Background: an optimization exercise with open tools, aiming at small area, a short achievable clock period and few clock cycles per item. Do not read the settings as production practice.
RTL that was checked went through simulation tests only; none was proved equivalent to the original.
Not every run is shown, and edits may drop behaviour that the tests do not exercise.
For runs 2 to 4, only the layout was checked, not whether the RTL still works.

==> run_1/layer_met4.png <==
Drawn at 1.5 px/um.
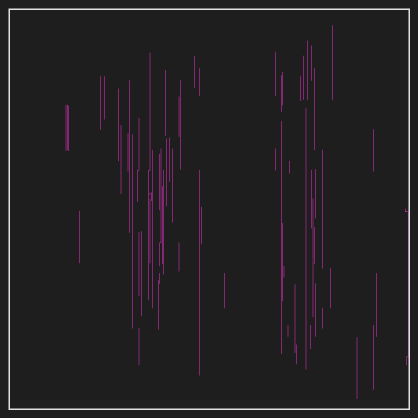
==> run_1/congestion.png <==
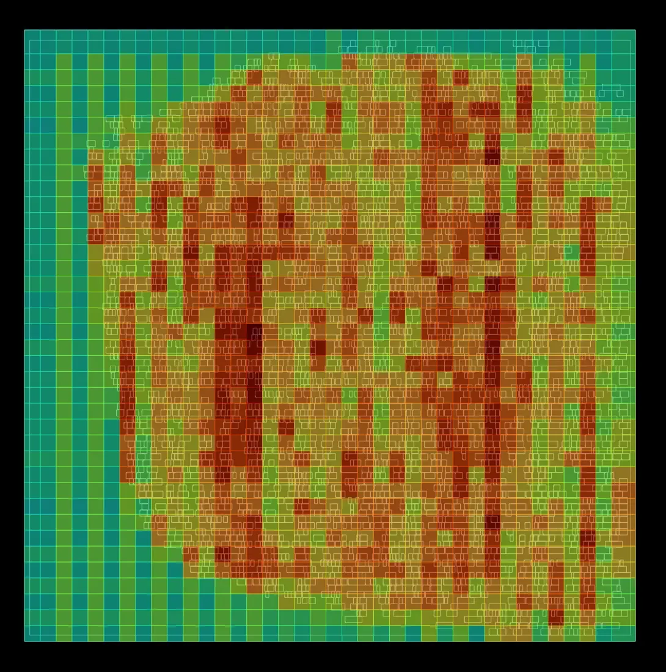
==> run_1/wires.png <==
Drawn at 2 px/um.
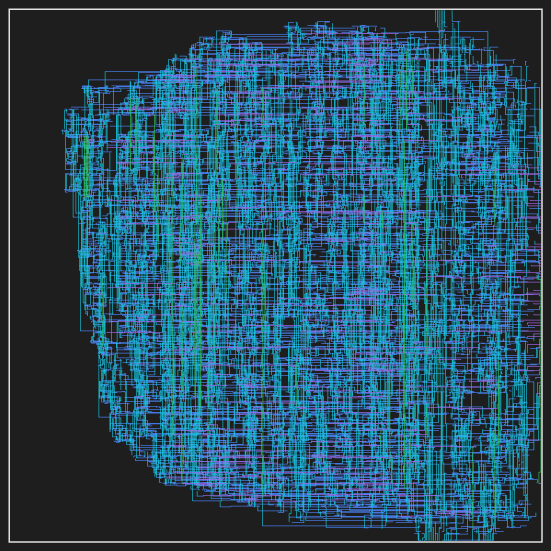
==> flow/run.sh <==
#!/bin/bash
# synth_recipe.tcl (not shown) runs the flow's synth.tcl, then flattens the netlist and writes it again
# the make line also repeats each setting of config.mk as NAME=value (left out here)
make -C /OpenROAD-flow-scripts/flow DESIGN_CONFIG=/design/flow/config.mk WORK_HOME=/design/flow/orfs CLKGATE_MAP_FILE= SYNTH_SCRIPT=/design/flow/synth_recipe.tcl finish
==> flow/config.mk <==
export PLATFORM = sky130hd
export DESIGN_NAME = MGT_01_mul_unit
export DESIGN_NICKNAME = MGT_01_mul_unit
export VERILOG_FILES = /design/flow/design.v
export SDC_FILE = /design/flow/constraint.sdc
export NUM_CORES = 4
export LEC_CHECK = 0
export CAP_MARGIN = 20
export CORE_MARGIN = 2
export CORE_UTILIZATION = 40
export PLACE_DENSITY = 0.6
export SLEW_MARGIN = 20
==> flow/constraint.sdc <==
create_clock -name core_clock -period 10.0 [get_ports {clk_i}]
set_input_delay 2.0000 -clock core_clock [delete_from_list [all_inputs] [get_ports {clk_i}]]
set_output_delay 2.0000 -clock core_clock [all_outputs]
set_load 0.01 [all_outputs]
==> flow/design.v <==
module MGT_01_booth_radix16
(  
  input  logic signed [31:0]             multiplier_i, multiplicand_i, 
  input  logic                           clk_i, clk_en_i,                
  input  logic                           rst_n_i,                        
  output logic signed [63:0]             result_o,
  output logic                           valid_o                             
); 
  localparam XLEN = 32;
  localparam TOTAL_BITS = XLEN + 4;
  typedef enum logic [1:0] {IDLE, MULTIPLY, VALID} fsm_state_e;
  fsm_state_e crt_state, nxt_state;
  logic [2:0] counter;
  logic rst_n_dly;
      always_ff @(posedge clk_i)
        begin
          rst_n_dly <= rst_n_i;
        end
      always_ff @(posedge clk_i)
        begin : STATE_REGISTER
          if (!rst_n_i)
            crt_state <= IDLE;
          else if (clk_en_i)
            crt_state <= nxt_state;
        end : STATE_REGISTER
      always_comb 
        begin
          case (crt_state)
            IDLE:     nxt_state = (~rst_n_dly) ? IDLE : MULTIPLY;
            MULTIPLY: nxt_state = (&counter) ? VALID : MULTIPLY;
            VALID:    nxt_state = IDLE;
            default:  nxt_state = IDLE;
          endcase
        end
  typedef struct packed {
    logic signed [TOTAL_BITS - 1:0] _P;       
    logic signed [XLEN - 1:0]       _A;       
      logic                         _L;       
  } reg_pair_s;
  reg_pair_s reg_pair_in, reg_pair_out;
  logic signed [TOTAL_BITS - 1:0] partial_product;
  logic signed [TOTAL_BITS - 1:0] reg_b_in, reg_b_out;    
      always_ff @(posedge clk_i)
        begin 
          if (!rst_n_i)
            reg_pair_out <= 0;
          else if (clk_en_i)   
            begin
              if (crt_state == IDLE)
                reg_pair_out <= {36'b0, multiplier_i, 1'b0};
              else if (crt_state == MULTIPLY)
                reg_pair_out <= reg_pair_in;
            end
        end
  assign reg_b_in = TOTAL_BITS'(multiplicand_i);
      always_ff @(posedge clk_i)
        begin
          if (!rst_n_i)
            reg_b_out <= 0;
          else if ((crt_state == IDLE) & clk_en_i)     
            reg_b_out <= reg_b_in;
        end
      always_comb 
        begin : BOOTH_RULES
          partial_product = reg_pair_out._P;
          if (crt_state == MULTIPLY)
            begin
              case ({reg_pair_out._A[3:0], reg_pair_out._L})     
                5'b00000,
                5'b11111:    partial_product = reg_pair_out._P;    
                5'b00001,
                5'b00010:    partial_product = reg_pair_out._P + reg_b_out;    
                5'b00011,
                5'b00100:    partial_product = reg_pair_out._P + (reg_b_out << 1);     
                5'b00101,
                5'b00110:    partial_product = reg_pair_out._P + ((reg_b_out << 1) + reg_b_out);     
                5'b00111,
                5'b01000:    partial_product = reg_pair_out._P + (reg_b_out << 2);     
                5'b01001,
                5'b01010:    partial_product = reg_pair_out._P + ((reg_b_out << 2) + reg_b_out);     
                5'b01011,
                5'b01100:    partial_product = reg_pair_out._P + ((reg_b_out << 2) + (reg_b_out << 1));    
                5'b01101,
                5'b01110:    partial_product = reg_pair_out._P + ((reg_b_out << 2) + (reg_b_out << 1) + reg_b_out);    
                5'b01111:    partial_product = reg_pair_out._P + (reg_b_out << 3);     
                5'b10000:    partial_product = reg_pair_out._P - (reg_b_out << 3);     
                5'b10001,
                5'b10010:    partial_product = reg_pair_out._P - ((reg_b_out << 2) + (reg_b_out << 1) + reg_b_out);     
                5'b10011,
                5'b10100:    partial_product = reg_pair_out._P - ((reg_b_out << 2) + (reg_b_out << 1));     
                5'b10101,
                5'b10110:    partial_product = reg_pair_out._P - ((reg_b_out << 2) + reg_b_out);    
                5'b10111,
                5'b11000:    partial_product = reg_pair_out._P - (reg_b_out << 2);     
                5'b11001,
                5'b11010:    partial_product = reg_pair_out._P - ((reg_b_out << 1) + reg_b_out);     
                5'b11011,
                5'b11100:    partial_product = reg_pair_out._P - (reg_b_out << 1);     
                5'b11101,
                5'b11110:    partial_product = reg_pair_out._P - reg_b_out;    
                default:     partial_product = reg_pair_out._P;
              endcase
              reg_pair_in = $signed({partial_product, reg_pair_out._A, reg_pair_out._L}) >>> 4;
            end
          else 
            begin 
              reg_pair_in = 0;
            end
        end : BOOTH_RULES
      always_ff @(posedge clk_i)
        begin : COUNTER
          if (!rst_n_i)
            counter <= 0;
          else if (clk_en_i & (crt_state == MULTIPLY))
            counter <= counter + 1;
        end : COUNTER
  assign result_o = {reg_pair_out._P[XLEN - 1:0], reg_pair_out._A};
  assign valid_o = (crt_state == VALID);
endmodule
module MGT_01_mul_unit
(  
  input  logic signed [31:0]       multiplier_i, multiplicand_i, 
  input  logic                     clk_i, clk_en_i,                
  input  logic                     rst_n_i,                        
  input  logic [1:0]               operation_i,
  output logic signed [31:0]       result_o,                      
  output logic                     valid_o
);
  localparam XLEN = 32;
  localparam logic [1:0] MUL_    = 2'b00;
  localparam logic [1:0] MULH_   = 2'b01;
  localparam logic [1:0] MULHSU_ = 2'b10;
  localparam logic [1:0] MULHU_  = 2'b11;
  logic signed [(XLEN * 2) - 1:0] result_mul;
  MGT_01_booth_radix16 mantissa_multiplier (
  .multiplier_i   ( multiplier_i     ),
  .multiplicand_i ( multiplicand_i   ),
  .clk_i          ( clk_i            ),
  .clk_en_i       ( clk_en_i         ),
  .rst_n_i        ( rst_n_i          ),
  .result_o       ( result_mul       ),  
  .valid_o        ( valid_o          )
  );
  logic [XLEN - 1:0] corr_a, corr_b;
  assign corr_a = multiplicand_i[XLEN - 1] ? multiplier_i : '0;
  assign corr_b = multiplier_i[XLEN - 1] ? multiplicand_i : '0;
    always_comb 
      begin : OUTPUT_LOGIC
        case (operation_i)
          MUL_:     result_o = result_mul[XLEN - 1:0];  
          MULH_:    result_o = result_mul[63:XLEN];
          MULHU_:   result_o = result_mul[63:XLEN] + corr_a + corr_b;
          MULHSU_:  result_o = result_mul[63:XLEN] + corr_a;
          default:  result_o = result_mul[XLEN - 1:0];
        endcase
      end : OUTPUT_LOGIC
endmodule
==> flow_summary.toml, run 1 <==
[global_route]
grt_pass1_wl_um = 157000
antenna_found_initial = 0
grt_max_degree = 76
grt_pass1_vias = 27800
grt_overflow = 0

[layout]
layout_common_cells = "nand2_1 (402), ha_1 (326), a21oi_1 (314)"
area_delta_synth_final_pct = 9.27
stdcell_count = 4729
layout_commonest_cell = "nand2_1"
fin_nets = 4254
drive_gt1_share_pct = 6.12
nFillCells = 6979
final_core_util_pct = 44.3

[placement]
dp_cells = 4712
hpwl_um = 81700
gp_congestion = 0.942
portBuffers = 101

[timing]
drv_slew = 0
finClkSkew_ns = 0.0214
fin_setup_tns_ns = 0
relSlewSlack_pct = 16.8
finalCritPeriodShare_pct = 96.3
finalCriticalPeriod_ns = 9.63
fmax_mhz = 104
hold_slack_ns = 0.479
setup_viol = 0
hold_violations = 0
tightest_slew_ns = 1.24

[setup_path]
slowest_delay_ns = 0.49
timing.rr.start = "mantissa_multiplier.reg_b_out[0]"
cp-end-kind = "output port"
r2r_slack_ns = 0.63
critical_path_class = "in2out"
cp.depth = 25
critPathLaunch = "multiplicand_i[31]"
crit_end = "result_o[29]"
cp-start-kind = "primary input"
worstPathArrival_ns = 7.63
worstRegToRegCells = 35
critPathBufInv = 4
cp_top_family = "compound AO/OA/AOI/OAI gates"
cp_slowest_cell = "clkdlybuf4s50_1"
path_common_cell = "a21oi_2"
timing.rr.end = "mantissa_multiplier.reg_pair_out[62]"
cp.required_ns = 8.00
path_max_fanout = 14

[synthesis]
synthFlopType = "dfxtp_1"
async_reset_ff_share_pct = 0
synth_warnings = 2
synth.ff_latch_count = 103
synth-edff-count = 0
syn_area_per_cell_sq_um = 7.15
ys_types = 105
seq_area_frac_synth_pct = 7.53
netlist_area_sq_mm = 0.0274
synth_cells = 3828

[routing]
drc = 0
first_pass_iters = 8
postRouteAntennaNets = 0
vias_per_cell = 6.19
drt_iter0_markers = 2640

[floorplanning]
start_util_pct = 40.6
die_area_sq_mm = 0.0706
die_x_um = 266
num_rows = 95
die_h_um = 266
core-area_sq_mm = 0.0675
io_pins = 102

[cts]
cts_max_level = 3
cts_sinks = 103
cts_tree = "built"
cts.hold.buffers_added = 0
path_clk_slew_ns = 0.08
cts_setup_buffers = 0
cts_buffer_depth = 2
clk_latency_ns = 0.39
cts_inserted_buffers = 9
cts-root-buf = "clkbuf_16"

[run]
max_cap_viol_count = 0

[min_path]
min_path_type = "reg2reg"

[outcome]
status = "complete, no violations"
Testbench counts for the RTL of run 1, summed over its fixed seeds: cycles 32,000, items 3,200.
-- layer_met4.png (at the start) --
share of all routed wire	3.1%
main direction	vertical
longest straight run	174 um
nets with wire on the layer	58
wire length on this layer	3180 um
vias: 29300
final WL: 102000 um

-- congestion.png (at the start) --
GR Layer Usage met2: 47.2%
met3 Track Usage GR: 1.99%
WL per Instance: 21.5 um

-- wires.png (at the start) --
color	layer	wire length
blue	metal 1	45.8 mm
purple	metal 3	6720 um
cyan	metal 2	46.2 mm
green	metal 4	3180 um
Total GRT Usage: 27.9%

==> run 1: synthesized netlist by cell type (45+ instances only) <==
library cell / instances / area (sq um)
nor2b_1: 56 / 350
o22ai_1: 51 / 319
nand2b_1: 55 / 344
nand2_1: 402 / 1510
and2_1: 93 / 582
a21oi_1: 324 / 1620
nor3_1: 94 / 470
nand3_1: 86 / 430
dfxtp_1: 103 / 2060
a21boi_0: 62 / 465
a21o_1: 117 / 878
nor2_1: 266 / 998
mux2i_1: 45 / 450
clkbuf_1: 167 / 627
o21ai_0: 225 / 1130
xnor2_1: 292 / 2560
xor2_1: 111 / 972
o21a_1: 58 / 435
inv_1: 137 / 514
ha_1: 326 / 4080
==> run 1: worst min path at each step <==
stage | cells past startpoint | slack [ns] | from | end
after floorplan | 2 | 0.45 | mantissa_multiplier.counter[1] | mantissa_multiplier.counter[1]
after global placement | 2 | 0.46 | mantissa_multiplier.counter[2] | mantissa_multiplier.counter[2]
after detailed placement | 2 | 0.47 | mantissa_multiplier.counter[2] | mantissa_multiplier.counter[2]
after CTS | 2 | 0.48 | mantissa_multiplier.counter[2] | mantissa_multiplier.counter[2]
after global routing | 2 | 0.52 | mantissa_multiplier.counter[1] | mantissa_multiplier.counter[1]
final | 2 | 0.48 | mantissa_multiplier.counter[2] | mantissa_multiplier.counter[2]
==> run 1: stage by stage <==
stage	instance area [sq um]	setup WS, ns
5_1_grt	29900	-0.00883
6_report	29900	0.371
2_1_floorplan	27400	1.57
4_1_cts	29800	0.0837
3_3_place_gp	29500	0.0333
3_5_place_dp	29500	-0.0749
==> run 1: sequential cells by signal (all words and copies together), names as in the netlist <==
| register | count |
|---|---|
| mantissa_multiplier.counter | 3 |
| mantissa_multiplier.rst_n_dly | 1 |
| mantissa_multiplier.reg_b_out | 32 |
| mantissa_multiplier.crt_state | 2 |
| mantissa_multiplier.reg_pair_out | 65 |
==> run 1: repair_timing <==
item / CTS / global route
gates resized for setup: 5 / 24
pin swaps: 1 / 7
setup endpoints to repair: 2 / 9
==> run 1: kinds of logic (layout without fill, tap and decap cells) <==
kind of cell,count (synthesis),in the layout,share of synthesized area [%]
other cells,0,1,0
xor+xnor,405,405,13.0
fa+ha+maj,335,335,15.6
flops,103,103,7.53
simple gates,1265,1265,22.8
compound gates,1323,1323,32.6
mux,75,75,4.07
buf+inv,322,349,4.42
==> run 1: layout make-up <==
type                       count  area [sq um]  share of cell area [%]
inverter                     141           529                    1.77
antenna                        1          2.50                 0.00837
sequential                   103          2060                    6.90
clock buffer                  10           229                   0.765
clock inverter                 6          47.5                   0.159
tap                          873          1090                    3.65
timing repair buffer         192          1690                    5.64
multi-input combinational   3403         24300                    81.1
==> run 1: per-layer routing <==
| metal | share of wire [%] | wire length [um] | GRT usage, % |
|---|---|---|---|
| met4 | 3.1 | 3180 | 8.32 |
| met2 | 45 | 46200 | 47.2 |
| met1 | 45 | 45800 | 37.8 |
| met3 | 6.6 | 6720 | 1.99 |
| met5 | 0 | 0 | 0 |
==> run 1: tightest hold or removal path, stage by stage, from the launching register on <==
cell,delay [ns]
dfxtp_1,0.32
nand2_1,0.05
a21boi_0,0.07
==> run_1/clk_routes.png <==
Drawn at 2 px/um.
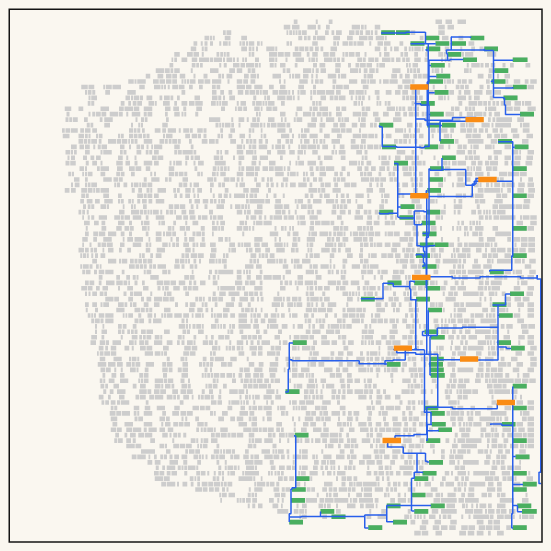

==> run 2: a larger rewrite; changed files in full <==
==> flow/design.v <==
module MGT_01_booth_row
(
  input  logic        one_i, two_i, neg_i,
  input  logic [33:0] y_i,
  output logic [33:0] pp_o
);
  genvar j;
  generate
    for (j = 0; j < 34; j++) begin : g_bit
      if (j == 0) begin : g_lsb
        MGT_01_booth_bit u_bit (.one_i(one_i), .two_i(two_i), .neg_i(neg_i),
                                .y_i(y_i[0]), .ym1_i(1'b0), .pp_o(pp_o[0]));
      end else if (j == 33) begin : g_msb
        MGT_01_booth_bit u_bit (.one_i(one_i), .two_i(two_i), .neg_i(~neg_i),
                                .y_i(y_i[33]), .ym1_i(y_i[32]), .pp_o(pp_o[33]));
      end else begin : g_mid
        MGT_01_booth_bit u_bit (.one_i(one_i), .two_i(two_i), .neg_i(neg_i),
                                .y_i(y_i[j]), .ym1_i(y_i[j-1]), .pp_o(pp_o[j]));
      end
    end
  endgenerate
endmodule
module MGT_01_booth_bit
(
  input  logic one_i, two_i, neg_i, y_i, ym1_i,
  output logic pp_o
);
  assign pp_o = ((one_i & y_i) | (two_i & ym1_i)) ^ neg_i;
endmodule
module MGT_01_fa
(
  input  logic a_i, b_i, c_i,
  output logic s_o, c_o
);
  assign s_o = a_i ^ b_i ^ c_i;
  assign c_o = (a_i & b_i) | (a_i & c_i) | (b_i & c_i);
endmodule
module MGT_01_ha
(
  input  logic a_i, b_i,
  output logic s_o, c_o
);
  assign s_o = a_i ^ b_i;
  assign c_o = a_i & b_i;
endmodule
module MGT_01_mul_unit
(  
  input  logic signed [31:0]       multiplier_i, multiplicand_i,
  input  logic                     clk_i, clk_en_i,                
  input  logic                     rst_n_i,                        
  input  logic [1:0]               operation_i,
  output logic signed [31:0]       result_o,
  output logic                     valid_o
);
  localparam int K = 4;
  logic [31:0]     b_q;       
  logic            bs_q;      
  logic            mul_q;     
  logic            corr_q;    
  logic [2:0]      cnt_q;
  logic            valid_q;
  logic [3:0]       one_q, two_q, neg_q;    
  logic [33:0]     s_q, c_q;  
  logic [7:0]      ls_q, lc_q;   
  logic            cl_q;      
  logic [31:0]     res_q;
  always_ff @(posedge clk_i) begin
    b_q    <= multiplicand_i;
    bs_q   <= (operation_i == 2'b01) & multiplicand_i[31];
    mul_q  <= (operation_i == 2'b00);
    corr_q <= operation_i[1] & operation_i[0] & multiplier_i[31];
  end
  logic [8:0] chunk;
  always_comb
    case (cnt_q[1:0])
      2'd0: chunk = {multiplier_i[7:0], 1'b0};
      2'd1: chunk = {multiplier_i[15:8], multiplier_i[7]};
      2'd2: chunk = {multiplier_i[23:16], multiplier_i[15]};
      2'd3: chunk = {multiplier_i[31:24], multiplier_i[23]};
      default: chunk = '0;
    endcase
  always_ff @(posedge clk_i)
    if (clk_en_i)
      for (int r = 0; r < 4; r++) begin
        neg_q[r] <= chunk[2*r+2];
        one_q[r] <= chunk[2*r+1] ^ chunk[2*r];
        two_q[r] <= chunk[2*r+2] ? ~(chunk[2*r+1] | chunk[2*r]) : (chunk[2*r+1] & chunk[2*r]);
      end
  logic [33:0] y;
  assign y = {bs_q, bs_q, b_q};
  logic [3:0]       neg;
  logic [3:0][33:0] pp;
  assign neg = neg_q;
  genvar gi;
  generate
    for (gi = 0; gi < 4; gi++) begin : g_row
      MGT_01_booth_row u_row (.one_i(one_q[gi]), .two_i(two_q[gi]), .neg_i(neg_q[gi]), .y_i(y), .pp_o(pp[gi]));
    end
  endgenerate
  logic t0_s, t0_c;
  MGT_01_ha u_ha0 (.a_i(c_q[6]), .b_i(s_q[6]), .s_o(t0_s), .c_o(t0_c));
  logic t1_s, t1_c;
  MGT_01_ha u_ha1 (.a_i(c_q[7]), .b_i(s_q[7]), .s_o(t1_s), .c_o(t1_c));
  logic t2_s, t2_c;
  MGT_01_ha u_ha2 (.a_i(c_q[8]), .b_i(s_q[8]), .s_o(t2_s), .c_o(t2_c));
  logic t3_s, t3_c;
  MGT_01_ha u_ha3 (.a_i(c_q[9]), .b_i(s_q[9]), .s_o(t3_s), .c_o(t3_c));
  logic t4_s, t4_c;
  MGT_01_ha u_ha4 (.a_i(c_q[10]), .b_i(s_q[10]), .s_o(t4_s), .c_o(t4_c));
  logic t5_s, t5_c;
  MGT_01_ha u_ha5 (.a_i(c_q[11]), .b_i(s_q[11]), .s_o(t5_s), .c_o(t5_c));
  logic t6_s, t6_c;
  MGT_01_ha u_ha6 (.a_i(c_q[12]), .b_i(s_q[12]), .s_o(t6_s), .c_o(t6_c));
  logic t7_s, t7_c;
  MGT_01_ha u_ha7 (.a_i(c_q[13]), .b_i(s_q[13]), .s_o(t7_s), .c_o(t7_c));
  logic t8_s, t8_c;
  MGT_01_ha u_ha8 (.a_i(c_q[14]), .b_i(s_q[14]), .s_o(t8_s), .c_o(t8_c));
  logic t9_s, t9_c;
  MGT_01_ha u_ha9 (.a_i(c_q[15]), .b_i(s_q[15]), .s_o(t9_s), .c_o(t9_c));
  logic t10_s, t10_c;
  MGT_01_ha u_ha10 (.a_i(c_q[16]), .b_i(s_q[16]), .s_o(t10_s), .c_o(t10_c));
  logic t11_s, t11_c;
  MGT_01_ha u_ha11 (.a_i(c_q[17]), .b_i(s_q[17]), .s_o(t11_s), .c_o(t11_c));
  logic t12_s, t12_c;
  MGT_01_ha u_ha12 (.a_i(c_q[18]), .b_i(s_q[18]), .s_o(t12_s), .c_o(t12_c));
  logic t13_s, t13_c;
  MGT_01_ha u_ha13 (.a_i(c_q[19]), .b_i(s_q[19]), .s_o(t13_s), .c_o(t13_c));
  logic t14_s, t14_c;
  MGT_01_ha u_ha14 (.a_i(c_q[20]), .b_i(s_q[20]), .s_o(t14_s), .c_o(t14_c));
  logic t15_s, t15_c;
  MGT_01_ha u_ha15 (.a_i(c_q[21]), .b_i(s_q[21]), .s_o(t15_s), .c_o(t15_c));
  logic t16_s, t16_c;
  MGT_01_ha u_ha16 (.a_i(c_q[22]), .b_i(s_q[22]), .s_o(t16_s), .c_o(t16_c));
  logic t17_s, t17_c;
  MGT_01_ha u_ha17 (.a_i(c_q[23]), .b_i(s_q[23]), .s_o(t17_s), .c_o(t17_c));
  logic t18_s, t18_c;
  MGT_01_ha u_ha18 (.a_i(c_q[24]), .b_i(s_q[24]), .s_o(t18_s), .c_o(t18_c));
  logic t19_s, t19_c;
  MGT_01_ha u_ha19 (.a_i(c_q[25]), .b_i(s_q[25]), .s_o(t19_s), .c_o(t19_c));
  logic t20_s, t20_c;
  MGT_01_ha u_ha20 (.a_i(c_q[26]), .b_i(s_q[26]), .s_o(t20_s), .c_o(t20_c));
  logic t21_s, t21_c;
  MGT_01_ha u_ha21 (.a_i(c_q[27]), .b_i(s_q[27]), .s_o(t21_s), .c_o(t21_c));
  logic t22_s, t22_c;
  MGT_01_ha u_ha22 (.a_i(c_q[28]), .b_i(s_q[28]), .s_o(t22_s), .c_o(t22_c));
  logic t23_s, t23_c;
  MGT_01_ha u_ha23 (.a_i(c_q[29]), .b_i(s_q[29]), .s_o(t23_s), .c_o(t23_c));
  logic t24_s, t24_c;
  MGT_01_ha u_ha24 (.a_i(c_q[30]), .b_i(s_q[30]), .s_o(t24_s), .c_o(t24_c));
  logic t25_s, t25_c;
  MGT_01_ha u_ha25 (.a_i(c_q[31]), .b_i(s_q[31]), .s_o(t25_s), .c_o(t25_c));
  logic t26_s, t26_c;
  MGT_01_ha u_ha26 (.a_i(c_q[32]), .b_i(s_q[32]), .s_o(t26_s), .c_o(t26_c));
  logic t27_s, t27_c;
  MGT_01_ha u_ha27 (.a_i(c_q[33]), .b_i(s_q[33]), .s_o(t27_s), .c_o(t27_c));
  logic t28_s, t28_c;
  MGT_01_ha u_ha28 (.a_i(c_q[2]), .b_i(s_q[2]), .s_o(t28_s), .c_o(t28_c));
  logic t29_s, t29_c;
  MGT_01_ha u_ha29 (.a_i(c_q[3]), .b_i(s_q[3]), .s_o(t29_s), .c_o(t29_c));
  logic t30_s, t30_c;
  MGT_01_fa u_fa30 (.a_i(c_q[4]), .b_i(s_q[4]), .c_i(neg[2]), .s_o(t30_s), .c_o(t30_c));
  logic t31_s, t31_c;
  MGT_01_ha u_ha31 (.a_i(pp[0][4]), .b_i(pp[1][2]), .s_o(t31_s), .c_o(t31_c));
  logic t32_s, t32_c;
  MGT_01_fa u_fa32 (.a_i(c_q[5]), .b_i(s_q[5]), .c_i(pp[0][5]), .s_o(t32_s), .c_o(t32_c));
  logic t33_s, t33_c;
  MGT_01_ha u_ha33 (.a_i(pp[1][3]), .b_i(pp[2][1]), .s_o(t33_s), .c_o(t33_c));
  logic t34_s, t34_c;
  MGT_01_fa u_fa34 (.a_i(t0_s), .b_i(neg[3]), .c_i(pp[0][6]), .s_o(t34_s), .c_o(t34_c));
  logic t35_s, t35_c;
  MGT_01_fa u_fa35 (.a_i(pp[1][4]), .b_i(pp[2][2]), .c_i(pp[3][0]), .s_o(t35_s), .c_o(t35_c));
  logic t36_s, t36_c;
  MGT_01_fa u_fa36 (.a_i(t0_c), .b_i(t1_s), .c_i(pp[0][7]), .s_o(t36_s), .c_o(t36_c));
  logic t37_s, t37_c;
  MGT_01_fa u_fa37 (.a_i(pp[1][5]), .b_i(pp[2][3]), .c_i(pp[3][1]), .s_o(t37_s), .c_o(t37_c));
  logic t38_s, t38_c;
  MGT_01_fa u_fa38 (.a_i(t1_c), .b_i(t2_s), .c_i(pp[0][8]), .s_o(t38_s), .c_o(t38_c));
  logic t39_s, t39_c;
  MGT_01_fa u_fa39 (.a_i(pp[1][6]), .b_i(pp[2][4]), .c_i(pp[3][2]), .s_o(t39_s), .c_o(t39_c));
  logic t40_s, t40_c;
  MGT_01_fa u_fa40 (.a_i(t2_c), .b_i(t3_s), .c_i(pp[0][9]), .s_o(t40_s), .c_o(t40_c));
  logic t41_s, t41_c;
  MGT_01_fa u_fa41 (.a_i(pp[1][7]), .b_i(pp[2][5]), .c_i(pp[3][3]), .s_o(t41_s), .c_o(t41_c));
  logic t42_s, t42_c;
  MGT_01_fa u_fa42 (.a_i(t3_c), .b_i(t4_s), .c_i(pp[0][10]), .s_o(t42_s), .c_o(t42_c));
  logic t43_s, t43_c;
  MGT_01_fa u_fa43 (.a_i(pp[1][8]), .b_i(pp[2][6]), .c_i(pp[3][4]), .s_o(t43_s), .c_o(t43_c));
  logic t44_s, t44_c;
  MGT_01_fa u_fa44 (.a_i(t4_c), .b_i(t5_s), .c_i(pp[0][11]), .s_o(t44_s), .c_o(t44_c));
  logic t45_s, t45_c;
  MGT_01_fa u_fa45 (.a_i(pp[1][9]), .b_i(pp[2][7]), .c_i(pp[3][5]), .s_o(t45_s), .c_o(t45_c));
  logic t46_s, t46_c;
  MGT_01_fa u_fa46 (.a_i(t5_c), .b_i(t6_s), .c_i(pp[0][12]), .s_o(t46_s), .c_o(t46_c));
  logic t47_s, t47_c;
  MGT_01_fa u_fa47 (.a_i(pp[1][10]), .b_i(pp[2][8]), .c_i(pp[3][6]), .s_o(t47_s), .c_o(t47_c));
  logic t48_s, t48_c;
  MGT_01_fa u_fa48 (.a_i(t6_c), .b_i(t7_s), .c_i(pp[0][13]), .s_o(t48_s), .c_o(t48_c));
  logic t49_s, t49_c;
  MGT_01_fa u_fa49 (.a_i(pp[1][11]), .b_i(pp[2][9]), .c_i(pp[3][7]), .s_o(t49_s), .c_o(t49_c));
  logic t50_s, t50_c;
  MGT_01_fa u_fa50 (.a_i(t7_c), .b_i(t8_s), .c_i(pp[0][14]), .s_o(t50_s), .c_o(t50_c));
  logic t51_s, t51_c;
  MGT_01_fa u_fa51 (.a_i(pp[1][12]), .b_i(pp[2][10]), .c_i(pp[3][8]), .s_o(t51_s), .c_o(t51_c));
  logic t52_s, t52_c;
  MGT_01_fa u_fa52 (.a_i(t8_c), .b_i(t9_s), .c_i(pp[0][15]), .s_o(t52_s), .c_o(t52_c));
  logic t53_s, t53_c;
  MGT_01_fa u_fa53 (.a_i(pp[1][13]), .b_i(pp[2][11]), .c_i(pp[3][9]), .s_o(t53_s), .c_o(t53_c));
  logic t54_s, t54_c;
  MGT_01_fa u_fa54 (.a_i(t9_c), .b_i(t10_s), .c_i(pp[0][16]), .s_o(t54_s), .c_o(t54_c));
  logic t55_s, t55_c;
  MGT_01_fa u_fa55 (.a_i(pp[1][14]), .b_i(pp[2][12]), .c_i(pp[3][10]), .s_o(t55_s), .c_o(t55_c));
  logic t56_s, t56_c;
  MGT_01_fa u_fa56 (.a_i(t10_c), .b_i(t11_s), .c_i(pp[0][17]), .s_o(t56_s), .c_o(t56_c));
  logic t57_s, t57_c;
  MGT_01_fa u_fa57 (.a_i(pp[1][15]), .b_i(pp[2][13]), .c_i(pp[3][11]), .s_o(t57_s), .c_o(t57_c));
  logic t58_s, t58_c;
  MGT_01_fa u_fa58 (.a_i(t11_c), .b_i(t12_s), .c_i(pp[0][18]), .s_o(t58_s), .c_o(t58_c));
  logic t59_s, t59_c;
  MGT_01_fa u_fa59 (.a_i(pp[1][16]), .b_i(pp[2][14]), .c_i(pp[3][12]), .s_o(t59_s), .c_o(t59_c));
  logic t60_s, t60_c;
  MGT_01_fa u_fa60 (.a_i(t12_c), .b_i(t13_s), .c_i(pp[0][19]), .s_o(t60_s), .c_o(t60_c));
  logic t61_s, t61_c;
  MGT_01_fa u_fa61 (.a_i(pp[1][17]), .b_i(pp[2][15]), .c_i(pp[3][13]), .s_o(t61_s), .c_o(t61_c));
  logic t62_s, t62_c;
  MGT_01_fa u_fa62 (.a_i(t13_c), .b_i(t14_s), .c_i(pp[0][20]), .s_o(t62_s), .c_o(t62_c));
  logic t63_s, t63_c;
  MGT_01_fa u_fa63 (.a_i(pp[1][18]), .b_i(pp[2][16]), .c_i(pp[3][14]), .s_o(t63_s), .c_o(t63_c));
  logic t64_s, t64_c;
  MGT_01_fa u_fa64 (.a_i(t14_c), .b_i(t15_s), .c_i(pp[0][21]), .s_o(t64_s), .c_o(t64_c));
  logic t65_s, t65_c;
  MGT_01_fa u_fa65 (.a_i(pp[1][19]), .b_i(pp[2][17]), .c_i(pp[3][15]), .s_o(t65_s), .c_o(t65_c));
  logic t66_s, t66_c;
  MGT_01_fa u_fa66 (.a_i(t15_c), .b_i(t16_s), .c_i(pp[0][22]), .s_o(t66_s), .c_o(t66_c));
  logic t67_s, t67_c;
  MGT_01_fa u_fa67 (.a_i(pp[1][20]), .b_i(pp[2][18]), .c_i(pp[3][16]), .s_o(t67_s), .c_o(t67_c));
  logic t68_s, t68_c;
  MGT_01_fa u_fa68 (.a_i(t16_c), .b_i(t17_s), .c_i(pp[0][23]), .s_o(t68_s), .c_o(t68_c));
  logic t69_s, t69_c;
  MGT_01_fa u_fa69 (.a_i(pp[1][21]), .b_i(pp[2][19]), .c_i(pp[3][17]), .s_o(t69_s), .c_o(t69_c));
  logic t70_s, t70_c;
  MGT_01_fa u_fa70 (.a_i(t17_c), .b_i(t18_s), .c_i(pp[0][24]), .s_o(t70_s), .c_o(t70_c));
  logic t71_s, t71_c;
  MGT_01_fa u_fa71 (.a_i(pp[1][22]), .b_i(pp[2][20]), .c_i(pp[3][18]), .s_o(t71_s), .c_o(t71_c));
  logic t72_s, t72_c;
  MGT_01_fa u_fa72 (.a_i(t18_c), .b_i(t19_s), .c_i(pp[0][25]), .s_o(t72_s), .c_o(t72_c));
  logic t73_s, t73_c;
  MGT_01_fa u_fa73 (.a_i(pp[1][23]), .b_i(pp[2][21]), .c_i(pp[3][19]), .s_o(t73_s), .c_o(t73_c));
  logic t74_s, t74_c;
  MGT_01_fa u_fa74 (.a_i(t19_c), .b_i(t20_s), .c_i(pp[0][26]), .s_o(t74_s), .c_o(t74_c));
  logic t75_s, t75_c;
  MGT_01_fa u_fa75 (.a_i(pp[1][24]), .b_i(pp[2][22]), .c_i(pp[3][20]), .s_o(t75_s), .c_o(t75_c));
  logic t76_s, t76_c;
  MGT_01_fa u_fa76 (.a_i(t20_c), .b_i(t21_s), .c_i(pp[0][27]), .s_o(t76_s), .c_o(t76_c));
  logic t77_s, t77_c;
  MGT_01_fa u_fa77 (.a_i(pp[1][25]), .b_i(pp[2][23]), .c_i(pp[3][21]), .s_o(t77_s), .c_o(t77_c));
  logic t78_s, t78_c;
  MGT_01_fa u_fa78 (.a_i(t21_c), .b_i(t22_s), .c_i(pp[0][28]), .s_o(t78_s), .c_o(t78_c));
  logic t79_s, t79_c;
  MGT_01_fa u_fa79 (.a_i(pp[1][26]), .b_i(pp[2][24]), .c_i(pp[3][22]), .s_o(t79_s), .c_o(t79_c));
  logic t80_s, t80_c;
  MGT_01_fa u_fa80 (.a_i(t22_c), .b_i(t23_s), .c_i(pp[0][29]), .s_o(t80_s), .c_o(t80_c));
  logic t81_s, t81_c;
  MGT_01_fa u_fa81 (.a_i(pp[1][27]), .b_i(pp[2][25]), .c_i(pp[3][23]), .s_o(t81_s), .c_o(t81_c));
  logic t82_s, t82_c;
  MGT_01_fa u_fa82 (.a_i(t23_c), .b_i(t24_s), .c_i(pp[0][30]), .s_o(t82_s), .c_o(t82_c));
  logic t83_s, t83_c;
  MGT_01_fa u_fa83 (.a_i(pp[1][28]), .b_i(pp[2][26]), .c_i(pp[3][24]), .s_o(t83_s), .c_o(t83_c));
  logic t84_s, t84_c;
  MGT_01_fa u_fa84 (.a_i(t24_c), .b_i(t25_s), .c_i(pp[0][31]), .s_o(t84_s), .c_o(t84_c));
  logic t85_s, t85_c;
  MGT_01_fa u_fa85 (.a_i(pp[1][29]), .b_i(pp[2][27]), .c_i(pp[3][25]), .s_o(t85_s), .c_o(t85_c));
  logic t86_s, t86_c;
  MGT_01_fa u_fa86 (.a_i(t25_c), .b_i(t26_s), .c_i(pp[0][32]), .s_o(t86_s), .c_o(t86_c));
  logic t87_s, t87_c;
  MGT_01_fa u_fa87 (.a_i(pp[1][30]), .b_i(pp[2][28]), .c_i(pp[3][26]), .s_o(t87_s), .c_o(t87_c));
  logic t88_s, t88_c;
  MGT_01_fa u_fa88 (.a_i(t26_c), .b_i(t27_s), .c_i(pp[0][33]), .s_o(t88_s), .c_o(t88_c));
  logic t89_s, t89_c;
  MGT_01_fa u_fa89 (.a_i(pp[1][31]), .b_i(pp[2][29]), .c_i(pp[3][27]), .s_o(t89_s), .c_o(t89_c));
  logic t90_s, t90_c;
  assign t90_s = ~(t27_c ^ pp[1][32]);
  assign t90_c = t27_c | pp[1][32];
  logic t91_s, t91_c;
  MGT_01_ha u_ha91 (.a_i(pp[2][30]), .b_i(pp[3][28]), .s_o(t91_s), .c_o(t91_c));
  logic t92_s, t92_c;
  MGT_01_ha u_ha92 (.a_i(pp[1][33]), .b_i(pp[2][31]), .s_o(t92_s), .c_o(t92_c));
  logic t93_s, t93_c;
  MGT_01_ha u_ha93 (.a_i(c_q[0]), .b_i(s_q[0]), .s_o(t93_s), .c_o(t93_c));
  logic t94_s, t94_c;
  MGT_01_ha u_ha94 (.a_i(c_q[1]), .b_i(s_q[1]), .s_o(t94_s), .c_o(t94_c));
  logic t95_s, t95_c;
  MGT_01_fa u_fa95 (.a_i(t28_s), .b_i(neg[1]), .c_i(pp[0][2]), .s_o(t95_s), .c_o(t95_c));
  logic t96_s, t96_c;
  MGT_01_fa u_fa96 (.a_i(t28_c), .b_i(t29_s), .c_i(pp[0][3]), .s_o(t96_s), .c_o(t96_c));
  logic t97_s, t97_c;
  MGT_01_fa u_fa97 (.a_i(t29_c), .b_i(pp[2][0]), .c_i(t30_s), .s_o(t97_s), .c_o(t97_c));
  logic t98_s, t98_c;
  MGT_01_fa u_fa98 (.a_i(t30_c), .b_i(t31_c), .c_i(t33_s), .s_o(t98_s), .c_o(t98_c));
  logic t99_s, t99_c;
  MGT_01_fa u_fa99 (.a_i(t33_c), .b_i(t32_c), .c_i(t34_s), .s_o(t99_s), .c_o(t99_c));
  logic t100_s, t100_c;
  MGT_01_fa u_fa100 (.a_i(t34_c), .b_i(t35_c), .c_i(t36_s), .s_o(t100_s), .c_o(t100_c));
  logic t101_s, t101_c;
  MGT_01_fa u_fa101 (.a_i(t36_c), .b_i(t37_c), .c_i(t38_s), .s_o(t101_s), .c_o(t101_c));
  logic t102_s, t102_c;
  MGT_01_fa u_fa102 (.a_i(t38_c), .b_i(t39_c), .c_i(t40_s), .s_o(t102_s), .c_o(t102_c));
  logic t103_s, t103_c;
  MGT_01_fa u_fa103 (.a_i(t40_c), .b_i(t41_c), .c_i(t42_s), .s_o(t103_s), .c_o(t103_c));
  logic t104_s, t104_c;
  MGT_01_fa u_fa104 (.a_i(t42_c), .b_i(t43_c), .c_i(t44_s), .s_o(t104_s), .c_o(t104_c));
  logic t105_s, t105_c;
  MGT_01_fa u_fa105 (.a_i(t44_c), .b_i(t45_c), .c_i(t46_s), .s_o(t105_s), .c_o(t105_c));
  logic t106_s, t106_c;
  MGT_01_fa u_fa106 (.a_i(t46_c), .b_i(t47_c), .c_i(t48_s), .s_o(t106_s), .c_o(t106_c));
  logic t107_s, t107_c;
  MGT_01_fa u_fa107 (.a_i(t48_c), .b_i(t49_c), .c_i(t50_s), .s_o(t107_s), .c_o(t107_c));
  logic t108_s, t108_c;
  MGT_01_fa u_fa108 (.a_i(t50_c), .b_i(t51_c), .c_i(t52_s), .s_o(t108_s), .c_o(t108_c));
  logic t109_s, t109_c;
  MGT_01_fa u_fa109 (.a_i(t52_c), .b_i(t53_c), .c_i(t54_s), .s_o(t109_s), .c_o(t109_c));
  logic t110_s, t110_c;
  MGT_01_fa u_fa110 (.a_i(t54_c), .b_i(t55_c), .c_i(t56_s), .s_o(t110_s), .c_o(t110_c));
  logic t111_s, t111_c;
  MGT_01_fa u_fa111 (.a_i(t56_c), .b_i(t57_c), .c_i(t58_s), .s_o(t111_s), .c_o(t111_c));
  logic t112_s, t112_c;
  MGT_01_fa u_fa112 (.a_i(t58_c), .b_i(t59_c), .c_i(t60_s), .s_o(t112_s), .c_o(t112_c));
  logic t113_s, t113_c;
  MGT_01_fa u_fa113 (.a_i(t60_c), .b_i(t61_c), .c_i(t62_s), .s_o(t113_s), .c_o(t113_c));
  logic t114_s, t114_c;
  MGT_01_fa u_fa114 (.a_i(t62_c), .b_i(t63_c), .c_i(t64_s), .s_o(t114_s), .c_o(t114_c));
  logic t115_s, t115_c;
  MGT_01_fa u_fa115 (.a_i(t64_c), .b_i(t65_c), .c_i(t66_s), .s_o(t115_s), .c_o(t115_c));
  logic t116_s, t116_c;
  MGT_01_fa u_fa116 (.a_i(t66_c), .b_i(t67_c), .c_i(t68_s), .s_o(t116_s), .c_o(t116_c));
  logic t117_s, t117_c;
  MGT_01_fa u_fa117 (.a_i(t68_c), .b_i(t69_c), .c_i(t70_s), .s_o(t117_s), .c_o(t117_c));
  logic t118_s, t118_c;
  MGT_01_fa u_fa118 (.a_i(t70_c), .b_i(t71_c), .c_i(t72_s), .s_o(t118_s), .c_o(t118_c));
  logic t119_s, t119_c;
  MGT_01_fa u_fa119 (.a_i(t72_c), .b_i(t73_c), .c_i(t74_s), .s_o(t119_s), .c_o(t119_c));
  logic t120_s, t120_c;
  MGT_01_fa u_fa120 (.a_i(t74_c), .b_i(t75_c), .c_i(t76_s), .s_o(t120_s), .c_o(t120_c));
  logic t121_s, t121_c;
  MGT_01_fa u_fa121 (.a_i(t76_c), .b_i(t77_c), .c_i(t78_s), .s_o(t121_s), .c_o(t121_c));
  logic t122_s, t122_c;
  MGT_01_fa u_fa122 (.a_i(t78_c), .b_i(t79_c), .c_i(t80_s), .s_o(t122_s), .c_o(t122_c));
  logic t123_s, t123_c;
  MGT_01_fa u_fa123 (.a_i(t80_c), .b_i(t81_c), .c_i(t82_s), .s_o(t123_s), .c_o(t123_c));
  logic t124_s, t124_c;
  MGT_01_fa u_fa124 (.a_i(t82_c), .b_i(t83_c), .c_i(t84_s), .s_o(t124_s), .c_o(t124_c));
  logic t125_s, t125_c;
  MGT_01_fa u_fa125 (.a_i(t84_c), .b_i(t85_c), .c_i(t86_s), .s_o(t125_s), .c_o(t125_c));
  logic t126_s, t126_c;
  MGT_01_fa u_fa126 (.a_i(t86_c), .b_i(t87_c), .c_i(t88_s), .s_o(t126_s), .c_o(t126_c));
  logic t127_s, t127_c;
  MGT_01_fa u_fa127 (.a_i(t91_s), .b_i(t88_c), .c_i(t89_c), .s_o(t127_s), .c_o(t127_c));
  logic t128_s, t128_c;
  MGT_01_fa u_fa128 (.a_i(pp[3][29]), .b_i(t91_c), .c_i(t92_s), .s_o(t128_s), .c_o(t128_c));
  logic t129_s, t129_c;
  assign t129_s = ~(pp[2][32] ^ pp[3][30]);
  assign t129_c = pp[2][32] | pp[3][30];
  logic t130_s, t130_c;
  MGT_01_ha u_ha130 (.a_i(t93_s), .b_i(neg[0]), .s_o(t130_s), .c_o(t130_c));
  logic t131_s, t131_c;
  MGT_01_fa u_fa131 (.a_i(t93_c), .b_i(t94_s), .c_i(pp[0][1]), .s_o(t131_s), .c_o(t131_c));
  logic t132_s, t132_c;
  MGT_01_fa u_fa132 (.a_i(t94_c), .b_i(pp[1][0]), .c_i(t95_s), .s_o(t132_s), .c_o(t132_c));
  logic t133_s, t133_c;
  MGT_01_fa u_fa133 (.a_i(pp[1][1]), .b_i(t95_c), .c_i(t96_s), .s_o(t133_s), .c_o(t133_c));
  logic t134_s, t134_c;
  MGT_01_fa u_fa134 (.a_i(t31_s), .b_i(t96_c), .c_i(t97_s), .s_o(t134_s), .c_o(t134_c));
  logic t135_s, t135_c;
  MGT_01_fa u_fa135 (.a_i(t97_c), .b_i(t32_s), .c_i(t98_s), .s_o(t135_s), .c_o(t135_c));
  logic t136_s, t136_c;
  MGT_01_fa u_fa136 (.a_i(t35_s), .b_i(t98_c), .c_i(t99_s), .s_o(t136_s), .c_o(t136_c));
  logic t137_s, t137_c;
  MGT_01_fa u_fa137 (.a_i(t37_s), .b_i(t99_c), .c_i(t100_s), .s_o(t137_s), .c_o(t137_c));
  logic t138_s, t138_c;
  MGT_01_fa u_fa138 (.a_i(t39_s), .b_i(t100_c), .c_i(t101_s), .s_o(t138_s), .c_o(t138_c));
  logic t139_s, t139_c;
  MGT_01_fa u_fa139 (.a_i(t41_s), .b_i(t101_c), .c_i(t102_s), .s_o(t139_s), .c_o(t139_c));
  logic t140_s, t140_c;
  MGT_01_fa u_fa140 (.a_i(t43_s), .b_i(t102_c), .c_i(t103_s), .s_o(t140_s), .c_o(t140_c));
  logic t141_s, t141_c;
  MGT_01_fa u_fa141 (.a_i(t45_s), .b_i(t103_c), .c_i(t104_s), .s_o(t141_s), .c_o(t141_c));
  logic t142_s, t142_c;
  MGT_01_fa u_fa142 (.a_i(t47_s), .b_i(t104_c), .c_i(t105_s), .s_o(t142_s), .c_o(t142_c));
  logic t143_s, t143_c;
  MGT_01_fa u_fa143 (.a_i(t49_s), .b_i(t105_c), .c_i(t106_s), .s_o(t143_s), .c_o(t143_c));
  logic t144_s, t144_c;
  MGT_01_fa u_fa144 (.a_i(t51_s), .b_i(t106_c), .c_i(t107_s), .s_o(t144_s), .c_o(t144_c));
  logic t145_s, t145_c;
  MGT_01_fa u_fa145 (.a_i(t53_s), .b_i(t107_c), .c_i(t108_s), .s_o(t145_s), .c_o(t145_c));
  logic t146_s, t146_c;
  MGT_01_fa u_fa146 (.a_i(t55_s), .b_i(t108_c), .c_i(t109_s), .s_o(t146_s), .c_o(t146_c));
  logic t147_s, t147_c;
  MGT_01_fa u_fa147 (.a_i(t57_s), .b_i(t109_c), .c_i(t110_s), .s_o(t147_s), .c_o(t147_c));
  logic t148_s, t148_c;
  MGT_01_fa u_fa148 (.a_i(t59_s), .b_i(t110_c), .c_i(t111_s), .s_o(t148_s), .c_o(t148_c));
  logic t149_s, t149_c;
  MGT_01_fa u_fa149 (.a_i(t61_s), .b_i(t111_c), .c_i(t112_s), .s_o(t149_s), .c_o(t149_c));
  logic t150_s, t150_c;
  MGT_01_fa u_fa150 (.a_i(t63_s), .b_i(t112_c), .c_i(t113_s), .s_o(t150_s), .c_o(t150_c));
  logic t151_s, t151_c;
  MGT_01_fa u_fa151 (.a_i(t65_s), .b_i(t113_c), .c_i(t114_s), .s_o(t151_s), .c_o(t151_c));
  logic t152_s, t152_c;
  MGT_01_fa u_fa152 (.a_i(t67_s), .b_i(t114_c), .c_i(t115_s), .s_o(t152_s), .c_o(t152_c));
  logic t153_s, t153_c;
  MGT_01_fa u_fa153 (.a_i(t69_s), .b_i(t115_c), .c_i(t116_s), .s_o(t153_s), .c_o(t153_c));
  logic t154_s, t154_c;
  MGT_01_fa u_fa154 (.a_i(t71_s), .b_i(t116_c), .c_i(t117_s), .s_o(t154_s), .c_o(t154_c));
  logic t155_s, t155_c;
  MGT_01_fa u_fa155 (.a_i(t73_s), .b_i(t117_c), .c_i(t118_s), .s_o(t155_s), .c_o(t155_c));
  logic t156_s, t156_c;
  MGT_01_fa u_fa156 (.a_i(t75_s), .b_i(t118_c), .c_i(t119_s), .s_o(t156_s), .c_o(t156_c));
  logic t157_s, t157_c;
  MGT_01_fa u_fa157 (.a_i(t77_s), .b_i(t119_c), .c_i(t120_s), .s_o(t157_s), .c_o(t157_c));
  logic t158_s, t158_c;
  MGT_01_fa u_fa158 (.a_i(t79_s), .b_i(t120_c), .c_i(t121_s), .s_o(t158_s), .c_o(t158_c));
  logic t159_s, t159_c;
  MGT_01_fa u_fa159 (.a_i(t81_s), .b_i(t121_c), .c_i(t122_s), .s_o(t159_s), .c_o(t159_c));
  logic t160_s, t160_c;
  MGT_01_fa u_fa160 (.a_i(t83_s), .b_i(t122_c), .c_i(t123_s), .s_o(t160_s), .c_o(t160_c));
  logic t161_s, t161_c;
  MGT_01_fa u_fa161 (.a_i(t85_s), .b_i(t123_c), .c_i(t124_s), .s_o(t161_s), .c_o(t161_c));
  logic t162_s, t162_c;
  MGT_01_fa u_fa162 (.a_i(t87_s), .b_i(t124_c), .c_i(t125_s), .s_o(t162_s), .c_o(t162_c));
  logic t163_s, t163_c;
  MGT_01_fa u_fa163 (.a_i(t89_s), .b_i(t125_c), .c_i(t126_s), .s_o(t163_s), .c_o(t163_c));
  logic t164_s, t164_c;
  MGT_01_fa u_fa164 (.a_i(t90_s), .b_i(t126_c), .c_i(t127_s), .s_o(t164_s), .c_o(t164_c));
  logic t165_s, t165_c;
  MGT_01_fa u_fa165 (.a_i(t90_c), .b_i(t127_c), .c_i(t128_s), .s_o(t165_s), .c_o(t165_c));
  logic t166_s, t166_c;
  MGT_01_fa u_fa166 (.a_i(t92_c), .b_i(t129_s), .c_i(t128_c), .s_o(t166_s), .c_o(t166_c));
  logic t167_s, t167_c;
  MGT_01_fa u_fa167 (.a_i(pp[2][33]), .b_i(pp[3][31]), .c_i(t129_c), .s_o(t167_s), .c_o(t167_c));
  logic t168_s, t168_c;
  assign t168_s = ~pp[3][32];
  assign t168_c = pp[3][32];
  logic [41:0] row_a, row_b;
  assign row_a = {1'b0, 1'b1, pp[3][33], t168_s, t167_s, t166_s, t165_s, t164_s, t163_s, t162_s, t161_s, t160_s, t159_s, t158_s, t157_s, t156_s, t155_s, t154_s, t153_s, t152_s, t151_s, t150_s, t149_s, t148_s, t147_s, t146_s, t145_s, t144_s, t143_s, t142_s, t141_s, t140_s, t139_s, t138_s, t137_s, t136_s, t135_s, t134_s, t133_s, t132_s, t131_s, pp[0][0]};
  assign row_b = {1'b0, 1'b0, t168_c, t167_c, t166_c, t165_c, t164_c, t163_c, t162_c, t161_c, t160_c, t159_c, t158_c, t157_c, t156_c, t155_c, t154_c, t153_c, t152_c, t151_c, t150_c, t149_c, t148_c, t147_c, t146_c, t145_c, t144_c, t143_c, t142_c, t141_c, t140_c, t139_c, t138_c, t137_c, t136_c, t135_c, t134_c, t133_c, t132_c, t131_c, t130_c, t130_s};
  logic [8:0] low;
  assign low = {1'b0, ls_q} + {1'b0, lc_q} + {8'b0, cl_q};
  logic [31:0] hs, hc, hi;
  always_comb
    for (int j = 0; j < 32; j++) begin
      hs[j] = s_q[j] ^ c_q[j] ^ (corr_q & b_q[j]);
      hc[j] = (s_q[j] & c_q[j]) | (s_q[j] & corr_q & b_q[j]) | (c_q[j] & corr_q & b_q[j]);
    end
  assign hi = hs + {hc[30:0], 1'b0} + {31'b0, low[8]};
  logic compute, last;
  assign compute = (cnt_q != 0) & (cnt_q <= K);
  assign last    = (cnt_q == K + 1);
  always_ff @(posedge clk_i) begin
    if (!rst_n_i) begin
      cnt_q   <= '0;
      valid_q <= 1'b0;
    end else if (clk_en_i) begin
      if (valid_q) begin
        cnt_q   <= '0;
        valid_q <= 1'b0;
      end else begin
        cnt_q   <= cnt_q + 1'b1;
        valid_q <= last;
      end
    end
  end
  always_ff @(posedge clk_i) begin
    if (clk_en_i) begin
      if (cnt_q == 0) begin
        s_q  <= 34'(1) << 33;
        c_q  <= '0;
      end else if (compute) begin
        s_q  <= row_a[41:8];
        c_q  <= row_b[41:8];
        ls_q <= row_a[7:0];
        lc_q <= row_b[7:0];
      end
      if (compute | last)
        cl_q <= (cnt_q == 1) ? 1'b0 : low[8];
      if (compute | (last & mul_q))
        res_q <= {low[7:0], res_q[31:8]};
      else if (last)
        res_q <= hi;
    end
  end
  assign result_o = res_q;
  assign valid_o  = valid_q;
endmodule
==> flow/config.mk <==
export PLATFORM = sky130hd
export DESIGN_NAME = MGT_01_mul_unit
export DESIGN_NICKNAME = MGT_01_mul_unit
export VERILOG_FILES = /design/flow/design.v
export SDC_FILE = /design/flow/constraint.sdc
export NUM_CORES = 4
export LEC_CHECK = 0
export CAP_MARGIN = 20
export CORE_MARGIN = 2
export CORE_UTILIZATION = 55
export PLACE_DENSITY = 0.65
export SLEW_MARGIN = 20
export SYNTH_HIERARCHICAL = 1
export SYNTH_MINIMUM_KEEP_SIZE = 0
==> run_2/clk_routes.png <==
Drawn at 3 px/um.
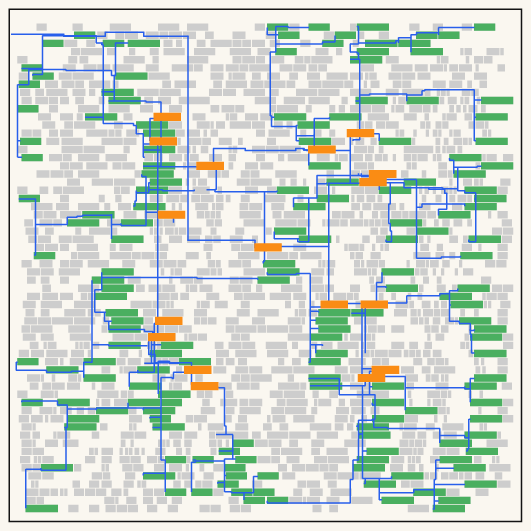
[green] flip-flops | count: 166
[orange] clock drivers | count: 17
[blue] clock wires | length: 2570 um
routed clock nets	18
Final Skew: 0.0191 ns
clk latency of the worst-skew pair: 0.44 ns

==> run_2/metal_density.png <==
Drawn at 2 px/um. The die is cut into 34 by 34 equal tiles; black is low, pale yellow is high, scaled to the fullest tile. Values are wire area over tile area, all layers added.
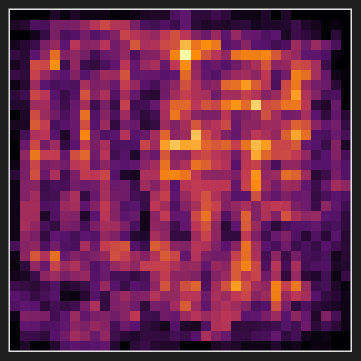
nearly empty tiles	3.8%
fullest tile	0.66
mean over tiles	0.21
tiles over half the peak	16%
vias: 10600
Total GRT Usage: 27.9%
final WL: 38700 um

==> run 2 against run 1 <==
Compared with the run above:
- synthesized cell count is 66% lower
- critical endpoint is now res_q[18]
- synthesized area is 44% lower
- still clean
- first-iteration DRC count is 69% lower
- non-clock buffer count decreased by 73
- final area is 42% lower
==> flow_summary.toml, run 2 <==
[synthesis]
synth_warnings = 7
seq_area_frac_synth_pct = 30.2
synth_cells = 1293
synth_area_leader_cell = "edfxtp_1"
synth_most_common_cell = "xnor2_1"
netlist_top_cells_area = "edfxtp_1 (25%), fa_1 (17%), a22oi_2 (11%)"
synth.ff_latch_count = 166
synthFlopType = "edfxtp_1"
syn_area_per_cell_sq_um = 11.8
synth-edff-count = 127
synth_common_cells = "xnor2_1 (182), a22oi_2 (136), fa_1 (132), edfxtp_1 (127), ha_1 (122)"
ys_types = 63
yosysTopAreaCellShare_pct = 25.1
async_reset_ff_share_pct = 0
netlist_area_sq_mm = 0.0152

[placement]
dpl_cell_area_sq_mm = 0.0167
gp_congestion = 0.852
hpwl_um = 28700
portBuffers = 101
dp_slack_ns = 5.44

[cts]
cts_setup_buffers = 0
cts_sinks = 166
cts-root-buf = "clkbuf_16"
cts.hold.buffers_added = 0
path_clk_slew_ns = 0.08
cts_buffer_depth = 2
cts_max_level = 4
cts_tree = "built"
post_cts_resized = 0
cts_inserted_buffers = 17

[routing]
topRoutingLayerUsed = "met4"
dr_wl_met3_um = 1970
drc = 0
wl_met2_um = 18400
drt_iter0_markers = 826
vias_per_cell = 6.03
first_pass_iters = 7
wl_met1_um = 17700
postRouteAntennaNets = 0

[global_route]
grt_pass1_vias = 10700
grt_overflow = 0
antenna_found_initial = 0
grt_pass1_wl_um = 61100
grt_max_degree = 67

[timing]
drv_slew = 0
tightest_slew_ns = 1.04
finalCritPeriodShare_pct = 46.2
rsz0062_at_grt = "no"
fin_ws_ns = 5.38
finalCriticalPeriod_ns = 4.62
relSlewSlack_pct = 30.7
hold_violations = 0
setup_viol = 0
fmax_mhz = 216
fin_setup_tns_ns = 0

[floorplanning]
core-area_sq_mm = 0.0270
io_pins = 102
die_x_um = 170
start_util_pct = 56.3
num_rows = 60
die_area_sq_mm = 0.0290
die_h_um = 170

[layout]
fin_nets = 1722
n_antenna_cell = 0
largest_reg_flops = 34
fin_area_sq_mm = 0.0173
layout_common_cells = "xnor2_1 (182), a22oi_2 (136), fa_1 (132)"
area_delta_synth_final_pct = 13.6
layout_commonest_cell = "xnor2_1"
regMostFlops = "s_q"
drive_gt1_share_pct = 14.9

[setup_path]
cp-start-kind = "flop"
cp-end-kind = "flop"
worstRegToRegCells = 22
timing.rr.start = "lc_q[0]"
critPathLaunch = "lc_q[0]"
crit_end = "res_q[18]"
r2r_slack_ns = 5.38
path_max_fanout = 3
worstPathArrival_ns = 4.77
cp.required_ns = 10.15
critical_path_class = "reg2reg"
timing.rr.end = "res_q[18]"

[min_path]
hold_start = "res_q[19]"
min_path_type = "reg2reg"

[run]
max_cap_viol_count = 0

[outcome]
status = "complete, no violations"
==> run_2/congestion.png <==
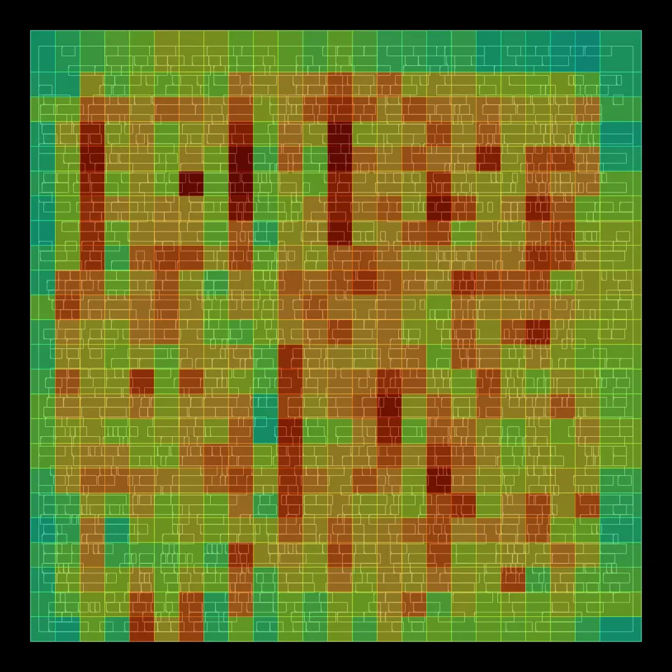
post-layout util: 63.9%
met3 Track Usage GR: 3.74%
WL per Instance: 22.1 um
GR Util met1: 39.3%

==> run_2/layer_met4.png <==
Drawn at 2 px/um.
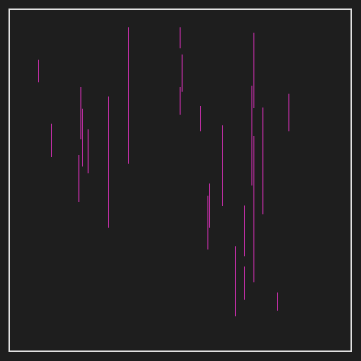
wire length on this layer	719 um
main direction	vertical

==> run 2: cell count changes after synthesis, moves of 127 or more <==
cell / delta
clkbuf_1: -142
a22oi_2: +136
a21oi_1: -286
ha_1: -204
nor2_1: -214
edfxtp_1: +127
o21ai_0: -183
nand2_1: -310
==> run 2: through the flow <==
step	std cells	hold slack, ns
after floorplan	1294	0.589
after global placement	1720	0.539
after detailed placement	1720	0.535
after CTS	1752	0.552
after global routing	1753	0.599
final	1753	0.551
==> run 2: area by class of cell <==
| type | count | area [sq um] |
|---|---|---|
| multi-input cells | 1056 | 10400 |
| fillers | 2205 | 9760 |
| flip-flops and latches | 166 | 4590 |
| repair buffers | 119 | 1150 |
| clock buffers | 19 | 433 |
| well taps | 341 | 427 |
| clock inverters | 13 | 165 |
| inverters | 39 | 146 |
==> run 2: worst min-delay path by stage <==
stage                      to  cells after the start
CTS                 res_q[11]                      2
detailed placement  res_q[11]                      2
finish              res_q[11]                      2
global route        res_q[22]                      2
global placement    res_q[11]                      2
floorplan            res_q[0]                      2
==> run 2: logic make-up after synthesis <==
kind of cell               count (synthesis)  synth area share (%)
AOI/OAI and AO/OA                        321                  19.6
xor gates and xnor gates                 199                  11.5
adders and majority gates                254                  27.4
buffers and inverters                     72                  1.88
DFF                                      166                  30.2
and+or+nand+nor                          264                  8.48
muxes                                     12                 0.856
other                                      5                 0.123
==> run 2: layer usage <==
metal / track usage, % / up-vias
li1: - / 4857
met1: 39.3 / 5326
met2: 45.4 / 331
met3: 3.74 / 53
met4: 7.73 / 0
met5: 0 / -
==> run 2: per-module statistics from Yosys (local to each module, per instance) <==
module | cell area (sq um) | copies in the design | flip-flops and latches
MGT_01_booth_row | 7.51 | 4 | 0
MGT_01_mul_unit | 9240 | 1 | 166
MGT_01_ha | 12.5 | 37 | 0
MGT_01_booth_bit | 21.3 | 136 | 0
MGT_01_fa | 20.0 | 129 | 0
==> run 2: critical path, cell delays in order (launching register included) <==
cell and delay, ns:
edfxtp_1 0.37, inv_1 0.08, fa_1 0.16, inv_1 0.06
fa_1 0.39, a21o_1 0.19, a21oi_1 0.22, o21bai_1 0.09
a21oi_1 0.23, nor2b_1 0.07, o21ai_0 0.25, nand2_1 0.11
ha_1 0.24, inv_1 0.07, fa_1 0.19, and2b_1 0.20
o211ai_1 0.24, a21oi_1 0.18, nor2_1 0.27, o21bai_1 0.20
a211oi_1 0.28, xor2_1 0.16, o21ai_0 0.08
==> run_2/wires.png <==
Drawn at 4 px/um.
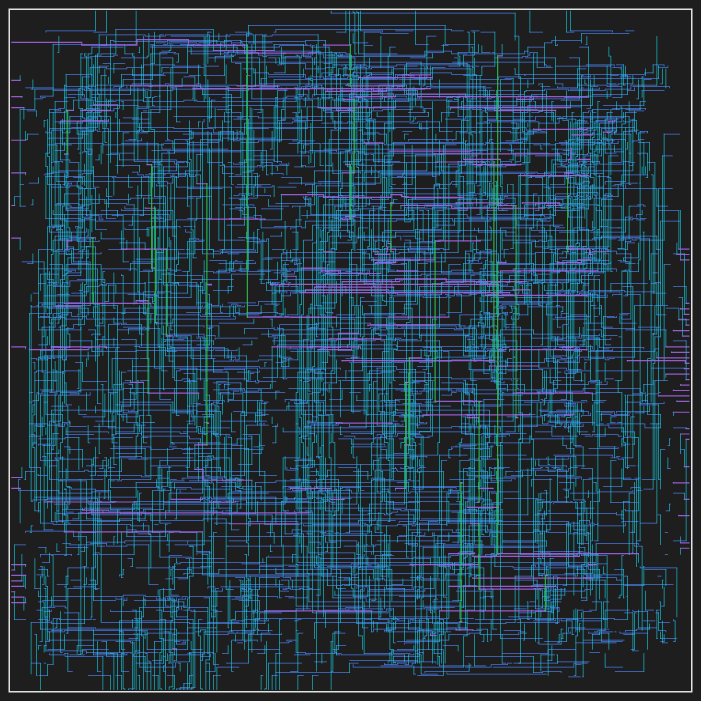

--- run 3: outline of the changes from run 2 ---
flow/design.v: 491 -> 849 lines; modules unchanged: 4
  MGT_01_mul_unit: edited, 446 -> 804 lines
==> run_3/wires.png <==
Drawn at 4 px/um.
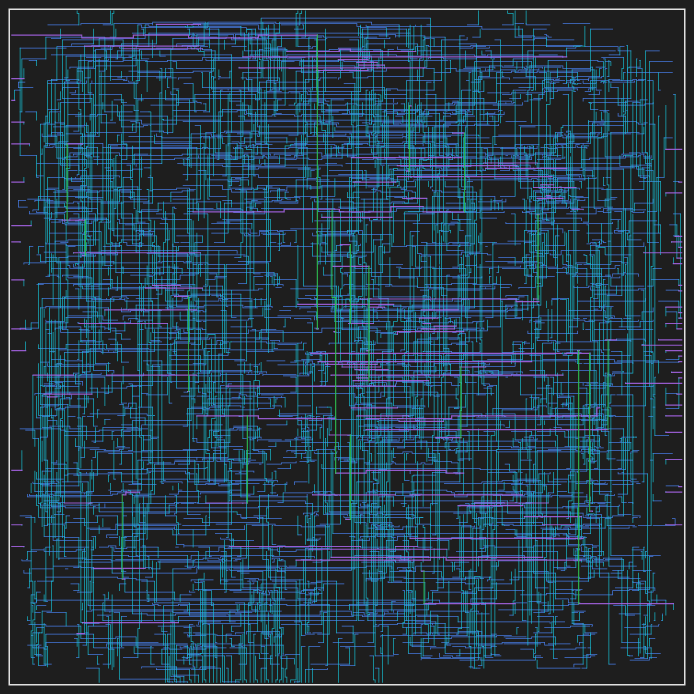
color	layer	wire length
green	metal 4	512 um
blue	metal 1	17400 um
cyan	metal 2	17600 um
purple	metal 3	2000 um
vias: 10000
Total GRT Usage: 27.8%

==> run_3/metal_density.png <==
Drawn at 2 px/um. The die is cut into 34 by 34 equal tiles; black is low, pale yellow is high, scaled to the fullest tile. Values are wire area over tile area, all layers added.
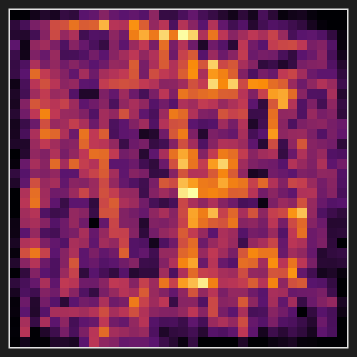
nearly empty tiles	3.5%
fullest tile	0.57
tiles over half the peak	22%
mean over tiles	0.21
final WL: 37500 um
WL per Instance: 22.0 um

==> run_3/congestion.png <==
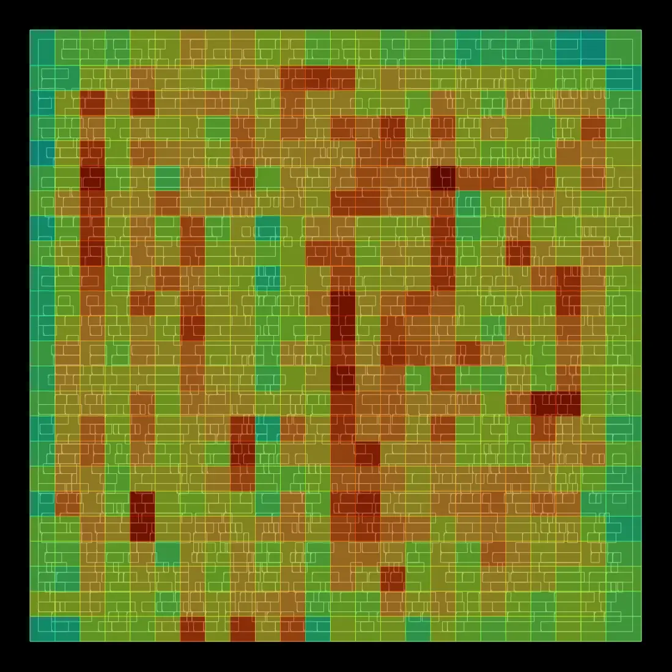
post-layout util: 63.5%
GR Layer Usage met2: 44.9%
met3 Track Usage GR: 5.49%
GR Util met1: 39.1%
Top Usage Layer GRT: met2

==> run_3/layer_met4.png <==
Drawn at 2 px/um.
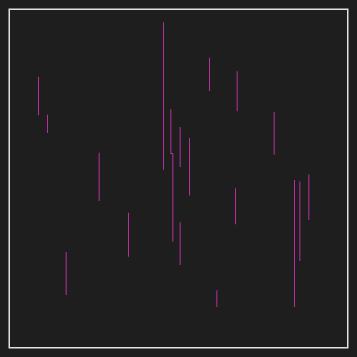
nets with wire on the layer	15
longest straight run	73.4 um
share of all routed wire	1.4%
wire length on this layer	512 um
main direction	vertical

==> run 3 against run 2 <==
Compared with the run above:
- still clean
- synthesized cell count fell by 4.5%
- core utilization down 0.40 points
- non-clock buffer count increased by 1
- first-iteration DRC count decreased by 9.4%
- sequential share of layout area increased by 0.29 points
- fmax up 15%
- critical path type unchanged
==> flow_summary.toml, run 3 <==
[synthesis]
netlist_top_cells_area = "edfxtp_1 (25%), fa_1 (18%), a22oi_2 (11%)"
synth_cells = 1235
ys_types = 62
synth.ff_latch_count = 165
synth_common_cells = "xnor2_1 (182), a22oi_2 (136), fa_1 (135), edfxtp_1 (126), ha_1 (120)"
synth_warnings = 7
yosysTopAreaCellShare_pct = 25.4
netlist_area_sq_mm = 0.0149
synth-edff-count = 126
async_reset_ff_share_pct = 0
syn_area_per_cell_sq_um = 12.0
seq_area_frac_synth_pct = 30.7

[cts]
cts_inserted_buffers = 17
cts-root-buf = "clkbuf_16"
post_cts_resized = 0
cts_tree = "built"
clk_latency_ns = 0.44
path_clk_slew_ns = 0.07
cts_sinks = 165
cts_buffer_depth = 2

[floorplanning]
die_area_sq_mm = 0.0284
start_util_pct = 55.7
num_rows = 60
io_pins = 102
die_x_um = 168
die_h_um = 168
core-area_sq_mm = 0.0267

[setup_path]
cp-start-kind = "flop"
cp.required_ns = 10.19
path_max_fanout = 23
critical_path_class = "reg2reg"
worstPathArrival_ns = 4.20

[run]
max_cap_viol_count = 0

[placement]
hpwl_um = 27500
gp_congestion = 0.854
dp_cells = 1673
portBuffers = 101

[min_path]
worstHoldPathCells = 2
min_path_type = "reg2reg"

[routing]
vias_per_cell = 5.86
drc = 0
first_pass_iters = 5

[layout]
n_antenna_cell = 0
nFillCells = 2166
stdcell_count = 1707
area_delta_synth_final_pct = 14.1
layout_commonest_cell = "xnor2_1"
layout_common_cells = "xnor2_1 (182), a22oi_2 (136), fa_1 (135)"

[timing]
tightest_slew_ns = 0.951
finalCritPeriodShare_pct = 40.1
fin_setup_tns_ns = 0
rsz0062_at_grt = "no"
fmax_mhz = 249
finalCriticalPeriod_ns = 4.01
drv_slew = 0
relSlewSlack_pct = 36.4

[global_route]
grt_pass1_wl_um = 59800
grt_pass1_vias = 10500
grt_overflow = 0

[outcome]
status = "complete, no violations"
[run 3: final timing paths]
path,slack [ns],startpoint,endpoint
setup / recovery,5.99,corr_q,res_q[30]
hold / removal,0.51,valid_q,valid_q
setup reg to reg,5.99,corr_q,res_q[30]
hold reg to reg,0.51,valid_q,valid_q
[run 3: modules after synthesis, one instance, submodules excluded]
module,cells,flops+latches
MGT_01_booth_bit,2,0
MGT_01_booth_row,2,0
MGT_01_fa,1,0
MGT_01_ha,1,0
MGT_01_mul_unit,789,165
[run 3: critical path: stages, from the launching register on]
cell and delay [ns]:
dfxtp_1 0.56, buf_4 0.38, nand2_1 0.15, xnor2_1 0.23, ha_1 0.38, a21oi_1 0.43
a32o_1 0.24, a31oi_1 0.06, a21bo_2 0.27, o31a_1 0.37, a21o_1 0.20, a211o_1 0.29
a32o_1 0.21
[run 3: layer usage]
| metal | GRT usage (%) | vias up | routed length, um |
|---|---|---|---|
| met1 | 39.1 | 5030 | 17400 |
| li1 | - | 4691 | - |
| met5 | 0 | - | 0 |
| met2 | 44.9 | 241 | 17600 |
| met4 | 6.26 | 0 | 512 |
| met3 | 5.49 | 40 | 2000 |
[run 3: logic make-up after synthesis]
| family | Yosys count | share of synthesized area, % |
|---|---|---|
| multiplexers | 14 | 1.01 |
| adder cells (fa/ha/maj) | 255 | 28.3 |
| AND/OR/NAND/NOR | 252 | 8.58 |
| other | 5 | 0.126 |
| AO/OA/AOI/OAI | 285 | 18.4 |
| XOR/XNOR | 192 | 11.3 |
| flip-flops | 165 | 30.7 |
| buffers and inverters | 67 | 1.70 |
[run 3: layout make-up]
type / count / area [sq um] / share of cell area [%]
Clock buffer: 17 / 425 / 2.51
Multi-Input combinational cell: 1004 / 10100 / 59.4
Tap cell: 341 / 427 / 2.51
Inverter: 45 / 169 / 0.995
Timing Repair Buffer: 120 / 1170 / 6.92
Sequential cell: 165 / 4560 / 26.9
Clock inverter: 15 / 138 / 0.811
[run 3: through the flow]
| step | hold WS [ns] | setup slack [ns] | cell area, sq um |
|---|---|---|---|
| global placement | 0.496 | 5.93 | 16400 |
| finish | 0.514 | 5.99 | 17000 |
| CTS | 0.517 | 5.98 | 16900 |
| floorplan | 0.513 | 5.69 | 14900 |
| global route | 0.575 | 5.72 | 17000 |
| detailed placement | 0.505 | 5.90 | 16400 |
==> run 4, diff against run 3 <==
==> flow/flow/run.sh (new file) <==
#!/bin/bash
# Layout flow: the standard flow, logged to standard.log
bash standard.sh > standard.log 2>&1
==> flow/standard.sh (new file) <==
#!/bin/bash
# synth_recipe.tcl (not shown) runs the flow's synth.tcl, then flattens the netlist and writes it again
# the make line also repeats each setting of config.mk as NAME=value (left out here)
make -C /OpenROAD-flow-scripts/flow DESIGN_CONFIG=/design/flow/config.mk WORK_HOME=/design/flow/orfs CLKGATE_MAP_FILE= SYNTH_SCRIPT=/design/flow/synth_recipe.tcl "${@:-finish}"
removed: flow/run.sh
==> run_4/clk_routes.png <==
Drawn at 3 px/um.
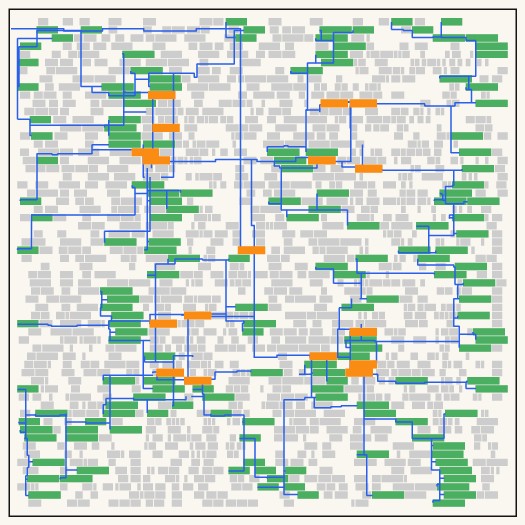
[green] flip-flops | count: 165
[orange] clock drivers | count: 17
[blue] clock wires | length: 2520 um
flops lie	spread over the die
routed clock nets	18
Final Skew: 0.0164 ns

==> run 4 against run 3 <==
Compared with the run above:
- synthesized cell count is the same
- fmax stayed put
- still clean on timing, DRC and antenna
- critical path depth unchanged
- register-to-register slack about the same
- clock-buffer cell count is the same
- final area is the same
- cell count unchanged
- critical endpoint unchanged
- global-route usage is the same
- first-iteration DRC count is the same
- synthesized area unchanged
==> flow_summary.toml, run 4 <==
[routing]
drt_iter0_markers = 748
first_pass_iters = 5
drc = 0
postRouteAntennaNets = 0
vias_per_cell = 5.86
vias = 10000
wl_per_cell_um = 22.0
finalWirelength_um = 37500

[setup_path]
critical_path_class = "reg2reg"
cp-end-kind = "flop"
r2r_slack_ns = 5.99
cp.required_ns = 10.19
cp-start-kind = "flop"
worstPathArrival_ns = 4.20
path_max_fanout = 23

[placement]
portBuffers = 101
dp_slack_ns = 5.90
hpwl_um = 27500
gp_congestion = 0.854

[cts]
cts_sinks = 165
path_clk_slew_ns = 0.07
cts_setup_buffers = 0
post_cts_resized = 0
cts_inserted_buffers = 17
cts-root-buf = "clkbuf_16"
cts.hold.buffers_added = 0
cts_buffer_depth = 2
clk_latency_ns = 0.44
cts_max_level = 4
cts_tree = "built"

[layout]
layout_commonest_cell = "xnor2_1"
area_delta_synth_final_pct = 14.1
layout_common_cells = "xnor2_1 (182), a22oi_2 (136), fa_1 (135)"
n_antenna_cell = 0
drive_gt1_share_pct = 15.3
regArea_sq_mm = 0.00456
nFillCells = 2166
multiInputGateArea_sq_mm = 0.0101
fin_nets = 1677

[synthesis]
syn_area_per_cell_sq_um = 12.0
synth_most_common_cell = "xnor2_1"
synth_area_leader_cell = "edfxtp_1"
synth-edff-count = 126
ys_types = 62
synth_warnings = 7
synth.ff_latch_count = 165
netlist_top_cells_area = "edfxtp_1 (25%), fa_1 (18%), a22oi_2 (11%)"
synth_cells = 1235
yosysTopAreaCellShare_pct = 25.4
netlist_area_sq_mm = 0.0149
synthFlopType = "edfxtp_1"
synth_common_cells = "xnor2_1 (182), a22oi_2 (136), fa_1 (135), edfxtp_1 (126), ha_1 (120)"
async_reset_ff_share_pct = 0
seq_area_frac_synth_pct = 30.7

[floorplanning]
num_rows = 60
core-area_sq_mm = 0.0267
die_h_um = 168
io_pins = 102
die_x_um = 168
start_util_pct = 55.7
die_area_sq_mm = 0.0284

[timing]
finalCritPeriodShare_pct = 40.1
fin_setup_tns_ns = 0
drv_slew = 0
fin_ws_ns = 5.99
fmax_mhz = 249
relSlewSlack_pct = 36.4
rsz0062_at_grt = "no"
finalCriticalPeriod_ns = 4.01
hold_violations = 0
tightest_slew_ns = 0.951
setup_viol = 0

[min_path]
min_path_type = "reg2reg"

[outcome]
status = "complete, no violations"

[global_route]
grt_usage_pct = 27.8
grt_overflow = 0
grt_max_degree = 81
grt_pass1_vias = 10500
grt_pass1_wl_um = 59800
antenna_found_initial = 1

[run]
max_cap_viol_count = 0
[run 4: through the flow]
stage	cells	hold WS (ns)	util, %	instance area [sq um]
2_1_floorplan	1236	0.513	-	14900
3_3_place_gp	1673	0.496	61.3	16400
3_5_place_dp	1673	0.505	61.3	16400
4_1_cts	1705	0.517	63.4	16900
5_1_grt	1707	0.575	63.5	17000
6_report	1707	0.514	63.5	17000
[run 4: area by class of cell]
cell class	count	share of cell area [%]
multi-input combinational	1004	59.4
sequential	165	26.9
timing repair buffer	120	6.92
tap	341	2.51
clock buffer	17	2.51
inverter	45	0.995
clock inverter	15	0.811
[run 4: logic make-up after synthesis]
group	after synthesis	share of synthesized area (%)
XOR/XNOR	192	11.3
buffers and inverters	67	1.70
other	5	0.126
flip-flops	165	30.7
AO/OA/AOI/OAI	285	18.4
multiplexers	14	1.01
AND/OR/NAND/NOR	252	8.58
adder cells (fa/ha/maj)	255	28.3
[run 4: per-module statistics from Yosys, one instance, submodules excluded]
module / flip-flops and latches / cells
MGT_01_mul_unit: 165 / 789
MGT_01_ha: 0 / 1
MGT_01_booth_bit: 0 / 2
MGT_01_booth_row: 0 / 2
MGT_01_fa: 0 / 1
[run 4: worst paths after layout]
| check | from | to | depth (start not counted) |
|---|---|---|---|
| setup / recovery | corr_q | res_q[30] | 12 |
| hold / removal | valid_q | valid_q | 2 |
| setup reg to reg | corr_q | res_q[30] | 12 |
| hold reg to reg | valid_q | valid_q | 2 |
[run 4: worst max-delay path, cell delays in order, from the launching register on]
cell and delay, ns:
dfxtp_1 0.56, buf_4 0.38, nand2_1 0.15, xnor2_1 0.23, ha_1 0.38, a21oi_1 0.43, a32o_1 0.24, a31oi_1 0.06
a21bo_2 0.27, o31a_1 0.37, a21o_1 0.20, a211o_1 0.29, a32o_1 0.21
[run 4: routing by layer]
layer	share of wire, %	GRT usage (%)	routed length, um	up-vias
met5	0	0	0	-
met4	1.4	6.26	512	0
met3	5.3	5.49	2000	40
met2	47	44.9	17600	241
met1	46	39.1	17400	5030
li1	-	-	-	4691
==> run 5: too many edits to list; what changed since run 4 <==
flow/design.v: 849 -> 853 lines; modules unchanged: 4
  MGT_01_mul_unit: edited, 804 -> 808 lines
==> flow/run.sh (new file) <==
#!/bin/bash
# synth_recipe.tcl (not shown) runs the flow's synth.tcl, then flattens the netlist and writes it again
# the make line also repeats each setting of config.mk as NAME=value (left out here)
make -C /OpenROAD-flow-scripts/flow DESIGN_CONFIG=/design/flow/config.mk WORK_HOME=/design/flow/orfs CLKGATE_MAP_FILE= SYNTH_SCRIPT=/design/flow/synth_recipe.tcl finish
removed: flow/flow/run.sh
removed: flow/standard.sh
==> run_5/congestion.png <==
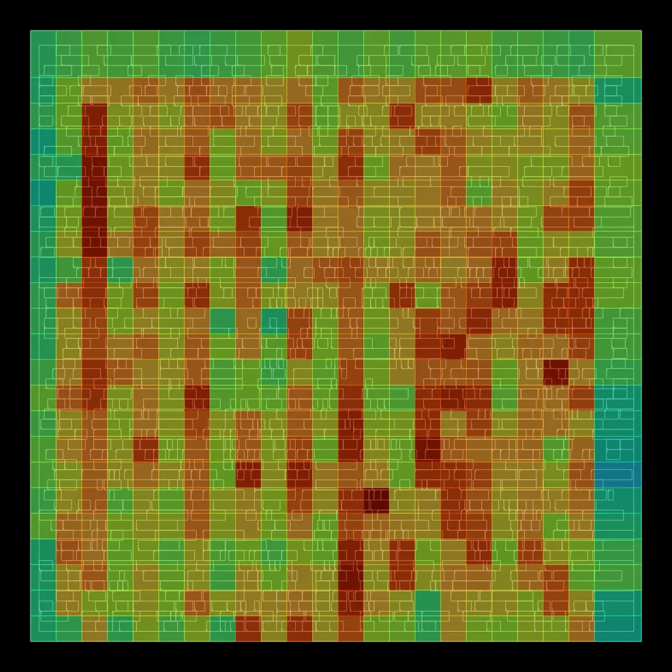
post-layout util: 64.5%
GR Util met1: 38.2%
GR Layer Usage met2: 49.2%
WL per Instance: 23.6 um
Total GRT Usage: 28.8%

==> run_5/metal_density.png <==
Drawn at 2 px/um. The die is cut into 33 by 33 equal tiles; black is low, pale yellow is high, scaled to the fullest tile. Values are wire area over tile area, all layers added.
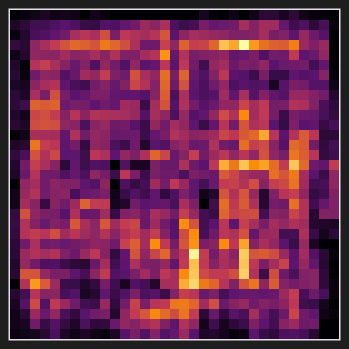
fullest tile	0.64
mean over tiles	0.21
tiles over half the peak	17%
nearly empty tiles	3.7%
final WL: 36900 um
vias: 9209

==> run_5/wires.png <==
Drawn at 4 px/um.
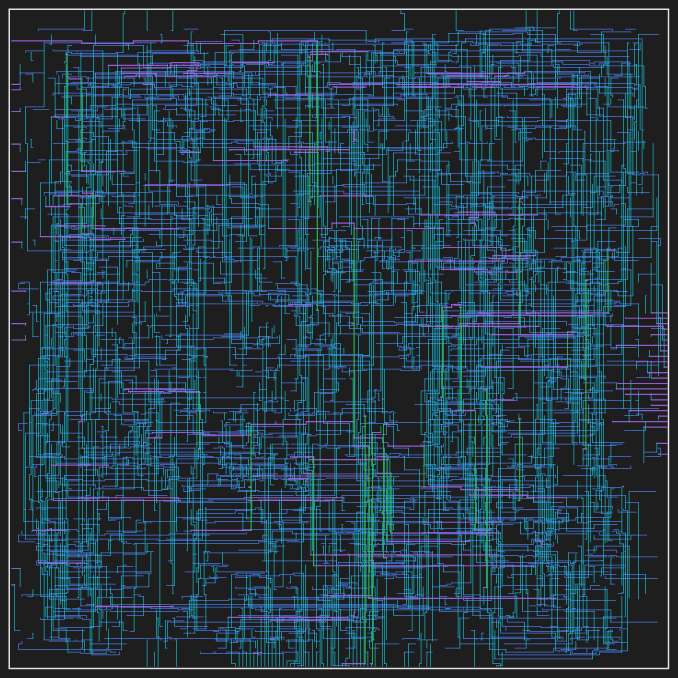
color	layer	wire length
cyan	metal 2	18500 um
purple	metal 3	1830 um
green	metal 4	778 um
blue	metal 1	15800 um

==> run_5/layer_met4.png <==
Drawn at 2 px/um.
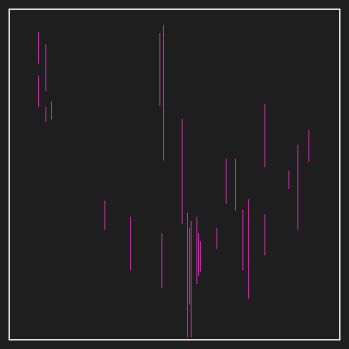
longest straight run	67.3 um
share of all routed wire	2.1%
main direction	vertical

==> run 5 against run 4 <==
Compared with the run above:
- synthesized area decreased by 4.8%
- die area decreased by 4.7%
- fmax increased by 2.1%
- critical path type unchanged
- critical path depth decreased by 6
- critical endpoint is now s_q[0]
- synthesized cell count decreased by 11%
- clock-buffer cell count unchanged
- routed wire length decreased by 1.5%
==> flow_summary.toml, run 5 <==
[outcome]
status = "complete, no violations"

[synthesis]
seq_area_frac_synth_pct = 32.5
synth_common_cells = "fa_1 (167), xnor2_1 (153), a22oi_2 (136), edfxtp_1 (128), nor2b_1 (69)"
async_reset_ff_share_pct = 0
yosysTopAreaCellShare_pct = 27.1
synth-edff-count = 128
synth_most_common_cell = "fa_1"
synth_cells = 1101
ys_types = 57
netlist_top_cells_area = "edfxtp_1 (27%), fa_1 (24%), a22oi_2 (12%)"
netlist_area_sq_mm = 0.0142
synth.ff_latch_count = 166
synth_warnings = 7
syn_area_per_cell_sq_um = 12.9
synth_area_leader_cell = "edfxtp_1"
synthFlopType = "edfxtp_1"

[timing]
drv_slew = 0
relSlewSlack_pct = 21.4
fmax_mhz = 254
tightest_slew_ns = 1.18
setup_viol = 0
fin_setup_tns_ns = 0
hold_violations = 0
finClkSkew_ns = 0.0156
fin_ws_ns = 6.07
finalCriticalPeriod_ns = 3.93
finalCritPeriodShare_pct = 39.3
rsz0062_at_grt = "no"

[setup_path]
path_common_cell = "fa_1"
critical_path_class = "reg2reg"
worstPathArrival_ns = 4.11
cp_slowest_cell = "edfxtp_1"
path_cells = "buf_4, nor2b_1, fa_1, fa_1, fa_1, fa_1"
timing.rr.start = "first_q"
critPathLaunch = "first_q"
cp-start-kind = "flop"
path_max_fanout = 37
cp-end-kind = "flop"
worstRegToRegCells = 6
crit_end = "s_q[0]"
slowest_delay_ns = 1.03
r2r_slack_ns = 6.07
timing.rr.end = "s_q[0]"
cp.required_ns = 10.17

[global_route]
grt_pass1_vias = 9726
grt_max_degree = 82
grt_overflow = 0
grt_pass1_wl_um = 57100
antenna_found_initial = 0

[placement]
dp_slack_ns = 5.88
dpl_cell_area_sq_mm = 0.0157
portBuffers = 101
gp_congestion = 0.906
hpwl_um = 27800

[layout]
fin_nets = 1518
regMostFlops = "c_q"
drive_gt1_share_pct = 17.1
layout_common_cells = "fa_1 (167), xnor2_1 (153), a22oi_2 (136)"
layout_commonest_cell = "fa_1"
largest_reg_flops = 33
nFillCells = 1954
area_delta_synth_final_pct = 15.1
regArea_sq_mm = 0.00460
multiInputGateArea_sq_mm = 0.00934
fin_area_sq_mm = 0.0163

[cts]
cts_setup_buffers = 0
cts_inserted_buffers = 17
cts.hold.buffers_added = 0
post_cts_resized = 0
path_clk_slew_ns = 0.07
clk_latency_ns = 0.44
cts_max_level = 4
cts-root-buf = "clkbuf_16"
cts_tree = "built"
cts_buffer_depth = 2
cts_sinks = 166

[floorplanning]
die_h_um = 164
die_x_um = 164
start_util_pct = 56.1
die_area_sq_mm = 0.0270
num_rows = 58
io_pins = 102
core-area_sq_mm = 0.0253

[run]
max_cap_viol_count = 0

[routing]
drt_iter0_markers = 687
drc = 0
vias_per_cell = 5.89
first_pass_iters = 5
postRouteAntennaNets = 0

[min_path]
worstHoldPathCells = 2
min_path_type = "reg2reg"
Testbench counts for the RTL of run 5, summed over its fixed seeds: cycles 22,400, items 3,200.
==> run 5: cell types whose count changed after synthesis, moves of 6 or more <==
cell,before,now
nor2_1,48,20
o21bai_1,29,1
fa_1,135,167
nand2_1,78,58
ha_1,120,62
xnor2_1,182,153
a21oi_1,22,28
and2_1,6,33
==> run 5: critical path, delay by kind of cell, from the launching register on <==
family / cells / cell delay (ns)
adder cells (fa/ha/maj): 4 / 1.98
buffers and inverters: 1 / 0.50
flip-flops: 1 / 1.03
AND/OR/NAND/NOR: 1 / 0.13
==> run 5: stage by stage <==
step	cells	hold slack, ns
final	1564	0.545
after global routing	1563	0.560
after CTS	1560	0.540
after detailed placement	1528	0.526
after global placement	1526	0.512
after floorplan	1101	0.491
==> run 5: final cells by class <==
type | instances | share of cell area [%]
Multi-Input combinational cell | 874 | 57.3
Sequential cell | 166 | 28.3
Timing Repair Buffer | 121 | 7.51
Clock buffer | 17 | 2.61
Tap cell | 330 | 2.53
Inverter | 40 | 0.921
Clock inverter | 15 | 0.883
Antenna cell | 1 | 0.0154
==> run 5: how the worst min path moves through the flow <==
stage                   from      end  slack, ns
finish               valid_q  valid_q       0.55
CTS                 cnt_q[2]  valid_q       0.54
detailed placement  cnt_q[2]  valid_q       0.53
global route         valid_q  valid_q       0.56
floorplan           cnt_q[2]  valid_q       0.49
global placement    cnt_q[2]  valid_q       0.51
==> run 5: metal layers <==
| layer | part of all wire, % | global-route usage [%] |
|---|---|---|
| met5 | 0 | 0 |
| met4 | 2.1 | 7.75 |
| met3 | 5.0 | 4.80 |
| met2 | 50 | 49.2 |
| met1 | 43 | 38.2 |
==> run 5: cell families after synthesis <==
group,synth area share (%)
flops,32.5
other cells,0.133
xor+xnor,10.1
fa+ha+maj,29.1
simple gates,8.35
mux,1.06
compound gates,17.1
buf+inv,1.62
==> run 5: per-module statistics from Yosys, one instance, submodules excluded <==
module / cells inside / area, sq um
MGT_01_booth_row: 2 / 7.51
MGT_01_fa: 1 / 20.0
MGT_01_ha: 1 / 12.5
MGT_01_booth_bit: 2 / 21.3
MGT_01_mul_unit: 651 / 7900
==> run_5/clk_routes.png <==
Drawn at 3 px/um.
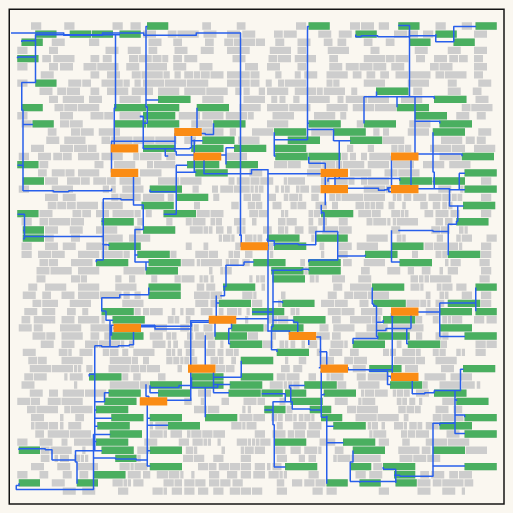

==> run 6, diff against run 5 <==
==> flow/flow/run.sh (new file) <==
#!/bin/bash
# Layout flow: the standard ORFS flow (standard.sh), with
#  - buf_2 cells as the port buffers (buffer_ports' default pick is a slow
#    delay cell), every input and output port still gets its own buffer
#  - timing repair aiming at a setup margin below the clock period
# Each tool's output goes to standard.log.
export BUFFER_PORTS_ARGS="-buffer_cell sky130_fd_sc_hd__buf_2"
export SETUP_SLACK_MARGIN=${MARGIN:-7}
bash standard.sh > standard.log 2>&1
==> flow/standard.sh (new file) <==
#!/bin/bash
# synth_recipe.tcl (not shown) runs the flow's synth.tcl, then flattens the netlist and writes it again
# the make line also repeats each setting of config.mk as NAME=value (left out here)
make -C /OpenROAD-flow-scripts/flow DESIGN_CONFIG=/design/flow/config.mk WORK_HOME=/design/flow/orfs CLKGATE_MAP_FILE= SYNTH_SCRIPT=/design/flow/synth_recipe.tcl "${@:-finish}"
removed: flow/run.sh
==> run_6/clk_routes.png <==
Drawn at 3 px/um.
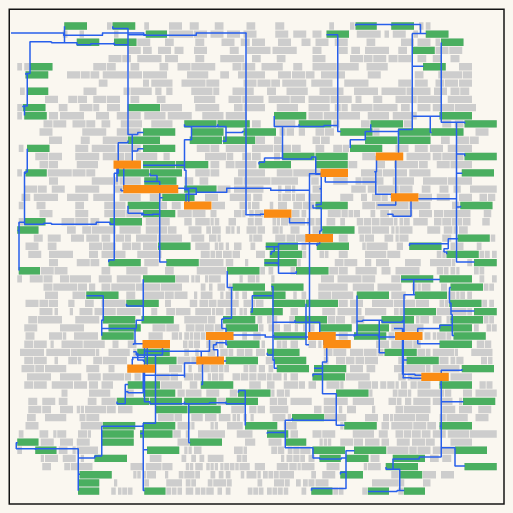
[green] flip-flops | count: 166
[blue] clock wires | length: 2260 um
[orange] clock drivers | count: 17
flops lie	spread over the die
routed clock nets	18
Final Skew: 0.0139 ns
clk latency of the worst-skew pair: 0.43 ns

==> run_6/layer_met4.png <==
Drawn at 2 px/um.
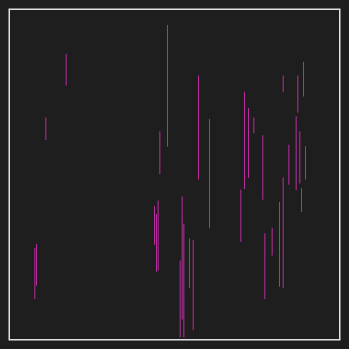
longest straight run	61.2 um
nets with wire on the layer	26
main direction	vertical
wire length on this layer	1010 um
vias: 9715
final WL: 39200 um

==> run 6 against run 5 <==
Compared with the run above:
- still clean on timing, DRC and antenna
- cell count is 4.0% higher
- first-iteration DRC count is 6.0% higher
- final area is 5.2% higher
- core utilization is 3.3 points higher
- synthesized area stayed put
- fmax is 24% higher
- non-clock buffer count is 59 higher
- worst hold slack worse by 0.0060 ns
- register-to-register slack better by 0.76 ns
- highest routed layer unchanged
==> flow_summary.toml, run 6 <==
[timing]
hold_slack_ns = 0.539
tightest_slew_ns = 0.756
fmax_mhz = 315
relSlewSlack_pct = 49.6
finalCriticalPeriod_ns = 3.17
hold_violations = 0
fin_setup_tns_ns = 0
drv_slew = 0
rsz0062_at_grt = "yes"
finalCritPeriodShare_pct = 31.7

[synthesis]
netlist_area_sq_mm = 0.0142
async_reset_ff_share_pct = 0
synth_warnings = 7
synth.ff_latch_count = 166
syn_area_per_cell_sq_um = 12.9
synthFlopType = "edfxtp_1"
synth_most_common_cell = "fa_1"
yosysTopAreaCellShare_pct = 27.1
synth_area_leader_cell = "edfxtp_1"
netlist_top_cells_area = "edfxtp_1 (27%), fa_1 (24%), a22oi_2 (12%)"
synth_common_cells = "fa_1 (167), xnor2_1 (153), a22oi_2 (136), edfxtp_1 (128), nor2b_1 (69)"
seq_area_frac_synth_pct = 32.5
synth-edff-count = 128
ys_types = 57
synth_cells = 1101

[layout]
regArea_sq_mm = 0.00463
drive_gt1_share_pct = 42.1
largest_reg_flops = 33
n_antenna_cell = 0
layout_common_cells = "xnor2_1 (153), a22oi_2 (137), edfxtp_1 (128)"
area_delta_synth_final_pct = 21.1
nFillCells = 1853
fin_nets = 1581
layout_commonest_cell = "xnor2_1"

[setup_path]
cp.required_ns = 10.17
cp_slowest_cell = "fa_1"
path_common_cell = "fa_2"
cp-start-kind = "flop"
cp-end-kind = "flop"
path_max_fanout = 8
worstPathArrival_ns = 3.34
path_cells = "buf_6, buf_16, buf_6, fa_1, fa_2, fa_2, fa_2"
critical_path_class = "reg2reg"

[floorplanning]
die_area_sq_mm = 0.0270
die_h_um = 164
io_pins = 102
core-area_sq_mm = 0.0253
num_rows = 58
die_x_um = 164

[routing]
first_pass_iters = 5
drc = 0
vias_per_cell = 5.97
drt_iter0_markers = 728

[global_route]
grt_max_degree = 58
antenna_found_initial = 0
grt_overflow = 0
grt_pass1_wl_um = 59400
grt_pass1_vias = 10300

[outcome]
status = "complete, no violations"

[cts]
cts_sinks = 166
cts_tree = "built"
path_clk_slew_ns = 0.07
cts_max_level = 4
cts_buffer_depth = 2
cts-root-buf = "clkbuf_16"

[placement]
gp_congestion = 0.867

[run]
max_cap_viol_count = 0

[min_path]
min_path_type = "reg2reg"
==> run_6/metal_density.png <==
Drawn at 2 px/um. The die is cut into 33 by 33 equal tiles; black is low, pale yellow is high, scaled to the fullest tile. Values are wire area over tile area, all layers added.
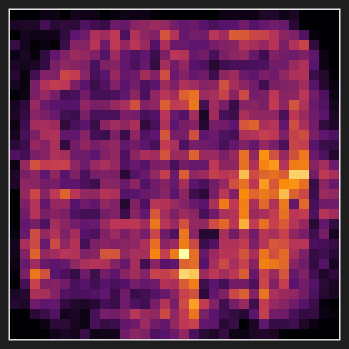
fullest tile	0.72
emptiest ninth of the die	top left
mean over tiles	0.23
densest ninth of the die	right middle
Total GRT Usage: 29.9%
WL per Instance: 24.1 um

==> run_6/congestion.png <==
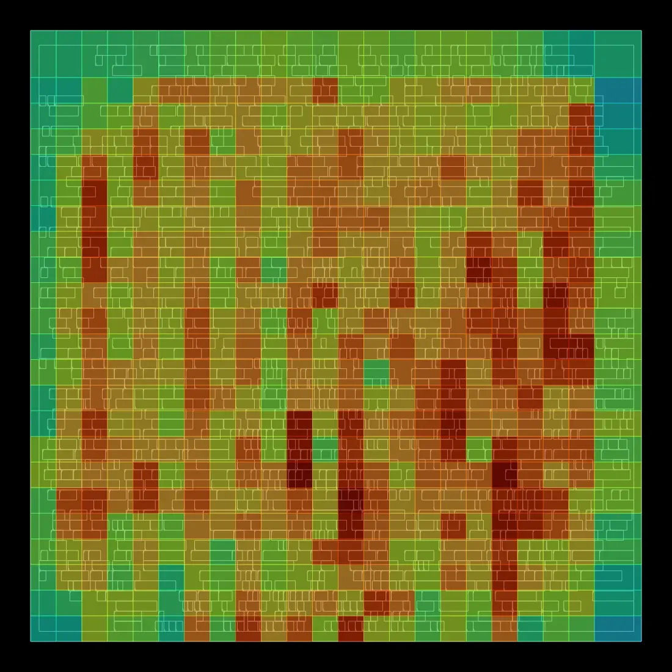
GR Layer Usage met2: 50.8%
met3 Track Usage GR: 4.80%
GR Util met1: 40.0%

-- run 6: cell types whose count changed in the layout (fill, tap and decap cells not counted), moves of 13 or more --
| cell | previous run | this run |
|---|---|---|
| nor2b_2 | 1 | 27 |
| ha_1 | 62 | 45 |
| ha_4 | 0 | 13 |
| buf_2 | 0 | 98 |
| nor2b_4 | 0 | 19 |
| clkdlybuf4s50_1 | 101 | 0 |
| fa_1 | 167 | 96 |
| dfxtp_2 | 0 | 20 |
| dfxtp_1 | 38 | 18 |
| nor2b_1 | 68 | 24 |
| fa_2 | 0 | 71 |
| buf_4 | 15 | 66 |
-- run 6: cells by family after synthesis --
| family | Yosys count | synth area share [%] |
|---|---|---|
| AOI/OAI and AO/OA | 244 | 17.1 |
| adders and majority gates | 229 | 29.1 |
| and+or+nand+nor | 219 | 8.35 |
| DFF | 166 | 32.5 |
| xor gates and xnor gates | 163 | 10.1 |
| buffers and inverters | 61 | 1.62 |
| muxes | 14 | 1.06 |
| other | 5 | 0.133 |
-- run 6: final timing paths --
path	to	slack (ns)	cells after the start	start
min	valid_q	0.54	2	valid_q
max	s_q[25]	6.83	7	first_q
min reg2reg	valid_q	0.54	2	valid_q
max reg2reg	s_q[25]	6.83	7	first_q
-- run 6: per-module statistics from Yosys, one instance, submodules excluded --
module            cells inside  cell area [sq um]
MGT_01_ha                    1               12.5
MGT_01_fa                    1               20.0
MGT_01_booth_row             2               7.51
MGT_01_mul_unit            651               7900
MGT_01_booth_bit             2               21.3
-- run 6: layer usage --
metal	track usage [%]	up-vias	wire length [um]
li1	-	4294	-
met1	40.0	5017	16400
met2	50.8	328	19800
met3	4.80	76	2060
met4	8.70	0	1010
met5	0	-	0
-- run 6: area by class of cell --
type | instances | share of cell area, %
repair buffers | 180 | 7.46
inverters | 40 | 0.876
clock buffers | 17 | 2.48
multi-input cells | 878 | 58.8
flip-flops and latches | 166 | 27.0
well taps | 330 | 2.41
clock inverters | 15 | 0.978
-- run 6: what timing repair did --
| action | 4_1_cts | 5_1_grt |
|---|---|---|
| setup buffers | 38 | 21 |
| hold buffers | 0 | 0 |
| pin swaps | 24 | 35 |
| cloned | 7 | 1 |
| setup endpoints to repair | 218 | 172 |
| resized for setup | 138 | 48 |
-- run 6: stage by stage --
stage | setup slack, ns | instances | area, sq um | util, %
2_1_floorplan | 6.75 | 1101 | 14300 | -
3_3_place_gp | 6.19 | 1527 | 15200 | 60.3
3_5_place_dp | 6.14 | 1527 | 15200 | 60.3
4_1_cts | 6.87 | 1604 | 16800 | 66.4
5_1_grt | 6.79 | 1626 | 17100 | 67.9
6_report | 6.83 | 1626 | 17100 | 67.9
-- run 6: critical path: cells and delay by family, from the launching register on --
family	cells	cell delay [ns]
flip-flops	1	0.44
adder cells (fa/ha/maj)	4	1.98
buffers and inverters	3	0.48
==> run_6/wires.png <==
Drawn at 4 px/um.
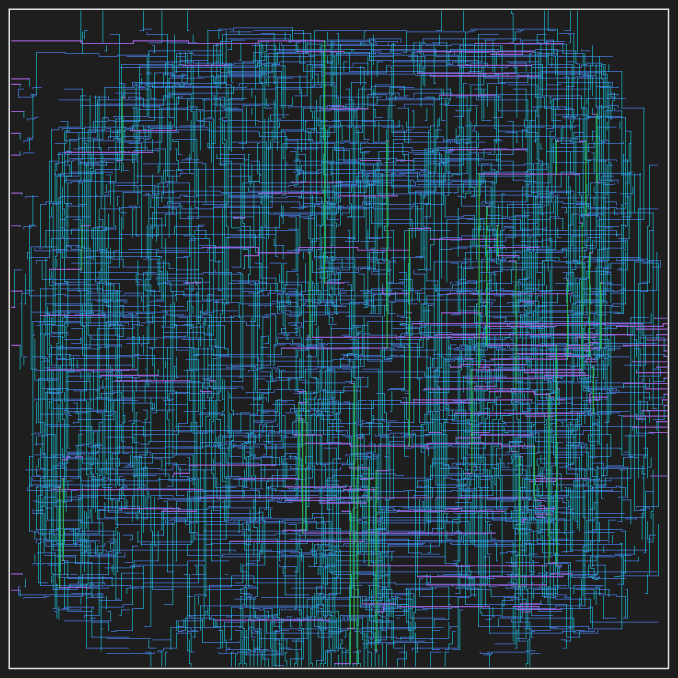

==> run 7, diff against run 6 <==
==> flow/flow/run.sh (replaced) <==
#!/bin/bash
# Layout flow: the standard ORFS flow (standard.sh), with
#  - buf_2 cells as the port buffers (buffer_ports' default pick is a slow
#    delay cell); every input and output port still gets its own buffer
#  - the Booth rows' a22oi_2 gates from synthesis sized down to a22oi_1
#    (same function and pins); timing repair sizes up what it needs
#  - timing repair aiming at a setup margin below the clock period
# Each tool's output goes to synth.log and standard.log.
set -e
export BUFFER_PORTS_ARGS="-buffer_cell sky130_fd_sc_hd__buf_2"
export SETUP_SLACK_MARGIN=${MARGIN:-7}
RES=orfs/results/sky130hd/MGT_01_mul_unit/base
bash standard.sh $PWD/$RES/1_2_yosys.v > synth.log 2>&1
sed -i 's/sky130_fd_sc_hd__a22oi_2 /sky130_fd_sc_hd__a22oi_1 /' $RES/1_2_yosys.v
bash standard.sh > standard.log 2>&1
==> run_7/wires.png <==
Drawn at 4 px/um.
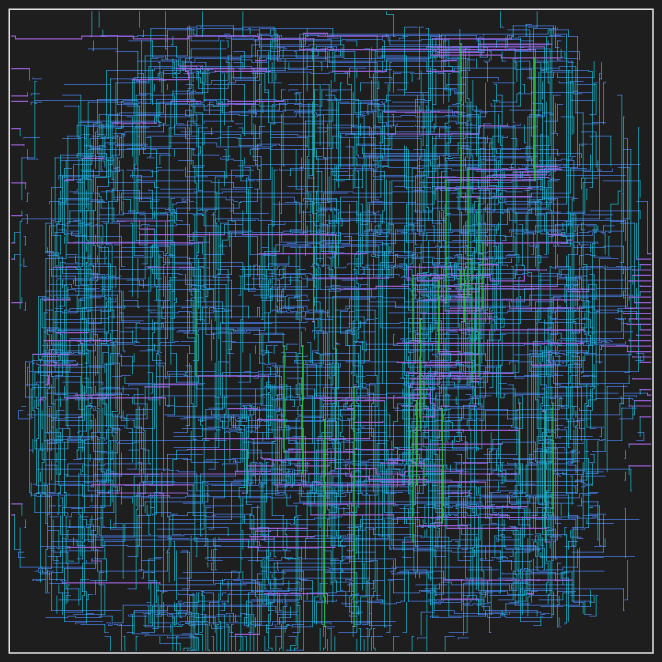
color	layer	wire length
cyan	metal 2	19100 um
green	metal 4	872 um
purple	metal 3	2430 um
blue	metal 1	15500 um
Total GRT Usage: 29.6%
WL per Instance: 23.4 um
final WL: 38000 um
vias: 9826

==> run_7/congestion.png <==
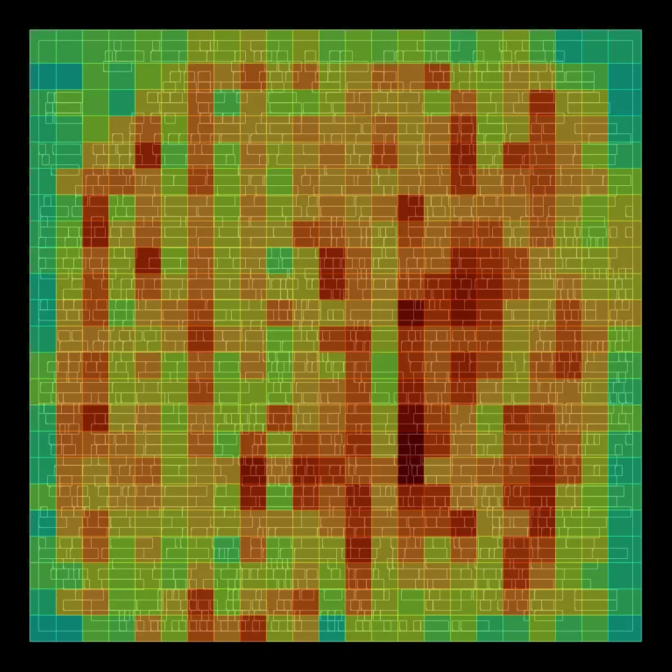
GR Util met1: 40.3%
GR Layer Usage met2: 50.1%
post-layout util: 68.9%
met3 Track Usage GR: 4.21%

==> run_7/metal_density.png <==
Drawn at 2 px/um. The die is cut into 32 by 32 equal tiles; black is low, pale yellow is high, scaled to the fullest tile. Values are wire area over tile area, all layers added.
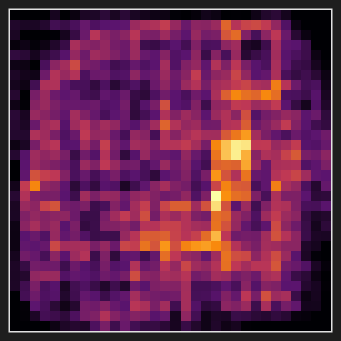
nearly empty tiles	6.2%
tiles over half the peak	12%
fullest tile	0.78
mean over tiles	0.24

==> run_7/layer_met4.png <==
Drawn at 2 px/um.
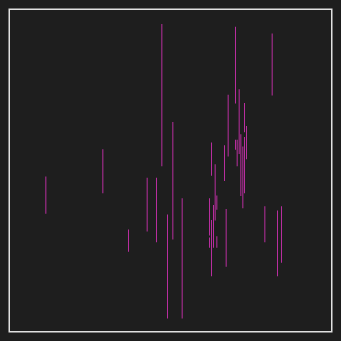
wire length on this layer	872 um
longest straight run	70.7 um

==> run 7 against run 6 <==
Compared with the run above:
- highest routed layer unchanged
- fmax fell by 1.1%
- core utilization grew 1.0 points
- largest cell class unchanged
- routed wire length down 3.2%
- worst hold slack got worse by 0.024 ns
- die area shrank 4.7%
- final area shrank 2.8%
- synthesized area is 4.8% lower
==> flow_summary.toml, run 7 <==
[outcome]
status = "complete, no violations"

[layout]
layout_common_cells = "xnor2_1 (152), a22oi_1 (139), edfxtp_1 (128)"
stdcell_count = 1626
fin_area_sq_mm = 0.0166
largest_reg_flops = 33
layout_commonest_cell = "xnor2_1"
area_delta_synth_final_pct = 23.5
n_antenna_cell = 0
drive_gt1_share_pct = 30.8
fin_nets = 1587
regMostFlops = "c_q"

[floorplanning]
num_rows = 57
io_pins = 102
die_area_sq_mm = 0.0258
start_util_pct = 55.7
die_h_um = 161
die_x_um = 161
core-area_sq_mm = 0.0242

[placement]
portBuffers = 101
dp_slack_ns = 6.17
gp_congestion = 0.858
hpwl_um = 25600
dp_cells = 1520
dpl_cell_area_sq_mm = 0.0145

[setup_path]
cp-end-kind = "flop"
path_common_cell = "fa_2"
cp.required_ns = 10.18
path_max_fanout = 8
critical_path_class = "reg2reg"
worstPathArrival_ns = 3.38
slowest_delay_ns = 0.55
cp-start-kind = "flop"
path_cells = "buf_6, buf_12, buf_16, nor2b_4, fa_2, fa_2, fa_2, fa_2"
cp_slowest_cell = "fa_2"

[cts]
cts_buffer_depth = 2
clk_latency_ns = 0.44
cts-root-buf = "clkbuf_16"
cts_inserted_buffers = 17
cts_sinks = 166
cts.hold.buffers_added = 0
cts_tree = "built"
cts_max_level = 4
path_clk_slew_ns = 0.07

[timing]
finClkSkew_ns = 0.0116
fin_ws_ns = 6.79
fin_setup_tns_ns = 0
fmax_mhz = 312
tightest_slew_ns = 0.719
finalCritPeriodShare_pct = 32.1
drv_slew = 0
rsz0062_at_grt = "yes"
hold_slack_ns = 0.515
finalCriticalPeriod_ns = 3.21
hold_violations = 0
relSlewSlack_pct = 52.1
setup_viol = 0

[routing]
vias_per_cell = 6.04
dr_wl_met3_um = 2430
wl_met1_um = 15500
drc = 0
drt_iter0_markers = 857
postRouteAntennaNets = 0
wl_met2_um = 19100
first_pass_iters = 8
topRoutingLayerUsed = "met4"

[synthesis]
synth_warnings = 7
netlist_area_sq_mm = 0.0135
syn_area_per_cell_sq_um = 12.2
synth_cells = 1101

[global_route]
grt_pass1_vias = 10100
grt_max_degree = 58
grt_overflow = 0
grt_pass1_wl_um = 57600
antenna_found_initial = 0

[run]
max_cap_viol_count = 0

[min_path]
min_path_type = "reg2reg"
[run 7: cell types whose count changed in the layout (fill, tap and decap cells not counted), sizes merged]
cell	before	now
buf	180	184
clkbuf	17	19
bufinv	2	1
clkinv	4	5
[run 7: path summary, 6_finish.rpt]
check,from,slack (ns),endpoint,cells after the start
worst min register to register,valid_q,0.51,valid_q,2
worst max-delay path,first_q,6.79,s_q[17],8
worst max register to register,first_q,6.79,s_q[17],8
worst min-delay path,valid_q,0.51,valid_q,2
[run 7: stage by stage]
stage	utilization [%]
2_1_floorplan	-
3_3_place_gp	59.8
3_5_place_dp	59.9
4_1_cts	66.3
5_1_grt	68.9
6_report	68.9
[run 7: final cells by class]
class | count | area, sq um
inverters | 40 | 150
multi-input cells | 878 | 9540
flip-flops and latches | 166 | 4610
clock inverters | 15 | 140
repair buffers | 186 | 1380
clock buffers | 17 | 425
well taps | 324 | 405
fillers | 1732 | 7530
[run 7: critical path, delay by kind of cell (launching register included)]
kind          cells  cell delay (ns)
buf+inv           3             0.47
flops             1             0.43
simple gates      1             0.14
fa+ha+maj         4             1.90
[run 7: layer usage]
layer  track usage [%]  vias up
met2              50.1      393
met5                 0        -
met3              4.21       74
li1                  -     4312
met4              8.68        0
met1              40.3     5047
[run 7: timing repair]
action | 4_1_cts | 5_1_grt
setup buffers | 30 | 34
endpoints found under the hold margin | 0 | 0
cloned | 6 | 4
resized for setup | 157 | 69
pin swaps | 44 | 60
endpoints found under the setup margin | 214 | 194
==> run_7/clk_routes.png <==
Drawn at 3 px/um.
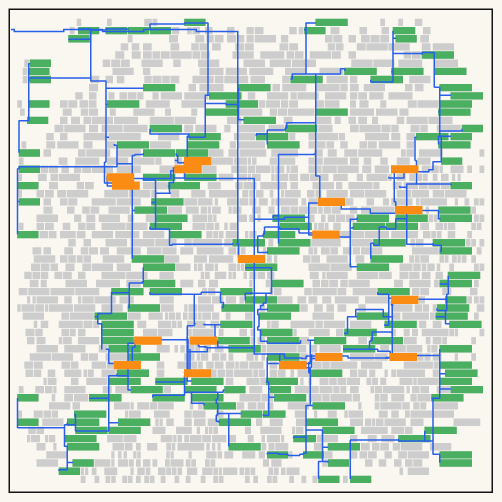

==> run 8, diff against run 7 <==
--- a/flow/config.mk
+++ b/flow/config.mk
@@ -9,4 +9,5 @@
 export CORE_MARGIN = 2
 export CORE_UTILIZATION = 55
+export CTS_BUF_LIST = sky130_fd_sc_hd__clkbuf_4 sky130_fd_sc_hd__clkbuf_8
 export PLACE_DENSITY = 0.65
 export SLEW_MARGIN = 20
==> run_8/clk_routes.png <==
Drawn at 3 px/um.
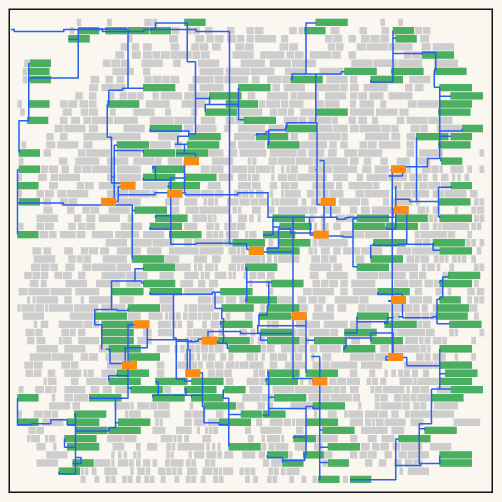
[green] flip-flops | count: 166
[orange] clock drivers | count: 17
[blue] clock wires | length: 2310 um
flops lie	spread over the die
clk latency of the worst-skew pair: 0.48 ns
Final Skew: 0.0153 ns

==> run_8/wires.png <==
Drawn at 4 px/um.
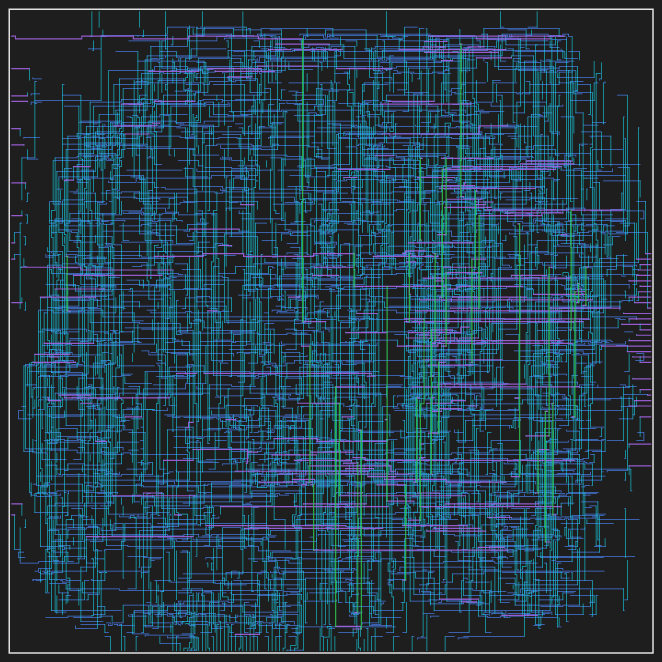
color	layer	wire length
purple	metal 3	2570 um
cyan	metal 2	19100 um
green	metal 4	1000 um
blue	metal 1	15500 um
final WL: 38200 um
Total GRT Usage: 29.9%
WL per Instance: 23.4 um
vias: 9763

==> run 8 against run 7 <==
Compared with the run above:
- routed wire length grew 0.56%
- cell count up 0.18%
- flip-flop and latch count did not move
- largest cell class unchanged
==> flow_summary.toml, run 8 <==
[floorplanning]
die_area_sq_mm = 0.0258
core-area_sq_mm = 0.0242
die_x_um = 161
num_rows = 57
start_util_pct = 55.7
die_h_um = 161
io_pins = 102

[layout]
area_delta_synth_final_pct = 22.8
drive_gt1_share_pct = 31.4
multiInputGateArea_sq_mm = 0.00959
fin_area_sq_mm = 0.0166
final_core_util_pct = 68.5
largest_reg_flops = 33
regMostFlops = "c_q"
layout_commonest_cell = "xnor2_1"
fin_nets = 1590
layout_common_cells = "xnor2_1 (152), a22oi_1 (139), edfxtp_1 (128)"
nFillCells = 1740
n_antenna_cell = 0
regArea_sq_mm = 0.00461

[min_path]
worstHoldPathCells = 2
min_path_type = "reg2reg"
hold_end = "valid_q"
hold_start = "cnt_q[2]"

[cts]
cts_sinks = 166
cts_max_level = 4
path_clk_slew_ns = 0.10
cts_inserted_buffers = 17
cts_tree = "built"
cts.hold.buffers_added = 0
cts_buffer_depth = 2
cts-root-buf = "clkbuf_8"

[setup_path]
timing.rr.end = "s_q[23]"
path_max_fanout = 8
path_common_cell = "fa_2"
cp-start-kind = "flop"
cp_slowest_cell = "fa_2"
cp.required_ns = 10.22
timing.rr.start = "first_q"
path_cells = "buf_6, buf_8, buf_12, buf_16, nor2b_4, fa_1, fa_2, fa_2, fa_2"
cp-end-kind = "flop"
r2r_slack_ns = 6.71
cp_top_family = "adder cells"
worstPathArrival_ns = 3.51
critPathBufInv = 4
worstRegToRegCells = 9
critical_path_class = "reg2reg"
slowest_delay_ns = 0.54

[timing]
hold_violations = 0
drv_slew = 0
finalCritPeriodShare_pct = 32.9
fin_setup_tns_ns = 0
rsz0062_at_grt = "yes"
fin_ws_ns = 6.71
relSlewSlack_pct = 51.5
tightest_slew_ns = 0.727
setup_viol = 0
fmax_mhz = 304
finalCriticalPeriod_ns = 3.29

[synthesis]
synth_cells = 1101
synth_warnings = 7
syn_area_per_cell_sq_um = 12.2
netlist_area_sq_mm = 0.0135

[placement]
dp_slack_ns = 6.17
gp_congestion = 0.858
portBuffers = 101
hpwl_um = 25600
dpl_cell_area_sq_mm = 0.0145

[global_route]
grt_max_degree = 58
grt_pass1_vias = 10100
antenna_found_initial = 0
grt_pass1_wl_um = 57800
grt_overflow = 0

[outcome]
status = "complete, no violations"

[routing]
vias_per_cell = 5.99
drc = 0
postRouteAntennaNets = 0
first_pass_iters = 6
drt_iter0_markers = 787

[run]
max_cap_viol_count = 0
==> run_8/layer_met4.png <==
Drawn at 2 px/um.
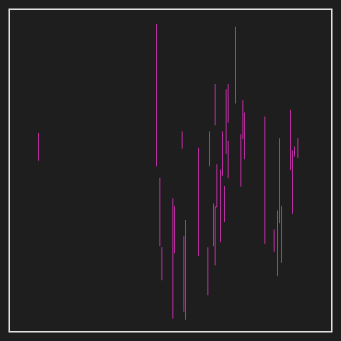
longest straight run	70.7 um
main direction	vertical
share of all routed wire	2.6%

==> run_8/metal_density.png <==
Drawn at 2 px/um. The die is cut into 32 by 32 equal tiles; black is low, pale yellow is high, scaled to the fullest tile. Values are wire area over tile area, all layers added.
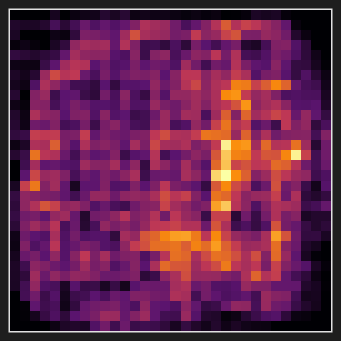
tiles over half the peak	13%
nearly empty tiles	5.8%
mean over tiles	0.24

## run 8: worst max-delay path by stage
| stage | startpoint | endpoint | depth (start not counted) |
|---|---|---|---|
| 6_report | first_q | s_q[23] | 9 |
| 5_1_grt | first_q | s_q[23] | 9 |
| 4_1_cts | first_q | s_q[23] | 9 |
| 3_5_place_dp | clk_en_i | c_q[10] | 2 |
| 3_3_place_gp | clk_en_i | c_q[10] | 2 |
| 2_1_floorplan | first_q | s_q[17] | 7 |
## run 8: cell type report
cell class / instances / area share (%)
Clock inverter: 15 / 0.847
Multi-Input combinational cell: 878 / 57.9
Tap cell: 324 / 2.45
Timing Repair Buffer: 189 / 8.65
Clock buffer: 17 / 1.41
Inverter: 40 / 0.907
Sequential cell: 166 / 27.8
## run 8: timing repair
item | 4_1_cts | 5_1_grt
pin swaps | 46 | 56
setup buffers | 36 | 28
endpoints found under the setup margin | 220 | 187
resized for setup | 196 | 46
cloned | 11 | 2
## run 8: tightest hold or removal path, cell delays in order, from the launching register on
cell      delay, ns
dfxtp_1        0.37
nand3_1        0.09
a21boi_0       0.08
## run 8: routing by layer
layer | global-route usage (%) | wire (um) | up-vias | part of all wire (%)
met4 | 9.66 | 1000 | 0 | 2.6
li1 | - | - | 4316 | -
met1 | 40.4 | 15500 | 4945 | 41
met2 | 50.5 | 19100 | 424 | 50
met3 | 3.85 | 2570 | 78 | 6.7
met5 | 0 | 0 | - | 0
## run 8: stage by stage
stage / hold WS, ns / std cells
2_1_floorplan: 0.491 / 1101
4_1_cts: 0.534 / 1599
6_report: 0.568 / 1629
3_3_place_gp: 0.513 / 1519
5_1_grt: 0.603 / 1629
3_5_place_dp: 0.523 / 1520

-- port drivers added, routing unchanged --
No port has a modelled driver above. Below, the same layouts with a new extraction and two added sets of constraints. Step 1: set_driving_cell puts a clkbuf_16 on clk_i and a buf_2 on each other input, an assumption about the parent block. Step 2, shift: input delay + t, output delay - t, t = (earliest + latest rising clock arrival at the registers) / 2. This alone moves slack from input paths to output paths. a / b / c = no drivers / after step 1 / after step 2; a / b = the first two.
| run | t, ns | slack for setup (ns) | slew at the worst register clock pin (ns) |
|---|---|---|---|
| run 1 | 0.428 | 0.371 / 0.347 / 0.347 | 0.09 / 0.09 |
| run 2 | 0.480 | 5.381 / 5.381 / 5.381 | 0.08 / 0.08 |
| run 3 | 0.478 | 5.985 / 5.985 / 5.985 | 0.08 / 0.08 |
| run 4 | 0.478 | 5.985 / 5.985 / 5.985 | 0.08 / 0.08 |
| run 5 | 0.480 | 6.068 / 6.068 / 6.042 | 0.08 / 0.08 |
| run 6 | 0.473 | 6.827 / 6.827 / 6.574 | 0.07 / 0.07 |
| run 7 | 0.481 | 6.791 / 6.791 / 6.533 | 0.07 / 0.07 |
| run 8 | 0.518 | 6.707 / 6.707 / 6.553 | 0.10 / 0.10 |
After both steps every run listed still meets setup and hold. For run 7, which loses most, drivers alone change the setup slack by 0.000 ns; drivers and shift together by -0.258 ns.
